What follows belongs to an exercise in optimizing a design on an open flow for small area and a short achievable clock period; a production flow would make more cautious choices.
Not every run is shown, and edits may drop behaviour that the tests do not exercise.
No run shown here included a check of the RTL's function; only the layout flow was run.
Power is estimated from default activity; no workload was simulated.

## flow/design.v in outline (module list and top-level ports)
// module CannyEdge: 1183 lines
module CannyEdge(dAddrRegRow, dAddrRegCol, bWE, bCE, InData, OutData,
	OPMode, bOPEnable, dReadReg, dWriteReg, clk, rst_b);
  // ...
==> flow/flow/run.sh <==
#!/bin/bash
# Standard layout with two changes:
#  - after the standard synthesis, flow/polarity.py removes inverters between
#    full adders (a full adder is self-dual, so an adder can be implemented in
#    its inverted form); registers and all other cells are untouched;
#  - timing repair aims at a setup slack margin of MARGIN ns, and the port
#    buffers are plain buffers instead of the delay cell buffer_ports picks.
set -euo pipefail
MARGIN=6.5
R=orfs/results/sky130hd/CannyEdge/base
bash standard.sh synth > log_synth.txt 2>&1
cp $R/1_2_yosys.v $R/1_2_yosys_std.v
python3 flow/polarity.py $R/1_2_yosys_std.v $R/1_2_yosys.v > log_polarity.txt 2>&1
rm -f $R/1_synth.odb $R/1_synth.sdc
bash standard.sh SETUP_SLACK_MARGIN=$MARGIN "BUFFER_PORTS_ARGS=-buffer_cell sky130_fd_sc_hd__buf_2" finish > log_finish.txt 2>&1
==> flow/flow/polarity.py <==
#!/usr/bin/env python3
# Full-adder polarity clean-up on a Yosys netlist of sky130 cells.
# A full adder is self-dual: FA(~a,~b,~c) = (~cout, ~sum). Yosys's extract_fa
# picks input/output inversions freely, which leaves many inverters between
# adders. This pass chooses, for each fa cell, whether to implement it in the
# inverted form, so that as few signals as possible need an inverter, and then
# rebuilds the inverters (one per signal that needs the inverted polarity).
# Registers and all other cells are left as they are.
# usage: polarity.py in.v out.v
import re, sys, random

OUTPINS = {"X", "Y", "Q", "Q_N", "SUM", "COUT", "HI", "LO"}
src = open(sys.argv[1]).read()
cell_re = re.compile(r"^  (sky130_fd_sc_hd__\w+) (\S+)\s+\((.*?)\n  \);\n", re.S | re.M)
pin_re = re.compile(r"\.(\w+)\(([^()]*)\)")

cells = []
for m in cell_re.finditer(src):
    pins = [(p, n.strip()) for p, n in pin_re.findall(m.group(3))]
    cells.append([m.group(1), m.group(2), pins, m.start(), m.end()])

def is_inv(t):
    return t in ("sky130_fd_sc_hd__inv_1", "sky130_fd_sc_hd__clkinv_1")
def is_fa(t):
    return t.startswith("sky130_fd_sc_hd__fa_")

inv_of = {}       # inverter output net -> input net
for c in cells:
    if is_inv(c[0]):
        d = dict(c[2])
        inv_of[d["Y"]] = d["A"]
drv = {}          # net -> cell index (non-inverter drivers)
for i, c in enumerate(cells):
    if is_inv(c[0]):
        continue
    for p, n in c[2]:
        if p in OUTPINS:
            drv[n] = i

def root(n):
    par = 0
    seen = 0
    while n in inv_of:
        n = inv_of[n]; par ^= 1; seen += 1
        if seen > 100:
            raise SystemExit("inverter loop")
    return n, par

# consumers of each root: list of (cell index, pin, parity)
cons = {}
ext_inv_roots = set()
for i, c in enumerate(cells):
    if is_inv(c[0]):
        continue
    for p, n in c[2]:
        if p in OUTPINS:
            continue
        r, par = root(n)
        cons.setdefault(r, []).append((i, p, par))
# inverter outputs that are not consumed by any cell (e.g. ports) keep their inverters
consumed = set()
for c in cells:
    for p, n in c[2]:
        if p not in OUTPINS:
            consumed.add(n)
port_nets = set()
for m in re.finditer(r"^\s*output\s+(?:\[(\d+):(\d+)\]\s+)?(\S+);", src, re.M):
    if m.group(1):
        for b in range(int(m.group(2)), int(m.group(1)) + 1):
            port_nets.add("%s[%d]" % (m.group(3), b))
    else:
        port_nets.add(m.group(3))
for n in inv_of:
    if n in port_nets:
        raise SystemExit("inverter drives a port; not handled")

fa_idx = [i for i, c in enumerate(cells) if is_fa(c[0])]
f = {i: 0 for i in fa_idx}
def fl(i):
    return f.get(i, 0)
def root_cost(r):
    fd = fl(drv[r]) if r in drv else 0
    return 1 if any(par ^ fl(ci) ^ fd for ci, p, par in cons.get(r, [])) else 0

# roots touched by each fa: its outputs and its inputs
touch = {}
for i in fa_idx:
    rs = set()
    for p, n in cells[i][2]:
        if p in OUTPINS:
            rs.add(n)
        else:
            rs.add(root(n)[0])
    touch[i] = rs
before = sum(root_cost(r) for r in cons)
def local_search(seed):
    improved = True
    it = 0
    while improved and it < 50:
        improved = False
        it += 1
        order = fa_idx[:]
        random.Random(seed * 1000 + it).shuffle(order)
        for i in order:
            rs = touch[i]
            c0 = sum(root_cost(r) for r in rs)
            f[i] ^= 1
            c1 = sum(root_cost(r) for r in rs)
            if c1 < c0 or (c1 == c0 and random.Random(seed * 7 + i + it).random() < 0.3):
                improved = improved or c1 < c0
            else:
                f[i] ^= 1
local_search(0)
best = dict(f); bestc = sum(root_cost(r) for r in cons)
# perturb and re-optimise a few times; keep the best assignment
rng = random.Random(12345)
for rnd in range(1, 200):
    for i in rng.sample(fa_idx, max(1, len(fa_idx) // 20)):
        f[i] ^= 1
    local_search(rnd)
    c = sum(root_cost(r) for r in cons)
    if c < bestc:
        best = dict(f); bestc = c
    else:
        f.clear(); f.update(best)
f.clear(); f.update(best)
after = sum(root_cost(r) for r in cons)
sys.stderr.write("polarity: %d fa cells, %d flipped, inverted signals %d -> %d, old inverter cells %d\n"
                 % (len(fa_idx), sum(f.values()), before, after, len(inv_of)))

# rebuild connections
newconn = {}   # (cell index, pin) -> net
newinv = []
k = 0
for r, lst in cons.items():
    fd = fl(drv[r]) if r in drv else 0
    need = [(ci, p) for ci, p, par in lst if par ^ fl(ci) ^ fd]
    keep = [(ci, p) for ci, p, par in lst if not (par ^ fl(ci) ^ fd)]
    for ci, p in keep:
        newconn[(ci, p)] = r
    if need:
        k += 1
        nn = "_pol%d_" % k
        newinv.append((nn, r))
        for ci, p in need:
            newconn[(ci, p)] = nn

out = []
pos = 0
wire_decl = "".join("  wire %s;\n" % nn for nn, r in newinv)
for i, c in enumerate(cells):
    out.append(src[pos:c[3]])
    pos = c[4]
    if is_inv(c[0]):
        continue
    pins = []
    for p, n in c[2]:
        if p not in OUTPINS:
            n = newconn[(i, p)]
        pins.append("    .%s(%s)" % (p, n if not n.startswith("\\") else n + " "))
    nm = c[1] + " " if c[1].startswith("\\") else c[1]
    out.append("  %s %s (\n%s\n  );\n" % (c[0], nm, ",\n".join(pins)))
tail = src[pos:]
for j, (nn, r) in enumerate(newinv):
    tail_cell = "  sky130_fd_sc_hd__inv_1 _polinv%d_ (\n    .A(%s),\n    .Y(%s)\n  );\n" % (
        j + 1, r if not r.startswith("\\") else r + " ", nn)
    out.append(tail_cell)
out.append(tail)
res = "".join(out)
# declare the new wires after the module header
mh = re.search(r"^module [^;]*;\n", res, re.M | re.S)
res = res[:mh.end()] + wire_decl + res[mh.end():]
n_in = len(re.findall(r"^  sky130_fd_sc_hd__", src, re.M))
if n_in != len(cells):
    raise SystemExit("parsed %d of %d cells" % (len(cells), n_in))
open(sys.argv[2], "w").write(res)
==> flow/standard.sh <==
#!/bin/bash
# synth_recipe.tcl (not shown) runs the flow's synth.tcl, then flattens the netlist and writes it again
# the make line also repeats each setting of config.mk as NAME=value (left out here)
make -C /OpenROAD-flow-scripts/flow DESIGN_CONFIG=/design/flow/config.mk WORK_HOME=/design/flow/orfs CLKGATE_MAP_FILE= SYNTH_SCRIPT=/design/flow/synth_recipe.tcl "${@:-finish}"
==> flow/config.mk <==
export PLATFORM = sky130hd
export DESIGN_NAME = CannyEdge
export DESIGN_NICKNAME = CannyEdge
export VERILOG_FILES = /design/flow/design.v
export SDC_FILE = /design/flow/constraint.sdc
export NUM_CORES = 4
export LEC_CHECK = 0
export CAP_MARGIN = 20
export CORE_MARGIN = 2
export CORE_UTILIZATION = 55
export CTS_BUF_LIST = sky130_fd_sc_hd__clkbuf_8
export CTS_CLUSTER_DIAMETER = 80
export CTS_CLUSTER_SIZE = 16
export PLACE_DENSITY = 0.7
export SLEW_MARGIN = 20
==> flow/constraint.sdc <==
create_clock -name core_clock -period 10.0 [get_ports {clk}]
set_input_delay 2.0000 -clock core_clock [delete_from_list [all_inputs] [get_ports {clk}]]
set_output_delay 2.0000 -clock core_clock [all_outputs]
set_load 0.01 [all_outputs]
==> run_1/final_congestion.png <==
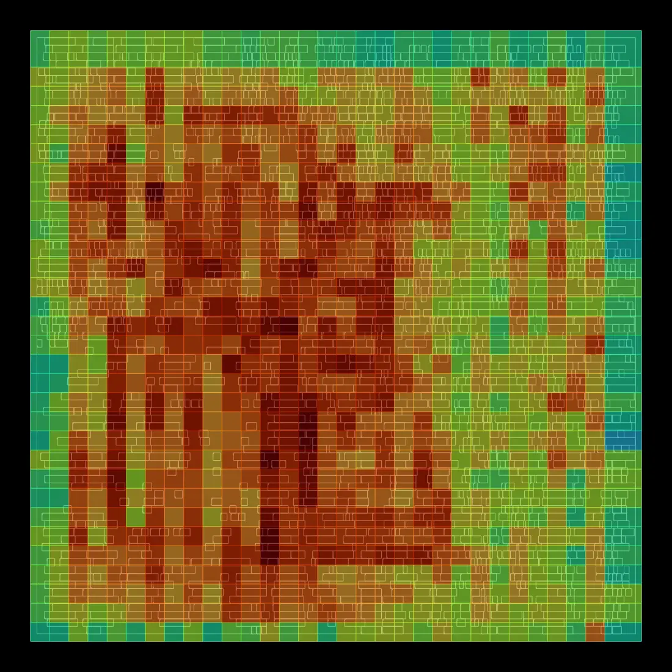
gr busiest metal: met2
M2 GR Usage: 0.540
GRT Overall Usage: 0.377
Core Util, Final: 0.625
GRT met1 Usage: 0.505

==> run_1/clock_map.png <==
The bar under the picture is 50 um long.
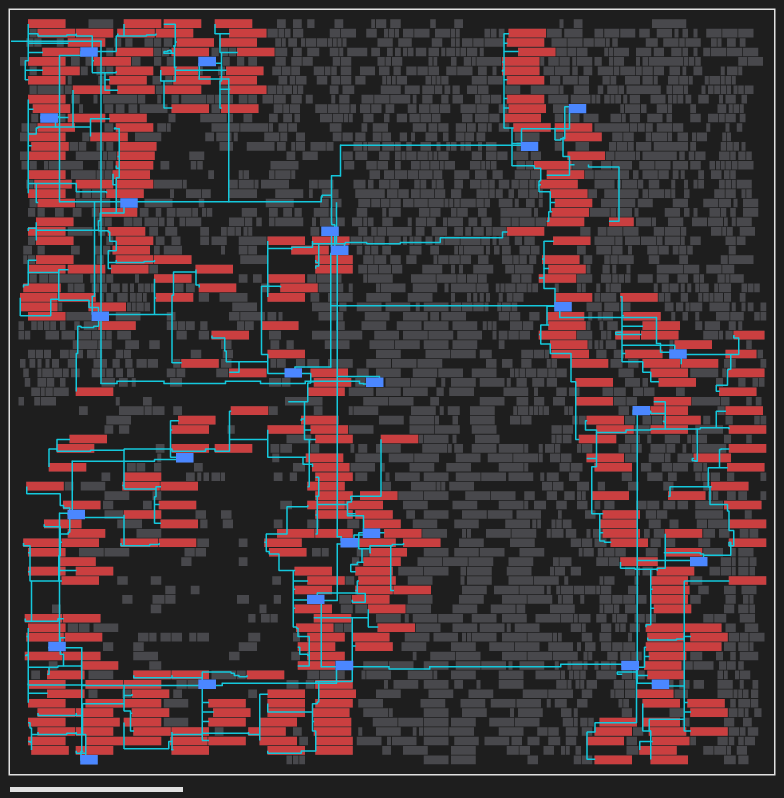
legend:
  blue:
    item: cells driving clock nets
    count: 26
  cyan:
    item: clock wires
    length: 3870 um
  red:
    item: flip-flops
    count: 327
flops lie: all over the die

==> run_1/met4.png <==
The bar under the picture is 50 um long. Supply wires on this layer in gray.
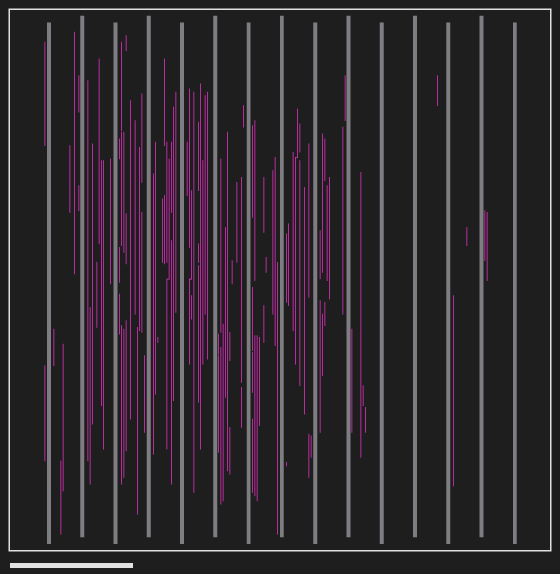
main direction: vertical
nets with wire on the layer: 96
share of all routed wire: 6.6%
vias: 18600
Routed WL: 91400 um

==> results by group, run 1 <==
Layout
  • Layout cells sized above 1: 0.166
  • Plain + repair buffers: 201
  • Register cell area after layout: 0.00979 mm^2
  • Largest register FFs: 200
  • Nets: 2699
  • Clock buffer count in the final layout: 27
  • Seq cells: between 300 and 400
  • NonClk Buf Share: 0.0543
  • N_diodes: 1
  • Top cell category: multi-input combinational cells
  • Layout inverter count without the clock tree: 169
  • Area occupied by multi-input gates: 0.0157 mm^2

Global route
  • Wire length of the first global-routing pass: 126000 um
  • Vias in the first global route: about 18000
  • Grt total ovfl: 0
  • Grt met3 use: 0.133

Critical path
  • Cells on worst reg2reg path: 13
  • Worst Path Class, Setup: flop to flop
  • CP arrival: 3.89 ns
  • Reg-to-reg slack, setup: between 6 and 7 ns

Timing
  • Crit path time final: 3.49 ns
  • Normalized max-slew margin: 0.302
  • Setup Viol. Count Final: 0
  • Worst Clk Skew: 0.0260 ns
  • Final max-slew violation count: 0
  • Peak Freq: about 0.29 GHz
  • Crit share post-route: 0.349

Yosys
  • Avg Cell Area, Syn: roughly 12 um^2
  • Syn Inst Count: 2152
  • Syn. warnings: 2

Worst hold path
  • Hold path cells: 0

Placement
  • DP HPWL: 67900 um
  • Dpl cell area: 0.0267 mm^2
  • GPL Wtd Cong: 1.07
  • I/O Buffers: 37

CTS
  • Latest clock arrival within the worst-skew pair: roughly 0.66 ns
  • TritonCTS Buffers: 26
  • Root Driver: clkbuf_8
  • Clk buf depth: 3
  • Clock slew at reported path FFs: around 0.1 ns
  • H-tree levels: 1
  • Cts hold-fix bufs: 0
  • Post-CTS Setup Bufs: 83

Routing
  • Number of remaining DRC errors: 0
  • Starting DRT DRC Count: ~2300
  • Max layer used: met5
  • Vias per inst: 6.36
  • WL met1: around 35000 um
  • Met2 wire len: between 30000 and 40000 um
  • Drt pass-1 iters: 8

Pwr
  • Clock share of power: 0.307
  • Comb pwr share: 0.064
  • Clk pwr: 0.000735 W
  • Combinational cell power: 0.000152 W
  • Power consumption: 0.00239 W
  • P_leak: 10.8 nW

Status
  • Outcome: no timing/DRC/antenna violations

Floorplanning
  • Starting Density: 0.554
  • Die area: 0.0485 mm^2
  • Die width: 220 um
  • IO Pins: 38
  • Core box area: 0.0464 mm^2
  • Row cnt: 79

Run
  • MaxCap Viol Count: 0
-- run 1: through the flow --
stage / std cells / utilization / setup WS [ns]
2_1_floorplan: 2152 / - / 5.64
5_1_grt: 2928 / 0.625 / 6.42
3_5_place_dp: 2737 / 0.577 / 5.46
3_3_place_gp: 2737 / 0.577 / 5.51
4_1_cts: 2858 / 0.603 / 6.49
6_report: 2929 / 0.625 / 6.51
-- run 1: worst max-delay path, stage by stage (launching register included) --
cell,delay (ns)
edfxtp_1,0.54
maj3_2,0.38
a21oi_1,0.20
nor2_2,0.07
xor2_1,0.20
xnor2_1,0.12
xnor2_1,0.28
ha_4,0.27
nand2_2,0.08
o21ai_2,0.06
or4_4,0.54
a41o_1,0.25
a21oi_2,0.15
xnor2_1,0.10
-- run 1: placed cells by master, fill, tap and decap left out, drive strengths merged, types with 7 or more instances in the layout --
cell type and instances:
edfxtp 323, inv 173, mux4 21, a22oi 33, a31oi 10, nand2b 18
a221oi 17, nand4 16, and2 19, xor2 68, and3 76, nor4 7
xnor2 269, nand2 93, fa 225, buf 200, a21oi 81, a211oi 11
maj3 79, nor3 33, clkbuf 28, a21o 31, nor2b 27, a22o 18
a222oi 21, nor2 108, ha 131, o21ai 91, nand3 19
==> run 1 -> run 2 <==
--- a/flow/flow/run.sh
+++ b/flow/flow/run.sh
@@ -12,4 +12,4 @@
 cp $R/1_2_yosys.v $R/1_2_yosys_std.v
 python3 flow/polarity.py $R/1_2_yosys_std.v $R/1_2_yosys.v > log_polarity.txt 2>&1
 rm -f $R/1_synth.odb $R/1_synth.sdc
-bash standard.sh SETUP_SLACK_MARGIN=$MARGIN "BUFFER_PORTS_ARGS=-buffer_cell sky130_fd_sc_hd__buf_2" finish > log_finish.txt 2>&1
+bash standard.sh SETUP_SLACK_MARGIN=$MARGIN RECOVER_POWER=100 "BUFFER_PORTS_ARGS=-buffer_cell sky130_fd_sc_hd__buf_2" finish > log_finish.txt 2>&1
--- a/flow/config.mk
+++ b/flow/config.mk
@@ -9,7 +9,7 @@
 export CORE_MARGIN = 2
 export CORE_UTILIZATION = 55
 export CTS_BUF_LIST = sky130_fd_sc_hd__clkbuf_8
-export CTS_CLUSTER_DIAMETER = 80
-export CTS_CLUSTER_SIZE = 16
+export CTS_CLUSTER_DIAMETER = 60
+export CTS_CLUSTER_SIZE = 12
 export PLACE_DENSITY = 0.7
 export SLEW_MARGIN = 20
==> run_2/density.png <==
22 x 22 tiles, from dark purple (low) to yellow (high), 0 to 100% covered.
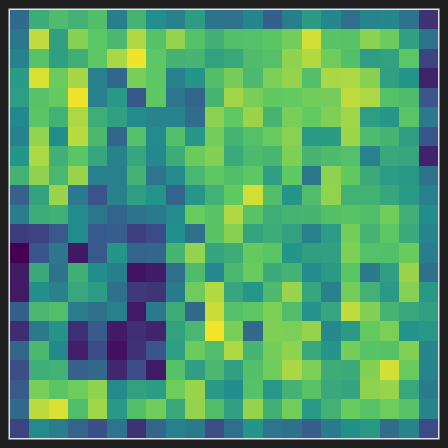
tiles over 75% full: 24%
fullest tile: 98%
nearly empty tiles: 0.20%
mean over tiles: 58%
Starting Density: 0.554
Core Util, Final: 0.625
core box area: 0.0464 mm^2

==> run_2/met4.png <==
The bar under the picture is 50 um long. Supply wires on this layer in gray.
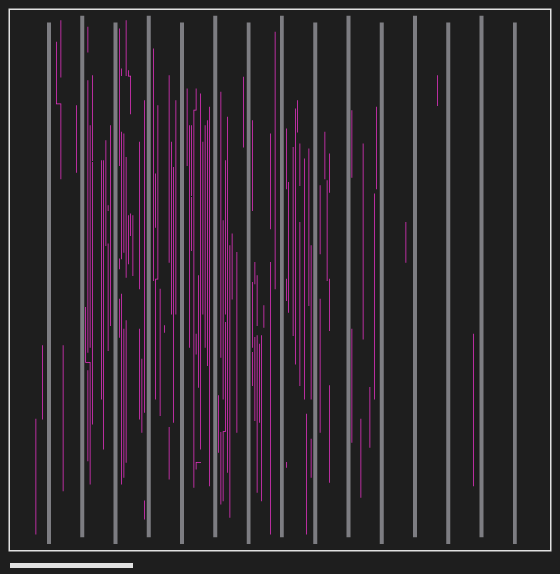
share of all routed wire: 6.6%
wire length on this layer: 6080 um
nets with wire on the layer: 97
vias: 18800
Routed WL: 91900 um

==> run 2 against run 1 <==
Now fails the layout checks on capacitance limit, slew limit. Synthesized cell count unchanged. Worst hold slack worse by 0.0018 ns. Setup slack worse by 1.8 ns. Final cell count up 0.85%. Routed wire length up 0.56%. Maximum frequency down 33%. Combinational power down 3%. Largest power group unchanged. First-iteration DRC count down 0.13%. Sequential power about the same.
==> results by group, run 2 <==
Status
  • Outcome: complete, but fails checks
  • Layout check faults: capacitance limit, slew limit

Layout
  • Commonest non-fill, non-tap cells in the layout: 323 x edfxtp_1, 252 x xnor2_1, 225 x fa_1
  • Nets: between 2000 and 3000
  • Layout cells sized above 1: 0.137
  • Area Overhead vs Synth: 12.7%
  • Commonest non-fill, non-tap cell in the layout: edfxtp_1
  • Largest register FFs: 200
  • Fin area: between 0.02 and 0.03 mm^2
  • N_diodes: 0

Critical path
  • Critical Path Max Stage Delay: roughly 1.5 ns
  • CP arrival: 5.52 ns
  • Slowest CP cell: and2_0
  • Critical Path Start Type: input port
  • Reg-to-reg slack, setup: 5.75 ns
  • Cells on worst reg2reg path: 12
  • Crit Path Max Fanout: 22
  • Worst Path Class, Setup: input port to flop
  • CP required: approximately 10 ns
  • Crit path top cell by count: clkbuf_1
  • Worst-path cell chain: clkbuf_1, nand2b_1, nor3_1, clkbuf_1, and2_0, nand2_1, o31ai_4, clkbuf_1
  • Endpoint class of the critical path: flop

Pwr
  • P_sw: 0.000613 W
  • Comb pwr share: 0.056
  • VDD IR max: 0.114 mV
  • Top power group: sequential cells
  • Clock share of power: 0.368
  • P_leak: approximately 11 nW
  • Clk pwr: roughly 0.00096 W
  • Seq pwr share: 0.576
  • Pint: 0.00200 W
  • Seq power: about 0.0015 W
  • Pwr dens: 90.3 mW/mm^2
  • Combinational cell power: 0.000147 W
  • Switching share of power: 0.234

Yosys
  • Syn Inst Count: roughly 2200
  • Syn. warnings: 2
  • Syn Nets: 2538
  • Area of the mapped netlist: 0.0257 mm^2
  • Avg Cell Area, Syn: 11.9 um^2

Placement
  • I/O Buffers: 37
  • GPL Wtd Cong: 1.07
  • DP HPWL: 67900 um
  • Dpl cell area: 0.0267 mm^2

Floorplanning
  • Die area: 0.0485 mm^2
  • Die width: 220 um
  • IO Pins: 38
  • Row cnt: 79
  • DIE HEIGHT: 220 um

Timing
  • Normalized max-slew margin: -0.748
  • Setup Viol. Count Final: 0
  • Crit path time final: 5.24 ns
  • Crit share post-route: 0.524
  • Final hold violation count: 0
  • Worst Clk Skew: 0.0570 ns
  • RSZ-0062 raised after global routing: true
  • Peak Freq: 0.191 GHz
  • Setup TNS: 0 ns
  • Slew @ Worst Pin: 2.62 ns
  • Final max-slew violation count: 367

Routing
  • Max layer used: met5
  • Met2 wire len: ~38000 um
  • Routed len/inst: 31.1 um
  • Vias per inst: 6.37
  • Routed Antenna Nets: 0
  • Starting DRT DRC Count: 2319
  • WL met1: 34900 um
  • Drt pass-1 iters: 8
  • Number of remaining DRC errors: 0
  • Met3 wire length: 12600 um

Global route
  • Grt total ovfl: 0
  • Largest net degree at the start of global routing: between 50 and 60
  • Wire length of the first global-routing pass: 126000 um
  • Vias in the first global route: 17800
  • Initial antenna violation count: 4
  • GRT Overall Usage: 0.379

CTS
  • Root Driver: clkbuf_8
  • Cts hold-fix bufs: 0
  • H-tree levels: 2
  • Clk buf depth: 3
  • Clock slew at reported path FFs: 0.08 ns
  • TritonCTS clock tree: built
  • TritonCTS Buffers: 38
  • Latest clock arrival within the worst-skew pair: between 0.6 and 0.7 ns
  • Clock sink count: 327

Worst hold path
  • Hold path cells: 0
  • Min-delay worst type: flop to flop

Run
  • MaxCap Viol Count: 12
[run 2: final cells by class]
cell class	count	area (um^2)
Fill cell	3671	17400
Inverter	169	634
Sequential cell	327	9790
Multi-Input combinational cell	1588	15500
Clock inverter	17	193
Clock buffer	39	537
Tap cell	607	759
Timing Repair Buffer	207	1560
[run 2: critical path, delay by kind of cell]
| kind | cells | cell delay [ns] |
|---|---|---|
| buf+inv | 3 | 1.21 |
| compound gates | 1 | 0.14 |
| simple gates | 4 | 2.16 |
[run 2: layer usage]
layer,vias to the layer above,GRT usage
met4,2,0.219
met3,263,0.140
li1,8007,-
met2,1251,0.537
met1,9298,0.502
met5,-,0.00606
[run 2: repair_timing]
item,in CTS,in global routing
setup endpoints to repair,226,116
gates cloned,2,1
pin swaps,7,52
buffers inserted,84,72
resized for setup,22,83
[run 2: stage by stage]
stage               setup slack, ns  cells  hold slack, ns  power (W)  utilization
finish                         4.76   2954           0.409    0.00262        0.625
global placement               5.51   2737           0.388    0.00167        0.577
global route                   4.55   2954           0.413    0.00269        0.625
detailed placement             5.46   2737           0.389    0.00168        0.577
floorplan                      5.64   2152           0.386    0.00163            -
CTS                            6.50   2879           0.411    0.00262        0.610
==> run 2 -> run 3 <==
--- a/flow/design.v
+++ b/flow/design.v
@@ -387,100 +387,147 @@
 wire g1_350 = ~((~g1_196 & ~g1_198) | (~g1_200 & (~g1_196 | ~g1_198)));
 wire g1_351 = ~(~x[12][7] ^ g1_204 ^ g1_206);
 wire g1_352 = ~((~x[12][7] & ~g1_204) | (~g1_206 & (~x[12][7] | ~g1_204)));
-wire g1_353 = ~(~g1_213 ^ g1_215 ^ g1_217);
-wire g1_354 = ~((~g1_213 & ~g1_215) | (~g1_217 & (~g1_213 | ~g1_215)));
-wire g1_355 = ~(~g1_219 ^ g1_221 ^ g1_210);
-wire g1_356 = ~((~g1_219 & ~g1_221) | (~g1_210 & (~g1_219 | ~g1_221)));
-wire g1_357 = ~(~g1_223 ^ g1_225 ^ g1_227);
-wire g1_358 = ~((~g1_223 & ~g1_225) | (~g1_227 & (~g1_223 | ~g1_225)));
-wire g1_359 = ~(~g1_229 ^ g1_231 ^ g1_233);
-wire g1_360 = ~((~g1_229 & ~g1_231) | (~g1_233 & (~g1_229 | ~g1_231)));
-wire g1_361 = ~(~g1_235 ^ g1_214 ^ g1_216);
-wire g1_362 = ~((~g1_235 & ~g1_214) | (~g1_216 & (~g1_235 | ~g1_214)));
-wire g1_363 = ~(~g1_218 ^ g1_220 ^ g1_222);
-wire g1_364 = ~((~g1_218 & ~g1_220) | (~g1_222 & (~g1_218 | ~g1_220)));
-wire g1_365 = ~(~g1_237 ^ g1_239 ^ g1_241);
-wire g1_366 = ~((~g1_237 & ~g1_239) | (~g1_241 & (~g1_237 | ~g1_239)));
-wire g1_367 = ~(~g1_243 ^ g1_245 ^ g1_247);
-wire g1_368 = ~((~g1_243 & ~g1_245) | (~g1_247 & (~g1_243 | ~g1_245)));
-wire g1_369 = ~(~g1_249 ^ g1_251 ^ g1_224);
-wire g1_370 = ~((~g1_249 & ~g1_251) | (~g1_224 & (~g1_249 | ~g1_251)));
-wire g1_371 = ~(~g1_226 ^ g1_228 ^ g1_230);
-wire g1_372 = ~((~g1_226 & ~g1_228) | (~g1_230 & (~g1_226 | ~g1_228)));
-wire g1_373 = ~(~g1_232 ^ g1_234 ^ g1_236);
-wire g1_374 = ~((~g1_232 & ~g1_234) | (~g1_236 & (~g1_232 | ~g1_234)));
-wire g1_375 = ~(~g1_253 ^ g1_255 ^ g1_257);
-wire g1_376 = ~((~g1_253 & ~g1_255) | (~g1_257 & (~g1_253 | ~g1_255)));
-wire g1_377 = ~(~g1_259 ^ g1_261 ^ g1_263);
-wire g1_378 = ~((~g1_259 & ~g1_261) | (~g1_263 & (~g1_259 | ~g1_261)));
-wire g1_379 = ~(~g1_265 ^ g1_267 ^ g1_269);
-wire g1_380 = ~((~g1_265 & ~g1_267) | (~g1_269 & (~g1_265 | ~g1_267)));
-wire g1_381 = ~(~g1_74 ^ g1_238 ^ g1_240);
-wire g1_382 = ~((~g1_74 & ~g1_238) | (~g1_240 & (~g1_74 | ~g1_238)));
-wire g1_383 = ~(~g1_242 ^ g1_244 ^ g1_246);
-wire g1_384 = ~((~g1_242 & ~g1_244) | (~g1_246 & (~g1_242 | ~g1_244)));
-wire g1_385 = ~(~g1_248 ^ g1_250 ^ g1_252);
-wire g1_386 = ~((~g1_248 & ~g1_250) | (~g1_252 & (~g1_248 | ~g1_250)));
-wire g1_387 = ~(~g1_271 ^ g1_273 ^ g1_275);
-wire g1_388 = ~((~g1_271 & ~g1_273) | (~g1_275 & (~g1_271 | ~g1_273)));
-wire g1_389 = ~(~g1_277 ^ g1_279 ^ g1_281);
-wire g1_390 = ~((~g1_277 & ~g1_279) | (~g1_281 & (~g1_277 | ~g1_279)));
-wire g1_391 = ~(~g1_283 ^ g1_285 ^ g1_287);
-wire g1_392 = ~((~g1_283 & ~g1_285) | (~g1_287 & (~g1_283 | ~g1_285)));
-wire g1_393 = ~(~g1_100 ^ g1_254 ^ g1_256);
-wire g1_394 = ~((~g1_100 & ~g1_254) | (~g1_256 & (~g1_100 | ~g1_254)));
-wire g1_395 = ~(~g1_258 ^ g1_260 ^ g1_262);
-wire g1_396 = ~((~g1_258 & ~g1_260) | (~g1_262 & (~g1_258 | ~g1_260)));
-wire g1_397 = ~(~g1_264 ^ g1_266 ^ g1_268);
-wire g1_398 = ~((~g1_264 & ~g1_266) | (~g1_268 & (~g1_264 | ~g1_266)));
-wire g1_399 = ~(~g1_289 ^ g1_291 ^ g1_293);
-wire g1_400 = ~((~g1_289 & ~g1_291) | (~g1_293 & (~g1_289 | ~g1_291)));
-wire g1_401 = ~(~g1_295 ^ g1_297 ^ g1_299);
-wire g1_402 = ~((~g1_295 & ~g1_297) | (~g1_299 & (~g1_295 | ~g1_297)));
-wire g1_403 = ~(~g1_301 ^ g1_303 ^ g1_305);
-wire g1_404 = ~((~g1_301 & ~g1_303) | (~g1_305 & (~g1_301 | ~g1_303)));
-wire g1_405 = ~(~g1_126 ^ g1_272 ^ g1_274);
-wire g1_406 = ~((~g1_126 & ~g1_272) | (~g1_274 & (~g1_126 | ~g1_272)));
-wire g1_407 = ~(~g1_276 ^ g1_278 ^ g1_280);
-wire g1_408 = ~((~g1_276 & ~g1_278) | (~g1_280 & (~g1_276 | ~g1_278)));
-wire g1_409 = ~(~g1_282 ^ g1_284 ^ g1_286);
-wire g1_410 = ~((~g1_282 & ~g1_284) | (~g1_286 & (~g1_282 | ~g1_284)));
-wire g1_411 = ~(~g1_307 ^ g1_309 ^ g1_311);
-wire g1_412 = ~((~g1_307 & ~g1_309) | (~g1_311 & (~g1_307 | ~g1_309)));
-wire g1_413 = ~(~g1_313 ^ g1_315 ^ g1_317);
-wire g1_414 = ~((~g1_313 & ~g1_315) | (~g1_317 & (~g1_313 | ~g1_315)));
-wire g1_415 = ~(~g1_319 ^ g1_321 ^ g1_323);
-wire g1_416 = ~((~g1_319 & ~g1_321) | (~g1_323 & (~g1_319 | ~g1_321)));
-wire g1_417 = ~(~g1_152 ^ g1_290 ^ g1_292);
-wire g1_418 = ~((~g1_152 & ~g1_290) | (~g1_292 & (~g1_152 | ~g1_290)));
-wire g1_419 = ~(~g1_294 ^ g1_296 ^ g1_298);
-wire g1_420 = ~((~g1_294 & ~g1_296) | (~g1_298 & (~g1_294 | ~g1_296)));
-wire g1_421 = ~(~g1_300 ^ g1_302 ^ g1_304);
-wire g1_422 = ~((~g1_300 & ~g1_302) | (~g1_304 & (~g1_300 | ~g1_302)));
-wire g1_423 = ~(~g1_325 ^ g1_327 ^ g1_329);
-wire g1_424 = ~((~g1_325 & ~g1_327) | (~g1_329 & (~g1_325 | ~g1_327)));
-wire g1_425 = ~(~g1_331 ^ g1_333 ^ g1_335);
-wire g1_426 = ~((~g1_331 & ~g1_333) | (~g1_335 & (~g1_331 | ~g1_333)));
-wire g1_427 = ~(~g1_337 ^ g1_178 ^ g1_308);
-wire g1_428 = ~((~g1_337 & ~g1_178) | (~g1_308 & (~g1_337 | ~g1_178)));
-wire g1_429 = ~(~g1_310 ^ g1_312 ^ g1_314);
-wire g1_430 = ~((~g1_310 & ~g1_312) | (~g1_314 & (~g1_310 | ~g1_312)));
-wire g1_431 = ~(~g1_316 ^ g1_318 ^ g1_320);
-wire g1_432 = ~((~g1_316 & ~g1_318) | (~g1_320 & (~g1_316 | ~g1_318)));
-wire g1_433 = ~(~g1_339 ^ g1_341 ^ g1_343);
-wire g1_434 = ~((~g1_339 & ~g1_341) | (~g1_343 & (~g1_339 | ~g1_341)));
-wire g1_435 = ~(~g1_345 ^ g1_194 ^ g1_326);
-wire g1_436 = ~((~g1_345 & ~g1_194) | (~g1_326 & (~g1_345 | ~g1_194)));
-wire g1_437 = ~(~g1_328 ^ g1_330 ^ g1_332);
-wire g1_438 = ~((~g1_328 & ~g1_330) | (~g1_332 & (~g1_328 | ~g1_330)));
-wire g1_439 = ~(~g1_334 ^ g1_336 ^ g1_338);
-wire g1_440 = ~((~g1_334 & ~g1_336) | (~g1_338 & (~g1_334 | ~g1_336)));
-wire g1_441 = ~(~g1_347 ^ g1_349 ^ g1_202);
-wire g1_442 = ~((~g1_347 & ~g1_349) | (~g1_202 & (~g1_347 | ~g1_349)));
-wire g1_443 = ~(~g1_340 ^ g1_342 ^ g1_344);
-wire g1_444 = ~((~g1_340 & ~g1_342) | (~g1_344 & (~g1_340 | ~g1_342)));
-wire g1_445 = ~(~g1_351 ^ g1_208 ^ g1_348);
-wire g1_446 = ~((~g1_351 & ~g1_208) | (~g1_348 & (~g1_351 | ~g1_208)));
+wire g1_353_x = g1_213 ^ g1_215;
+wire g1_353 = g1_353_x ^ g1_217;
+wire g1_354 = g1_353_x ? g1_217 : g1_213;
+wire g1_355_x = g1_219 ^ g1_221;
+wire g1_355 = g1_355_x ^ g1_210;
+wire g1_356 = g1_355_x ? g1_210 : g1_219;
+wire g1_357_x = g1_223 ^ g1_225;
+wire g1_357 = g1_357_x ^ g1_227;
+wire g1_358 = g1_357_x ? g1_227 : g1_223;
+wire g1_359_x = g1_229 ^ g1_231;
+wire g1_359 = g1_359_x ^ g1_233;
+wire g1_360 = g1_359_x ? g1_233 : g1_229;
+wire g1_361_x = g1_235 ^ g1_214;
+wire g1_361 = g1_361_x ^ g1_216;
+wire g1_362 = g1_361_x ? g1_216 : g1_235;
+wire g1_363_x = g1_218 ^ g1_220;
+wire g1_363 = g1_363_x ^ g1_222;
+wire g1_364 = g1_363_x ? g1_222 : g1_218;
+wire g1_365_x = g1_237 ^ g1_239;
+wire g1_365 = g1_365_x ^ g1_241;
+wire g1_366 = g1_365_x ? g1_241 : g1_237;
+wire g1_367_x = g1_243 ^ g1_245;
+wire g1_367 = g1_367_x ^ g1_247;
+wire g1_368 = g1_367_x ? g1_247 : g1_243;
+wire g1_369_x = g1_249 ^ g1_251;
+wire g1_369 = g1_369_x ^ g1_224;
+wire g1_370 = g1_369_x ? g1_224 : g1_249;
+wire g1_371_x = g1_226 ^ g1_228;
+wire g1_371 = g1_371_x ^ g1_230;
+wire g1_372 = g1_371_x ? g1_230 : g1_226;
+wire g1_373_x = g1_232 ^ g1_234;
+wire g1_373 = g1_373_x ^ g1_236;
+wire g1_374 = g1_373_x ? g1_236 : g1_232;
+wire g1_375_x = g1_253 ^ g1_255;
+wire g1_375 = g1_375_x ^ g1_257;
+wire g1_376 = g1_375_x ? g1_257 : g1_253;
+wire g1_377_x = g1_259 ^ g1_261;
+wire g1_377 = g1_377_x ^ g1_263;
+wire g1_378 = g1_377_x ? g1_263 : g1_259;
+wire g1_379_x = g1_265 ^ g1_267;
+wire g1_379 = g1_379_x ^ g1_269;
+wire g1_380 = g1_379_x ? g1_269 : g1_265;
+wire g1_381_x = g1_74 ^ g1_238;
+wire g1_381 = g1_381_x ^ g1_240;
+wire g1_382 = g1_381_x ? g1_240 : g1_74;
+wire g1_383_x = g1_242 ^ g1_244;
+wire g1_383 = g1_383_x ^ g1_246;
+wire g1_384 = g1_383_x ? g1_246 : g1_242;
+wire g1_385_x = g1_248 ^ g1_250;
+wire g1_385 = g1_385_x ^ g1_252;
+wire g1_386 = g1_385_x ? g1_252 : g1_248;
+wire g1_387_x = g1_271 ^ g1_273;
+wire g1_387 = g1_387_x ^ g1_275;
+wire g1_388 = g1_387_x ? g1_275 : g1_271;
+wire g1_389_x = g1_277 ^ g1_279;
+wire g1_389 = g1_389_x ^ g1_281;
+wire g1_390 = g1_389_x ? g1_281 : g1_277;
+wire g1_391_x = g1_283 ^ g1_285;
+wire g1_391 = g1_391_x ^ g1_287;
+wire g1_392 = g1_391_x ? g1_287 : g1_283;
+wire g1_393_x = g1_100 ^ g1_254;
+wire g1_393 = g1_393_x ^ g1_256;
+wire g1_394 = g1_393_x ? g1_256 : g1_100;
+wire g1_395_x = g1_258 ^ g1_260;
+wire g1_395 = g1_395_x ^ g1_262;
+wire g1_396 = g1_395_x ? g1_262 : g1_258;
+wire g1_397_x = g1_264 ^ g1_266;
+wire g1_397 = g1_397_x ^ g1_268;
+wire g1_398 = g1_397_x ? g1_268 : g1_264;
+wire g1_399_x = g1_289 ^ g1_291;
+wire g1_399 = g1_399_x ^ g1_293;
+wire g1_400 = g1_399_x ? g1_293 : g1_289;
+wire g1_401_x = g1_295 ^ g1_297;
+wire g1_401 = g1_401_x ^ g1_299;
+wire g1_402 = g1_401_x ? g1_299 : g1_295;
+wire g1_403_x = g1_301 ^ g1_303;
+wire g1_403 = g1_403_x ^ g1_305;
+wire g1_404 = g1_403_x ? g1_305 : g1_301;
+wire g1_405_x = g1_126 ^ g1_272;
+wire g1_405 = g1_405_x ^ g1_274;
+wire g1_406 = g1_405_x ? g1_274 : g1_126;
+wire g1_407_x = g1_276 ^ g1_278;
+wire g1_407 = g1_407_x ^ g1_280;
+wire g1_408 = g1_407_x ? g1_280 : g1_276;
+wire g1_409_x = g1_282 ^ g1_284;
+wire g1_409 = g1_409_x ^ g1_286;
+wire g1_410 = g1_409_x ? g1_286 : g1_282;
+wire g1_411_x = g1_307 ^ g1_309;
+wire g1_411 = g1_411_x ^ g1_311;
+wire g1_412 = g1_411_x ? g1_311 : g1_307;
+wire g1_413_x = g1_313 ^ g1_315;
+wire g1_413 = g1_413_x ^ g1_317;
+wire g1_414 = g1_413_x ? g1_317 : g1_313;
+wire g1_415_x = g1_319 ^ g1_321;
+wire g1_415 = g1_415_x ^ g1_323;
+wire g1_416 = g1_415_x ? g1_323 : g1_319;
+wire g1_417_x = g1_152 ^ g1_290;
+wire g1_417 = g1_417_x ^ g1_292;
+wire g1_418 = g1_417_x ? g1_292 : g1_152;
+wire g1_419_x = g1_294 ^ g1_296;
+wire g1_419 = g1_419_x ^ g1_298;
+wire g1_420 = g1_419_x ? g1_298 : g1_294;
+wire g1_421_x = g1_300 ^ g1_302;
+wire g1_421 = g1_421_x ^ g1_304;
+wire g1_422 = g1_421_x ? g1_304 : g1_300;
+wire g1_423_x = g1_325 ^ g1_327;
+wire g1_423 = g1_423_x ^ g1_329;
+wire g1_424 = g1_423_x ? g1_329 : g1_325;
+wire g1_425_x = g1_331 ^ g1_333;
+wire g1_425 = g1_425_x ^ g1_335;
+wire g1_426 = g1_425_x ? g1_335 : g1_331;
+wire g1_427_x = g1_337 ^ g1_178;
+wire g1_427 = g1_427_x ^ g1_308;
+wire g1_428 = g1_427_x ? g1_308 : g1_337;
+wire g1_429_x = g1_310 ^ g1_312;
+wire g1_429 = g1_429_x ^ g1_314;
+wire g1_430 = g1_429_x ? g1_314 : g1_310;
+wire g1_431_x = g1_316 ^ g1_318;
+wire g1_431 = g1_431_x ^ g1_320;
+wire g1_432 = g1_431_x ? g1_320 : g1_316;
+wire g1_433_x = g1_339 ^ g1_341;
+wire g1_433 = g1_433_x ^ g1_343;
+wire g1_434 = g1_433_x ? g1_343 : g1_339;
+wire g1_435_x = g1_345 ^ g1_194;
+wire g1_435 = g1_435_x ^ g1_326;
+wire g1_436 = g1_435_x ? g1_326 : g1_345;
+wire g1_437_x = g1_328 ^ g1_330;
+wire g1_437 = g1_437_x ^ g1_332;
+wire g1_438 = g1_437_x ? g1_332 : g1_328;
+wire g1_439_x = g1_334 ^ g1_336;
+wire g1_439 = g1_439_x ^ g1_338;
+wire g1_440 = g1_439_x ? g1_338 : g1_334;
+wire g1_441_x = g1_347 ^ g1_349;
+wire g1_441 = g1_441_x ^ g1_202;
+wire g1_442 = g1_441_x ? g1_202 : g1_347;
+wire g1_443_x = g1_340 ^ g1_342;
+wire g1_443 = g1_443_x ^ g1_344;
+wire g1_444 = g1_443_x ? g1_344 : g1_340;
+wire g1_445_x = g1_351 ^ g1_208;
+wire g1_445 = g1_445_x ^ g1_348;
+wire g1_446 = g1_445_x ? g1_348 : g1_351;
 wire g1_447_x = g1_353 ^ g1_355;
 wire g1_447 = g1_447_x ^ g1_212;
 wire g1_448 = g1_447_x ? g1_212 : g1_353;
--- a/flow/flow/run.sh
+++ b/flow/flow/run.sh
@@ -12,4 +12,4 @@
 cp $R/1_2_yosys.v $R/1_2_yosys_std.v
 python3 flow/polarity.py $R/1_2_yosys_std.v $R/1_2_yosys.v > log_polarity.txt 2>&1
 rm -f $R/1_synth.odb $R/1_synth.sdc
-bash standard.sh SETUP_SLACK_MARGIN=$MARGIN RECOVER_POWER=100 "BUFFER_PORTS_ARGS=-buffer_cell sky130_fd_sc_hd__buf_2" finish > log_finish.txt 2>&1
+bash standard.sh SETUP_SLACK_MARGIN=$MARGIN "BUFFER_PORTS_ARGS=-buffer_cell sky130_fd_sc_hd__buf_2" finish > log_finish.txt 2>&1
==> run_3/clock_map.png <==
The bar under the picture is 50 um long.
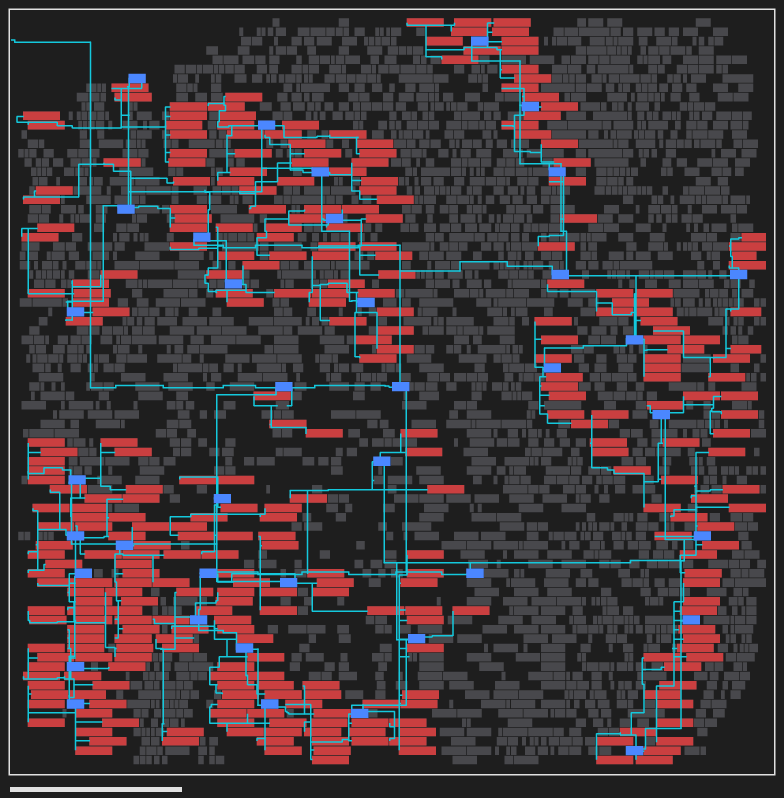
legend:
  red:
    item: flip-flops
    count: 327
  blue:
    item: cells driving clock nets
    count: 38
  cyan:
    item: clock wires
    length: 4140 um
flops lie: all over the die
routed clock nets: 39

==> run_3/met4.png <==
The bar under the picture is 50 um long. Supply wires on this layer in gray.
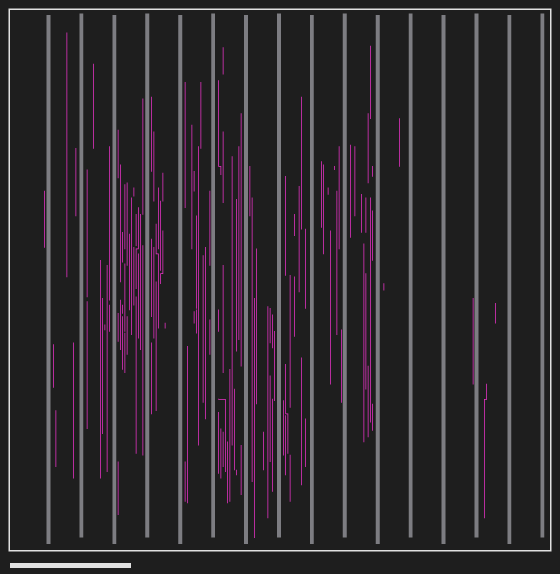
share of all routed wire: 5.3%
longest straight run: 123 um
main direction: vertical
wire length on this layer: 4860 um
nets with wire on the layer: 96

==> run 3 against run 2 <==
The run now finishes clean. Critical path depth grew 8. Clock-buffer cell count shrank 1. Largest power group unchanged. Via count grew 4.3%. Largest cell class unchanged. Maximum frequency grew 48%. Clock skew is essentially flat. Sequential share of layout area shrank 0.93 points. Worst hold slack gained 0.0063 ns. Register-to-register slack gained 0.70 ns. Setup slack gained 1.7 ns. Synthesized cell count grew 6.3%.
==> results by group, run 3 <==
Timing
  • Setup TNS: 0 ns
  • Worst Clk Skew: between 0.05 and 0.06 ns
  • Final max-slew violation count: 0
  • Setup Viol. Count Final: 0
  • Normalized max-slew margin: 0.238
  • Crit share post-route: 0.355
  • RSZ-0062 raised after global routing: true
  • Slew @ Worst Pin: 1.14 ns

Layout
  • Layout cells sized above 1: 0.158
  • Commonest non-fill, non-tap cells in the layout: 323 x edfxtp_1, 320 x xnor2_1, 201 x inv_1
  • Nets: 2789
  • Largest register FFs: 200

Floorplanning
  • DIE HEIGHT: around 220 um
  • Die width: 223 um
  • Starting Density: 0.554
  • Row cnt: 80
  • Core box area: 0.0474 mm^2
  • Die area: 0.0495 mm^2
  • IO Pins: 38

Global route
  • Vias in the first global route: 19100
  • Largest net degree at the start of global routing: 80
  • Wire length of the first global-routing pass: ~130000 um
  • GRT Overall Usage: 0.370
  • Initial antenna violation count: 6

CTS
  • Clock slew at reported path FFs: 0.08 ns
  • Cts hold-fix bufs: 0
  • Latest clock arrival within the worst-skew pair: 0.66 ns
  • H-tree levels: 2
  • Post-CTS Resized: 53
  • Post-CTS Setup Bufs: 54
  • Clk buf depth: 3
  • TritonCTS Buffers: 38
  • Root Driver: clkbuf_8
  • Clock sink count: 327

Pwr
  • Pwr dens: 88.6 mW/mm^2
  • P_leak: 11.3 nW

Critical path
  • Worst-path cell chain: buf_6, buf_6, xnor2_4, xnor2_2, a21oi_2, o21ai_1, o311ai_2, ha_1, ha_4, a21o_1, a21o_1, a221o_1, a211oi_2, o21a_1, o21ai_2, nor2b_2
  • Cell family with most CP delay: compound AO/OA/AOI/OAI gates
  • Endpoint class of the critical path: flop
  • CP arrival: a little over 4 ns
  • Cells on worst reg2reg path: 16
  • Critical Path Start Type: flop
  • Crit Path Max Fanout: 5
  • Worst path buffer plus inverter count: 2
  • Critical Path Max Stage Delay: 0.44 ns

Routing
  • Met2 wire len: roughly 40000 um
  • Starting DRT DRC Count: 2797
  • Drt pass-1 iters: 8
  • Met3 wire length: 11200 um
  • Vias: 19600
  • Routed WL: 91100 um
  • Max layer used: met5

Yosys
  • Syn. warnings: 2
  • Syn Nets: 2627
  • Avg Cell Area, Syn: 11.5 um^2
  • Syn Inst Count: 2288

Worst hold path
  • Hold path cells: 0

Status
  • Outcome: no timing/DRC/antenna violations

Placement
  • GPL Wtd Cong: slightly above 1
## run 3: stage by stage
step	cells	hold WS, ns	instance area, um^2	worst slack, ns	total power, W
floorplan	2288	0.386	26600	5.53	0.00161
global placement	2891	0.408	27400	5.66	0.00166
detailed placement	2892	0.390	27400	5.61	0.00166
CTS	3007	0.418	28900	6.44	0.00264
global route	3086	0.421	29800	6.32	0.00270
finish	3087	0.415	29800	6.45	0.00264
## run 3: layout make-up
| type | instances | area, um^2 |
|---|---|---|
| tap | 615 | 769 |
| clock buffer | 38 | 523 |
| antenna | 1 | 2.50 |
| inverter | 203 | 764 |
| fill | 3689 | 17700 |
| sequential | 327 | 9790 |
| timing repair buffer | 184 | 1420 |
| multi-input combinational | 1696 | 16300 |
| clock inverter | 23 | 251 |
## run 3: power by group
part           switching (W)  internal [W]
Sequential        0.00000391       0.00150
Clock               0.000527      0.000472
Combinational      0.0000888     0.0000489
## run 3: layer usage
metal | vias to the layer above | GRT usage
li1 | 8467 | -
met1 | 9607 | 0.491
met2 | 1260 | 0.565
met3 | 297 | 0.109
met4 | 6 | 0.166
met5 | - | 0
==> run 3 -> run 4 <==
--- a/flow/design.v
+++ b/flow/design.v
@@ -621,171 +621,171 @@
 wire g1_507_x = g1_445 ^ g1_350;
 wire g1_507 = g1_507_x ^ g1_442;
 wire g1_508 = g1_507_x ? g1_442 : g1_445;
-wire g1_509_x = g1_449 ^ g1_451;
-wire g1_509 = g1_509_x ^ g1_448;
-wire g1_510 = g1_509_x ? g1_448 : g1_449;
-wire g1_511_x = g1_453 ^ g1_455;
-wire g1_511 = g1_511_x ^ g1_457;
-wire g1_512 = g1_511_x ? g1_457 : g1_453;
-wire g1_513_x = g1_459 ^ g1_461;
-wire g1_513 = g1_513_x ^ g1_463;
-wire g1_514 = g1_513_x ? g1_463 : g1_459;
-wire g1_515_x = g1_372 ^ g1_374;
-wire g1_515 = g1_515_x ^ g1_454;
-wire g1_516 = g1_515_x ? g1_454 : g1_372;
-wire g1_517_x = g1_465 ^ g1_467;
-wire g1_517 = g1_517_x ^ g1_469;
-wire g1_518 = g1_517_x ? g1_469 : g1_465;
-wire g1_519_x = g1_471 ^ g1_386;
-wire g1_519 = g1_519_x ^ g1_460;
-wire g1_520 = g1_519_x ? g1_460 : g1_471;
-wire g1_521_x = g1_473 ^ g1_475;
-wire g1_521 = g1_521_x ^ g1_477;
-wire g1_522 = g1_521_x ? g1_477 : g1_473;
-wire g1_523_x = g1_479 ^ g1_398;
-wire g1_523 = g1_523_x ^ g1_466;
-wire g1_524 = g1_523_x ? g1_466 : g1_479;
-wire g1_525_x = g1_468 ^ g1_470;
-wire g1_525 = g1_525_x ^ g1_472;
-wire g1_526 = g1_525_x ? g1_472 : g1_468;
-wire g1_527_x = g1_481 ^ g1_483;
-wire g1_527 = g1_527_x ^ g1_485;
-wire g1_528 = g1_527_x ? g1_485 : g1_481;
-wire g1_529_x = g1_487 ^ g1_410;
-wire g1_529 = g1_529_x ^ g1_474;
-wire g1_530 = g1_529_x ? g1_474 : g1_487;
-wire g1_531_x = g1_476 ^ g1_478;
-wire g1_531 = g1_531_x ^ g1_480;
-wire g1_532 = g1_531_x ? g1_480 : g1_476;
-wire g1_533_x = g1_489 ^ g1_491;
-wire g1_533 = g1_533_x ^ g1_493;
-wire g1_534 = g1_533_x ? g1_493 : g1_489;
-wire g1_535_x = g1_495 ^ g1_422;
-wire g1_535 = g1_535_x ^ g1_482;
-wire g1_536 = g1_535_x ? g1_482 : g1_495;
-wire g1_537_x = g1_484 ^ g1_486;
-wire g1_537 = g1_537_x ^ g1_488;
-wire g1_538 = g1_537_x ? g1_488 : g1_484;
-wire g1_539_x = g1_497 ^ g1_499;
-wire g1_539 = g1_539_x ^ g1_501;
-wire g1_540 = g1_539_x ? g1_501 : g1_497;
-wire g1_541_x = g1_490 ^ g1_492;
-wire g1_541 = g1_541_x ^ g1_494;
-wire g1_542 = g1_541_x ? g1_494 : g1_490;
-wire g1_543_x = g1_503 ^ g1_505;
-wire g1_543 = g1_543_x ^ g1_440;
-wire g1_544 = g1_543_x ? g1_440 : g1_503;
-wire g1_545_x = g1_498 ^ g1_500;
-wire g1_545 = g1_545_x ^ g1_502;
-wire g1_546 = g1_545_x ? g1_502 : g1_498;
-wire g1_547_x = g1_507 ^ g1_444;
-wire g1_547 = g1_547_x ^ g1_504;
-wire g1_548 = g1_547_x ? g1_504 : g1_507;
-wire g1_549_x = g1_352 ^ g1_446;
-wire g1_549 = g1_549_x ^ g1_508;
-wire g1_550 = g1_549_x ? g1_508 : g1_352;
-reg [52:0] gq;
-wire [52:0] gq_d = {g1_550, g1_548, g1_549, g1_546, g1_544, g1_506, g1_547, g1_542, g1_540, g1_545, g1_543, g1_538, g1_536, g1_534, g1_496, g1_541, g1_539, g1_532, g1_530, g1_528, g1_537, g1_535, g1_533, g1_526, g1_524, g1_522, g1_531, g1_529, g1_527, g1_520, g1_518, g1_525, g1_523, g1_521, g1_516, g1_514, g1_464, g1_462, g1_519, g1_517, g1_512, g1_458, g1_456, g1_515, g1_513, g1_510, g1_452, g1_450, g1_511, g1_509, g1_447, g1_211, g1_209};
-wire g2_1_x = gq[4] ^ gq[5];
-wire g2_1 = g2_1_x ^ gq[6];
-wire g2_2 = g2_1_x ? gq[6] : gq[4];
-wire g2_3_x = gq[8] ^ gq[9];
-wire g2_3 = g2_3_x ^ gq[10];
-wire g2_4 = g2_3_x ? gq[10] : gq[8];
-wire g2_5_x = gq[11] ^ gq[12];
+reg [73:0] gq;
+wire [73:0] gq_d = {g1_508, g1_446, g1_352, g1_506, g1_504, g1_444, g1_507, g1_502, g1_500, g1_498, g1_440, g1_505, g1_503, g1_496, g1_494, g1_492, g1_490, g1_501, g1_499, g1_497, g1_488, g1_486, g1_484, g1_482, g1_422, g1_495, g1_493, g1_491, g1_489, g1_480, g1_478, g1_476, g1_474, g1_410, g1_487, g1_485, g1_483, g1_481, g1_472, g1_470, g1_468, g1_466, g1_398, g1_479, g1_477, g1_475, g1_473, g1_464, g1_462, g1_460, g1_386, g1_471, g1_469, g1_467, g1_465, g1_458, g1_456, g1_454, g1_374, g1_372, g1_463, g1_461, g1_459, g1_452, g1_450, g1_457, g1_455, g1_453, g1_448, g1_451, g1_449, g1_447, g1_211, g1_209};
+wire g2_1_x = 1'b1 ^ gq[3];
+wire g2_1 = g2_1_x ^ gq[4];
+wire g2_2 = g2_1_x ? gq[4] : 1'b1;
+wire g2_3_x = gq[6] ^ gq[7];
+wire g2_3 = g2_3_x ^ gq[8];
+wire g2_4 = g2_3_x ? gq[8] : gq[6];
+wire g2_5_x = gq[9] ^ gq[10];
 wire g2_5 = g2_5_x ^ g2_2;
-wire g2_6 = g2_5_x ? g2_2 : gq[11];
-wire g2_7_x = gq[13] ^ gq[14];
-wire g2_7 = g2_7_x ^ gq[15];
-wire g2_8 = g2_7_x ? gq[15] : gq[13];
-wire g2_9_x = gq[16] ^ gq[17];
-wire g2_9 = g2_9_x ^ gq[18];
-wire g2_10 = g2_9_x ? gq[18] : gq[16];
-wire g2_11_x = g2_4 ^ g2_7;
-wire g2_11 = g2_11_x ^ g2_9;
-wire g2_12 = g2_11_x ? g2_9 : g2_4;
-wire g2_13_x = gq[19] ^ gq[20];
-wire g2_13 = g2_13_x ^ gq[21];
-wire g2_14 = g2_13_x ? gq[21] : gq[19];
-wire g2_15_x = gq[22] ^ gq[23];
-wire g2_15 = g2_15_x ^ g2_8;
-wire g2_16 = g2_15_x ? g2_8 : gq[22];
-wire g2_17_x = g2_10 ^ g2_13;
-wire g2_17 = g2_17_x ^ g2_12;
-wire g2_18 = g2_17_x ? g2_12 : g2_10;
-wire g2_19_x = gq[24] ^ gq[25];
-wire g2_19 = g2_19_x ^ gq[26];
-wire g2_20 = g2_19_x ? gq[26] : gq[24];
-wire g2_21_x = gq[27] ^ gq[28];
-wire g2_21 = g2_21_x ^ gq[29];
-wire g2_22 = g2_21_x ? gq[29] : gq[27];
-wire g2_23_x = g2_14 ^ g2_19;
+wire g2_6 = g2_5_x ? g2_2 : gq[9];
+wire g2_7_x = gq[11] ^ gq[12];
+wire g2_7 = g2_7_x ^ gq[13];
+wire g2_8 = g2_7_x ? gq[13] : gq[11];
+wire g2_9_x = gq[14] ^ gq[15];
+wire g2_9 = g2_9_x ^ gq[16];
+wire g2_10 = g2_9_x ? gq[16] : gq[14];
+wire g2_11_x = gq[17] ^ gq[18];
+wire g2_11 = g2_11_x ^ g2_4;
+wire g2_12 = g2_11_x ? g2_4 : gq[17];
+wire g2_13_x = g2_7 ^ g2_9;
+wire g2_13 = g2_13_x ^ g2_6;
+wire g2_14 = g2_13_x ? g2_6 : g2_7;
+wire g2_15_x = gq[19] ^ gq[20];
+wire g2_15 = g2_15_x ^ gq[21];
+wire g2_16 = g2_15_x ? gq[21] : gq[19];
+wire g2_17_x = gq[22] ^ gq[23];
+wire g2_17 = g2_17_x ^ gq[24];
+wire g2_18 = g2_17_x ? gq[24] : gq[22];
+wire g2_19_x = gq[25] ^ gq[26];
+wire g2_19 = g2_19_x ^ g2_8;
+wire g2_20 = g2_19_x ? g2_8 : gq[25];
+wire g2_21_x = g2_10 ^ g2_15;
+wire g2_21 = g2_21_x ^ g2_17;
+wire g2_22 = g2_21_x ? g2_17 : g2_10;
+wire g2_23_x = g2_12 ^ g2_19;
 wire g2_23 = g2_23_x ^ g2_21;
-wire g2_24 = g2_23_x ? g2_21 : g2_14;
-wire g2_25 = g2_16 ^ g2_23;
-wire g2_26 = g2_16 & g2_23;
+wire g2_24 = g2_23_x ? g2_21 : g2_12;
+wire g2_25_x = gq[27] ^ gq[28];
+wire g2_25 = g2_25_x ^ gq[29];
+wire g2_26 = g2_25_x ? gq[29] : gq[27];
 wire g2_27_x = gq[30] ^ gq[31];
 wire g2_27 = g2_27_x ^ gq[32];
 wire g2_28 = g2_27_x ? gq[32] : gq[30];
 wire g2_29_x = gq[33] ^ gq[34];
 wire g2_29 = g2_29_x ^ gq[35];
 wire g2_30 = g2_29_x ? gq[35] : gq[33];
-wire g2_31_x = g2_20 ^ g2_22;
-wire g2_31 = g2_31_x ^ g2_27;
-wire g2_32 = g2_31_x ? g2_27 : g2_20;
-wire g2_33_x = g2_29 ^ g2_24;
-wire g2_33 = g2_33_x ^ g2_31;
-wire g2_34 = g2_33_x ? g2_31 : g2_29;
-wire g2_35_x = gq[36] ^ gq[37];
-wire g2_35 = g2_35_x ^ gq[38];
-wire g2_36 = g2_35_x ? gq[38] : gq[36];
-wire g2_37_x = gq[39] ^ gq[40];
-wire g2_37 = g2_37_x ^ gq[41];
-wire g2_38 = g2_37_x ? gq[41] : gq[39];
-wire g2_39_x = g2_28 ^ g2_30;
-wire g2_39 = g2_39_x ^ g2_35;
-wire g2_40 = g2_39_x ? g2_35 : g2_28;
-wire g2_41_x = g2_37 ^ g2_32;
-wire g2_41 = g2_41_x ^ g2_39;
-wire g2_42 = g2_41_x ? g2_39 : g2_37;
-wire g2_43_x = 1'b1 ^ gq[42];
-wire g2_43 = g2_43_x ^ gq[43];
-wire g2_44 = g2_43_x ? gq[43] : 1'b1;
-wire g2_45_x = gq[44] ^ gq[45];
-wire g2_45 = g2_45_x ^ g2_36;
-wire g2_46 = g2_45_x ? g2_36 : gq[44];
-wire g2_47_x = g2_38 ^ g2_43;
-wire g2_47 = g2_47_x ^ g2_40;
-wire g2_48 = g2_47_x ? g2_40 : g2_38;
-wire g2_49 = g2_45 ^ g2_42;
-wire g2_50 = g2_45 & g2_42;
-wire g2_51_x = 1'b1 ^ gq[46];
+wire g2_31_x = g2_16 ^ g2_18;
+wire g2_31 = g2_31_x ^ g2_25;
+wire g2_32 = g2_31_x ? g2_25 : g2_16;
+wire g2_33_x = g2_27 ^ g2_29;
+wire g2_33 = g2_33_x ^ g2_20;
+wire g2_34 = g2_33_x ? g2_20 : g2_27;
+wire g2_35_x = g2_22 ^ g2_31;
+wire g2_35 = g2_35_x ^ g2_24;
+wire g2_36 = g2_35_x ? g2_24 : g2_22;
+wire g2_37_x = gq[36] ^ gq[37];
+wire g2_37 = g2_37_x ^ gq[38];
+wire g2_38 = g2_37_x ? gq[38] : gq[36];
+wire g2_39_x = gq[39] ^ gq[40];
+wire g2_39 = g2_39_x ^ gq[41];
+wire g2_40 = g2_39_x ? gq[41] : gq[39];
+wire g2_41_x = gq[42] ^ gq[43];
+wire g2_41 = g2_41_x ^ gq[44];
+wire g2_42 = g2_41_x ? gq[44] : gq[42];
+wire g2_43_x = g2_26 ^ g2_28;
+wire g2_43 = g2_43_x ^ g2_30;
+wire g2_44 = g2_43_x ? g2_30 : g2_26;
+wire g2_45_x = g2_37 ^ g2_39;
+wire g2_45 = g2_45_x ^ g2_41;
+wire g2_46 = g2_45_x ? g2_41 : g2_37;
+wire g2_47_x = g2_32 ^ g2_43;
+wire g2_47 = g2_47_x ^ g2_45;
+wire g2_48 = g2_47_x ? g2_45 : g2_32;
+wire g2_49 = g2_34 ^ g2_47;
+wire g2_50 = g2_34 & g2_47;
+wire g2_51_x = gq[45] ^ gq[46];
 wire g2_51 = g2_51_x ^ gq[47];
-wire g2_52 = g2_51_x ? gq[47] : 1'b1;
+wire g2_52 = g2_51_x ? gq[47] : gq[45];
 wire g2_53_x = gq[48] ^ gq[49];
-wire g2_53 = g2_53_x ^ g2_44;
-wire g2_54 = g2_53_x ? g2_44 : gq[48];
-wire g2_55_x = g2_51 ^ g2_46;
-wire g2_55 = g2_55_x ^ g2_53;
-wire g2_56 = g2_55_x ? g2_53 : g2_51;
-wire g2_57 = g2_48 ^ g2_55;
-wire g2_58 = g2_48 & g2_55;
-wire g2_59_x = 1'b1 ^ gq[50];
-wire g2_59 = g2_59_x ^ gq[51];
-wire g2_60 = g2_59_x ? gq[51] : 1'b1;
-wire g2_61_x = g2_52 ^ g2_59;
-wire g2_61 = g2_61_x ^ g2_54;
-wire g2_62 = g2_61_x ? g2_54 : g2_52;
-wire g2_63 = g2_56 ^ g2_61;
-wire g2_64 = g2_56 & g2_61;
-wire g2_65_x = 1'b1 ^ gq[52];
-wire g2_65 = g2_65_x ^ g2_60;
-wire g2_66 = g2_65_x ? g2_60 : 1'b1;
-wire g2_67 = g2_65 ^ g2_62;
-wire g2_68 = g2_65 & g2_62;
-wire g2_69 = 1'b1 ^ g2_66;
-wire g2_70 = 1'b1 & g2_66;
-wire [14:0] gfsum = {g2_68, g2_64, g2_58, g2_50, g2_47, g2_34, g2_26, g2_18, g2_15, g2_6, g2_3, gq[7], gq[3], gq[2], gq[0]} + {g2_69, g2_67, g2_63, g2_57, g2_49, g2_41, g2_33, g2_25, g2_17, g2_11, g2_5, g2_1, 1'b1, 1'b0, gq[1]};
+wire g2_53 = g2_53_x ^ gq[50];
+wire g2_54 = g2_53_x ? gq[50] : gq[48];
+wire g2_55_x = gq[51] ^ gq[52];
+wire g2_55 = g2_55_x ^ gq[53];
+wire g2_56 = g2_55_x ? gq[53] : gq[51];
+wire g2_57_x = g2_38 ^ g2_40;
+wire g2_57 = g2_57_x ^ g2_42;
+wire g2_58 = g2_57_x ? g2_42 : g2_38;
+wire g2_59_x = g2_51 ^ g2_53;
+wire g2_59 = g2_59_x ^ g2_55;
+wire g2_60 = g2_59_x ? g2_55 : g2_51;
+wire g2_61_x = g2_44 ^ g2_46;
+wire g2_61 = g2_61_x ^ g2_57;
+wire g2_62 = g2_61_x ? g2_57 : g2_44;
+wire g2_63_x = g2_59 ^ g2_48;
+wire g2_63 = g2_63_x ^ g2_61;
+wire g2_64 = g2_63_x ? g2_61 : g2_59;
+wire g2_65_x = gq[54] ^ gq[55];
+wire g2_65 = g2_65_x ^ gq[56];
+wire g2_66 = g2_65_x ? gq[56] : gq[54];
+wire g2_67_x = gq[57] ^ gq[58];
+wire g2_67 = g2_67_x ^ gq[59];
+wire g2_68 = g2_67_x ? gq[59] : gq[57];
+wire g2_69_x = gq[60] ^ g2_52;
+wire g2_69 = g2_69_x ^ g2_54;
+wire g2_70 = g2_69_x ? g2_54 : gq[60];
+wire g2_71_x = g2_56 ^ g2_65;
+wire g2_71 = g2_71_x ^ g2_67;
+wire g2_72 = g2_71_x ? g2_67 : g2_56;
+wire g2_73_x = g2_58 ^ g2_60;
+wire g2_73 = g2_73_x ^ g2_69;
+wire g2_74 = g2_73_x ? g2_69 : g2_58;
+wire g2_75_x = g2_71 ^ g2_62;
+wire g2_75 = g2_75_x ^ g2_73;
+wire g2_76 = g2_75_x ? g2_73 : g2_71;
+wire g2_77_x = 1'b1 ^ gq[61];
+wire g2_77 = g2_77_x ^ gq[62];
+wire g2_78 = g2_77_x ? gq[62] : 1'b1;
+wire g2_79_x = gq[63] ^ gq[64];
+wire g2_79 = g2_79_x ^ gq[65];
+wire g2_80 = g2_79_x ? gq[65] : gq[63];
+wire g2_81_x = gq[66] ^ g2_66;
+wire g2_81 = g2_81_x ^ g2_68;
+wire g2_82 = g2_81_x ? g2_68 : gq[66];
+wire g2_83_x = g2_77 ^ g2_79;
+wire g2_83 = g2_83_x ^ g2_70;
+wire g2_84 = g2_83_x ? g2_70 : g2_77;
+wire g2_85_x = g2_72 ^ g2_81;
+wire g2_85 = g2_85_x ^ g2_74;
+wire g2_86 = g2_85_x ? g2_74 : g2_72;
+wire g2_87 = g2_83 ^ g2_76;
+wire g2_88 = g2_83 & g2_76;
+wire g2_89_x = 1'b1 ^ gq[67];
+wire g2_89 = g2_89_x ^ gq[68];
+wire g2_90 = g2_89_x ? gq[68] : 1'b1;
+wire g2_91_x = gq[69] ^ gq[70];
+wire g2_91 = g2_91_x ^ g2_78;
+wire g2_92 = g2_91_x ? g2_78 : gq[69];
+wire g2_93_x = g2_80 ^ g2_89;
+wire g2_93 = g2_93_x ^ g2_82;
+wire g2_94 = g2_93_x ? g2_82 : g2_80;
+wire g2_95_x = g2_91 ^ g2_84;
+wire g2_95 = g2_95_x ^ g2_93;
+wire g2_96 = g2_95_x ? g2_93 : g2_91;
+wire g2_97 = g2_86 ^ g2_95;
+wire g2_98 = g2_86 & g2_95;
+wire g2_99_x = 1'b1 ^ gq[71];
+wire g2_99 = g2_99_x ^ gq[72];
+wire g2_100 = g2_99_x ? gq[72] : 1'b1;
+wire g2_101_x = gq[73] ^ g2_90;
+wire g2_101 = g2_101_x ^ g2_99;
+wire g2_102 = g2_101_x ? g2_99 : gq[73];
+wire g2_103_x = g2_92 ^ g2_101;
+wire g2_103 = g2_103_x ^ g2_94;
+wire g2_104 = g2_103_x ? g2_94 : g2_92;
+wire g2_105 = g2_96 ^ g2_103;
+wire g2_106 = g2_96 & g2_103;
+wire g2_107_x = 1'b1 ^ g2_100;
+wire g2_107 = g2_107_x ^ g2_102;
+wire g2_108 = g2_107_x ? g2_102 : 1'b1;
+wire g2_109 = g2_107 ^ g2_104;
+wire g2_110 = g2_107 & g2_104;
+wire g2_111 = 1'b1 ^ g2_108;
+wire g2_112 = 1'b1 & g2_108;
+wire [14:0] gfsum = {g2_110, g2_106, g2_98, g2_88, g2_85, g2_64, g2_50, g2_36, g2_33, g2_14, g2_11, g2_3, gq[5], gq[2], gq[0]} + {g2_111, g2_109, g2_105, g2_97, g2_87, g2_75, g2_63, g2_49, g2_35, g2_23, g2_13, g2_5, g2_1, 1'b0, gq[1]};
 wire sx_1_x = x[2][0] ^ x[12][0];
 wire sx_1 = sx_1_x ^ ~x[0][0];
 wire sx_2 = sx_1_x ? ~x[0][0] : x[2][0];
@@ -970,8 +970,9 @@
 wire sx = Gx[10], sy = Gy[10];
 wire [9:0] ga = Gx[9:0] ^ {10{sx}};    
 wire [9:0] gb = Gy[9:0] ^ {10{sy}};    
-wire sm_1 = ~(~ga[0] ^ gb[0] ^ sx);
-wire sm_2 = ~((~ga[0] & ~gb[0]) | (~sx & (~ga[0] | ~gb[0])));
+wire sm_1_x = ga[0] ^ gb[0];
+wire sm_1 = sm_1_x ^ sx;
+wire sm_2 = sm_1_x ? sx : ga[0];
 wire sm_3 = ga[1] ^ gb[1];
 wire sm_4 = ga[1] & gb[1];
 wire sm_5 = ga[2] ^ gb[2];
@@ -1143,12 +1144,18 @@
 assign pdz[1] = nms_zero && pd == 2'd1;
 assign pdz[2] = nms_zero && pd == 2'd2;
 assign pdz[3] = nms_zero && pd == 2'd3;
+reg [7:0] xrow [0:4];
 reg [7:0] xsel;
-integer k;
+integer k, r;
 always @* begin
+	for (r = 0; r < 5; r = r + 1) begin
+		xrow[r] = 8'd0;
+		for (k = 0; k < 5; k = k + 1)
+			xrow[r] = xrow[r] | ({8{cdec[k]}} & x[r*5+k]);
+	end
 	xsel = 8'd0;
-	for (k = 0; k < 25; k = k + 1)
-		xsel = xsel | ({8{sel[k]}} & x[k]);
+	for (r = 0; r < 5; r = r + 1)
+		xsel = xsel | ({8{rdec[r]}} & xrow[r]);
 end
 wire hi6 = x[6] >= 8'd15;
 wire lo6 = x[6] <= 8'd10;
--- a/flow/config.mk
+++ b/flow/config.mk
@@ -9,7 +9,7 @@
 export CORE_MARGIN = 2
 export CORE_UTILIZATION = 55
 export CTS_BUF_LIST = sky130_fd_sc_hd__clkbuf_8
-export CTS_CLUSTER_DIAMETER = 60
-export CTS_CLUSTER_SIZE = 12
+export CTS_CLUSTER_DIAMETER = 80
+export CTS_CLUSTER_SIZE = 16
 export PLACE_DENSITY = 0.7
 export SLEW_MARGIN = 20
==> run_4/met4.png <==
The bar under the picture is 50 um long. Supply wires on this layer in gray.
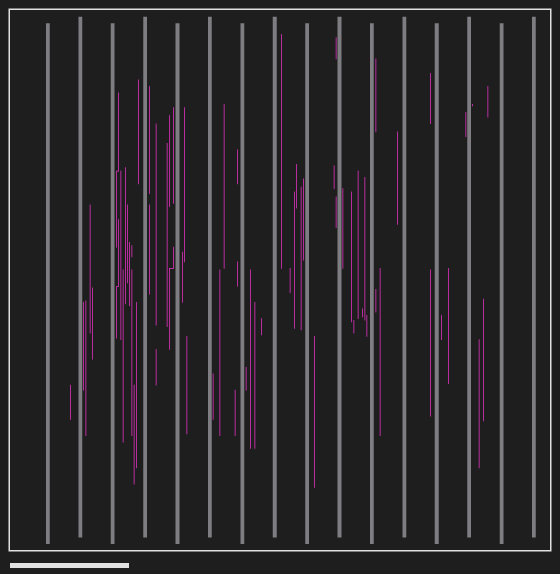
wire length on this layer: 2670 um
share of all routed wire: 3.5%
longest straight run: 97.9 um
nets with wire on the layer: 54

==> run_4/clock_map.png <==
The bar under the picture is 50 um long.
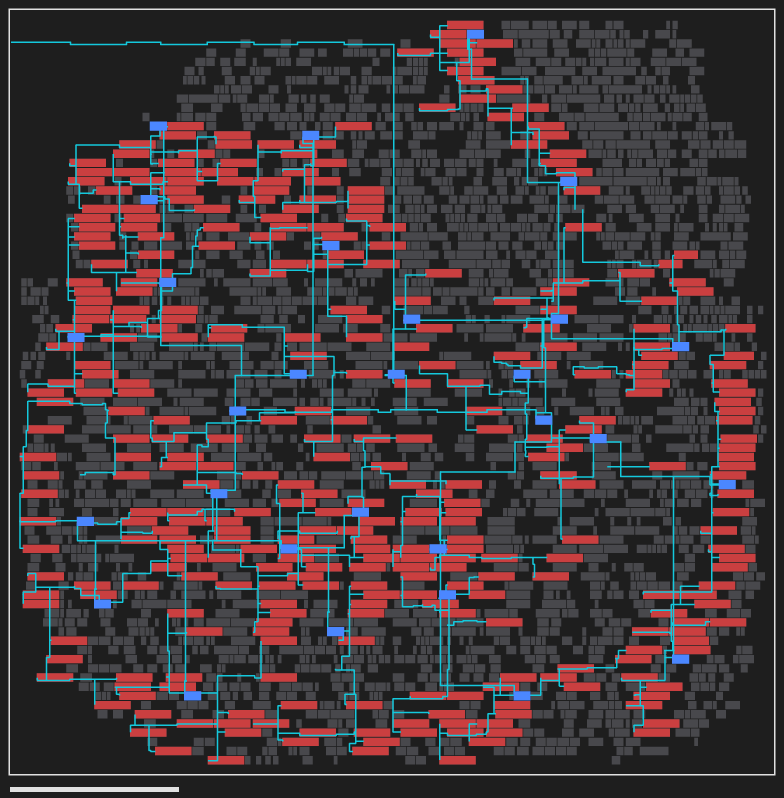
legend:
  red:
    item: flip-flops
    count: 348
  cyan:
    item: clock wires
    length: 4500 um
  blue:
    item: cells driving clock nets
    count: 29
routed clock nets: 30
flops lie: all over the die
Worst Clk Skew: 0.0241 ns
clk pwr: 0.000834 W
clock share of power: 0.312
latest clock arrival within the worst-skew pair: 0.68 ns

==> run 4 against run 3 <==
Register-to-register slack worse by 0.47 ns. First-iteration DRC count down 21%. Routed wire length down 16%. Largest power group unchanged. Final cell count down 1.0%.
==> results by group, run 4 <==
Placement
  • GPL Wtd Cong: 0.958
  • Number of cells after detailed placement: 2943
  • Dpl cell area: 0.0283 mm^2
  • DP HPWL: 59500 um
  • I/O Buffers: 37

Timing
  • Setup Viol. Count Final: 0
  • Setup TNS: 0 ns
  • Final max-slew violation count: 0
  • Crit path time final: ~4.0 ns
  • RSZ-0062 raised after global routing: true
  • Normalized max-slew margin: 0.110
  • Peak Freq: 0.249 GHz
  • Crit share post-route: 0.402
  • Slew @ Worst Pin: 1.30 ns
  • Final hold violation count: 0

Routing
  • Drt pass-1 iters: 6
  • Routed WL: 76400 um
  • Vias: 18400
  • Number of remaining DRC errors: 0
  • Starting DRT DRC Count: 2199
  • Routed Antenna Nets: 0
  • Routed len/inst: 25.0 um
  • Vias per inst: 6.01

Critical path
  • Crit path top cell by count: a21o_1
  • Critical Path Max Stage Delay: 0.41 ns
  • Worst Path Class, Setup: flop to flop
  • Endpoint class of the critical path: flop
  • Crit Path Max Fanout: 3
  • Cell family with most CP delay: compound AO/OA/AOI/OAI gates
  • Worst-path cell chain: maj3_2, maj3_2, or2_4, a21o_1, a22oi_2, o211ai_1, a21o_1, xor2_1, ha_1, a21o_1, a21oi_2, o31ai_2, o311a_1, a311o_1, a21oi_2, xnor2_1
  • Critical Path Start Type: flop
  • Worst path buffer plus inverter count: 0
  • CP arrival: ~4.4 ns
  • CP Depth: 16
  • CP required: 10.40 ns
  • Slowest CP cell: edfxtp_1
  • Cells on worst reg2reg path: 16
  • Reg-to-reg slack, setup: 5.98 ns

Pwr
  • Seq power: 0.00160 W
  • Pwr dens: 89.8 mW/mm^2
  • P_leak: between 10 and 15 nW
  • Seq pwr share: 0.599
  • Switching share of power: 0.252
  • Comb pwr share: 0.089
  • VDD IR max: 0.0899 mV
  • Pint: 0.00200 W
  • P_sw: 0.000675 W
  • Combinational cell power: 0.000239 W
  • Top power group: sequential cells

CTS
  • Cts hold-fix bufs: 0
  • TritonCTS clock tree: built
  • TritonCTS Buffers: 29
  • Clock sink count: 348
  • Clock slew at reported path FFs: 0.10 ns
  • H-tree levels: 1
  • Clk buf depth: 3
  • Root Driver: clkbuf_8

Floorplanning
  • IO Pins: 38
  • Die width: 226 um
  • Row cnt: 81
  • Die area: 0.0511 mm^2
  • Core box area: 0.0488 mm^2
  • Starting Density: 0.556
  • DIE HEIGHT: 226 um

Worst hold path
  • Hold path cells: 0
  • Min-delay worst type: flop to flop

Global route
  • Wire length of the first global-routing pass: ~110000 um
  • GRT Overall Usage: 0.305
  • Initial antenna violation count: 2
  • Vias in the first global route: 18300
  • Grt total ovfl: 0
  • Largest net degree at the start of global routing: 62

Layout
  • Largest register FFs: 200
  • Area Overhead vs Synth: 9.84%
  • Nets: approximately 2700
  • Commonest non-fill, non-tap cell in the layout: edfxtp_1
  • Commonest non-fill, non-tap cells in the layout: 344 x edfxtp_1, 326 x xnor2_1, 223 x inv_1
  • Final std cells w/o fill: roughly 3100
  • Layout cells sized above 1: 0.133
  • N_diodes: 0
  • Fin area: roughly 0.030 mm^2

Yosys
  • Area of the mapped netlist: 0.0271 mm^2
  • Syn Inst Count: approximately 2300
  • Syn Nets: ~2600
  • Syn. warnings: 3
  • Avg Cell Area, Syn: 11.9 um^2

Status
  • Outcome: no timing/DRC/antenna violations

Run
  • MaxCap Viol Count: 0
## run 4: layer usage
metal / up-vias / routed length (um) / GRT usage / share of wire
li1: 8148 / - / - / -
met1: 9071 / 30400 / 0.419 / 0.40
met2: 987 / 35000 / 0.478 / 0.46
met3: 151 / 8380 / 0.0799 / 0.11
met4: 0 / 2670 / 0.0913 / 0.035
met5: - / 0 / 0 / 0
## run 4: through the flow
stage | setup WS, ns | hold slack [ns] | total power (W) | util
after global routing | 5.79 | 0.408 | 0.00275 | 0.610
after floorplan | 6.19 | 0.386 | 0.00179 | -
final | 5.98 | 0.403 | 0.00268 | 0.610
after detailed placement | 5.48 | 0.398 | 0.00186 | 0.579
after CTS | 5.96 | 0.410 | 0.00267 | 0.600
after global placement | 5.54 | 0.397 | 0.00185 | 0.579
## run 4: repair_timing
item | in CTS | in global routing
pin swaps | 5 | 14
buffers inserted | 31 | 35
gates resized for setup | 42 | 49
gates cloned | 0 | 0
setup endpoints to repair | 163 | 159
## run 4: final cells by class
class | count | area [um^2]
clock inverters | 18 | 146
repair buffers | 114 | 815
multi-input cells | 1661 | 16400
flip-flops and latches | 348 | 10400
clock buffers | 29 | 399
fillers | 3851 | 19000
well taps | 664 | 831
inverters | 222 | 840

[port drivers added, routing unchanged]
How much do the figures lean on ideal ports? The routed layouts below were timed once more, with nothing changed but the port constraints.
Step 1 (the two cells are an assumption about what drives the block):
set clk [get_ports {clk}]
set_driving_cell -lib_cell sky130_fd_sc_hd__clkbuf_16 $clk
set_driving_cell -lib_cell sky130_fd_sc_hd__buf_2 [delete_from_list [all_inputs] $clk]
Step 2 moves the port delays by t, midway between the first and last clock arrival at a register: inputs arrive t later, outputs are due t later. That takes back most of the time a late clock gives input paths.
Slacks: no drivers / after step 1 / after step 2; pairs: no drivers / after step 1.
run	t (ns)	setup slack, ns	worst register clock-pin slew, ns
run 1	0.706	6.511 / 6.511 / 5.889	0.11 / 0.11
run 2	0.679	4.757 / 4.794 / 4.115	0.10 / 0.10
run 3	0.688	6.450 / 6.450 / 5.830	0.08 / 0.08
run 4	0.720	5.982 / 5.982 / 5.867	0.11 / 0.11
The setup slack of run 2, which loses most, moves by +0.037 ns with the drivers and by -0.642 ns with both steps.
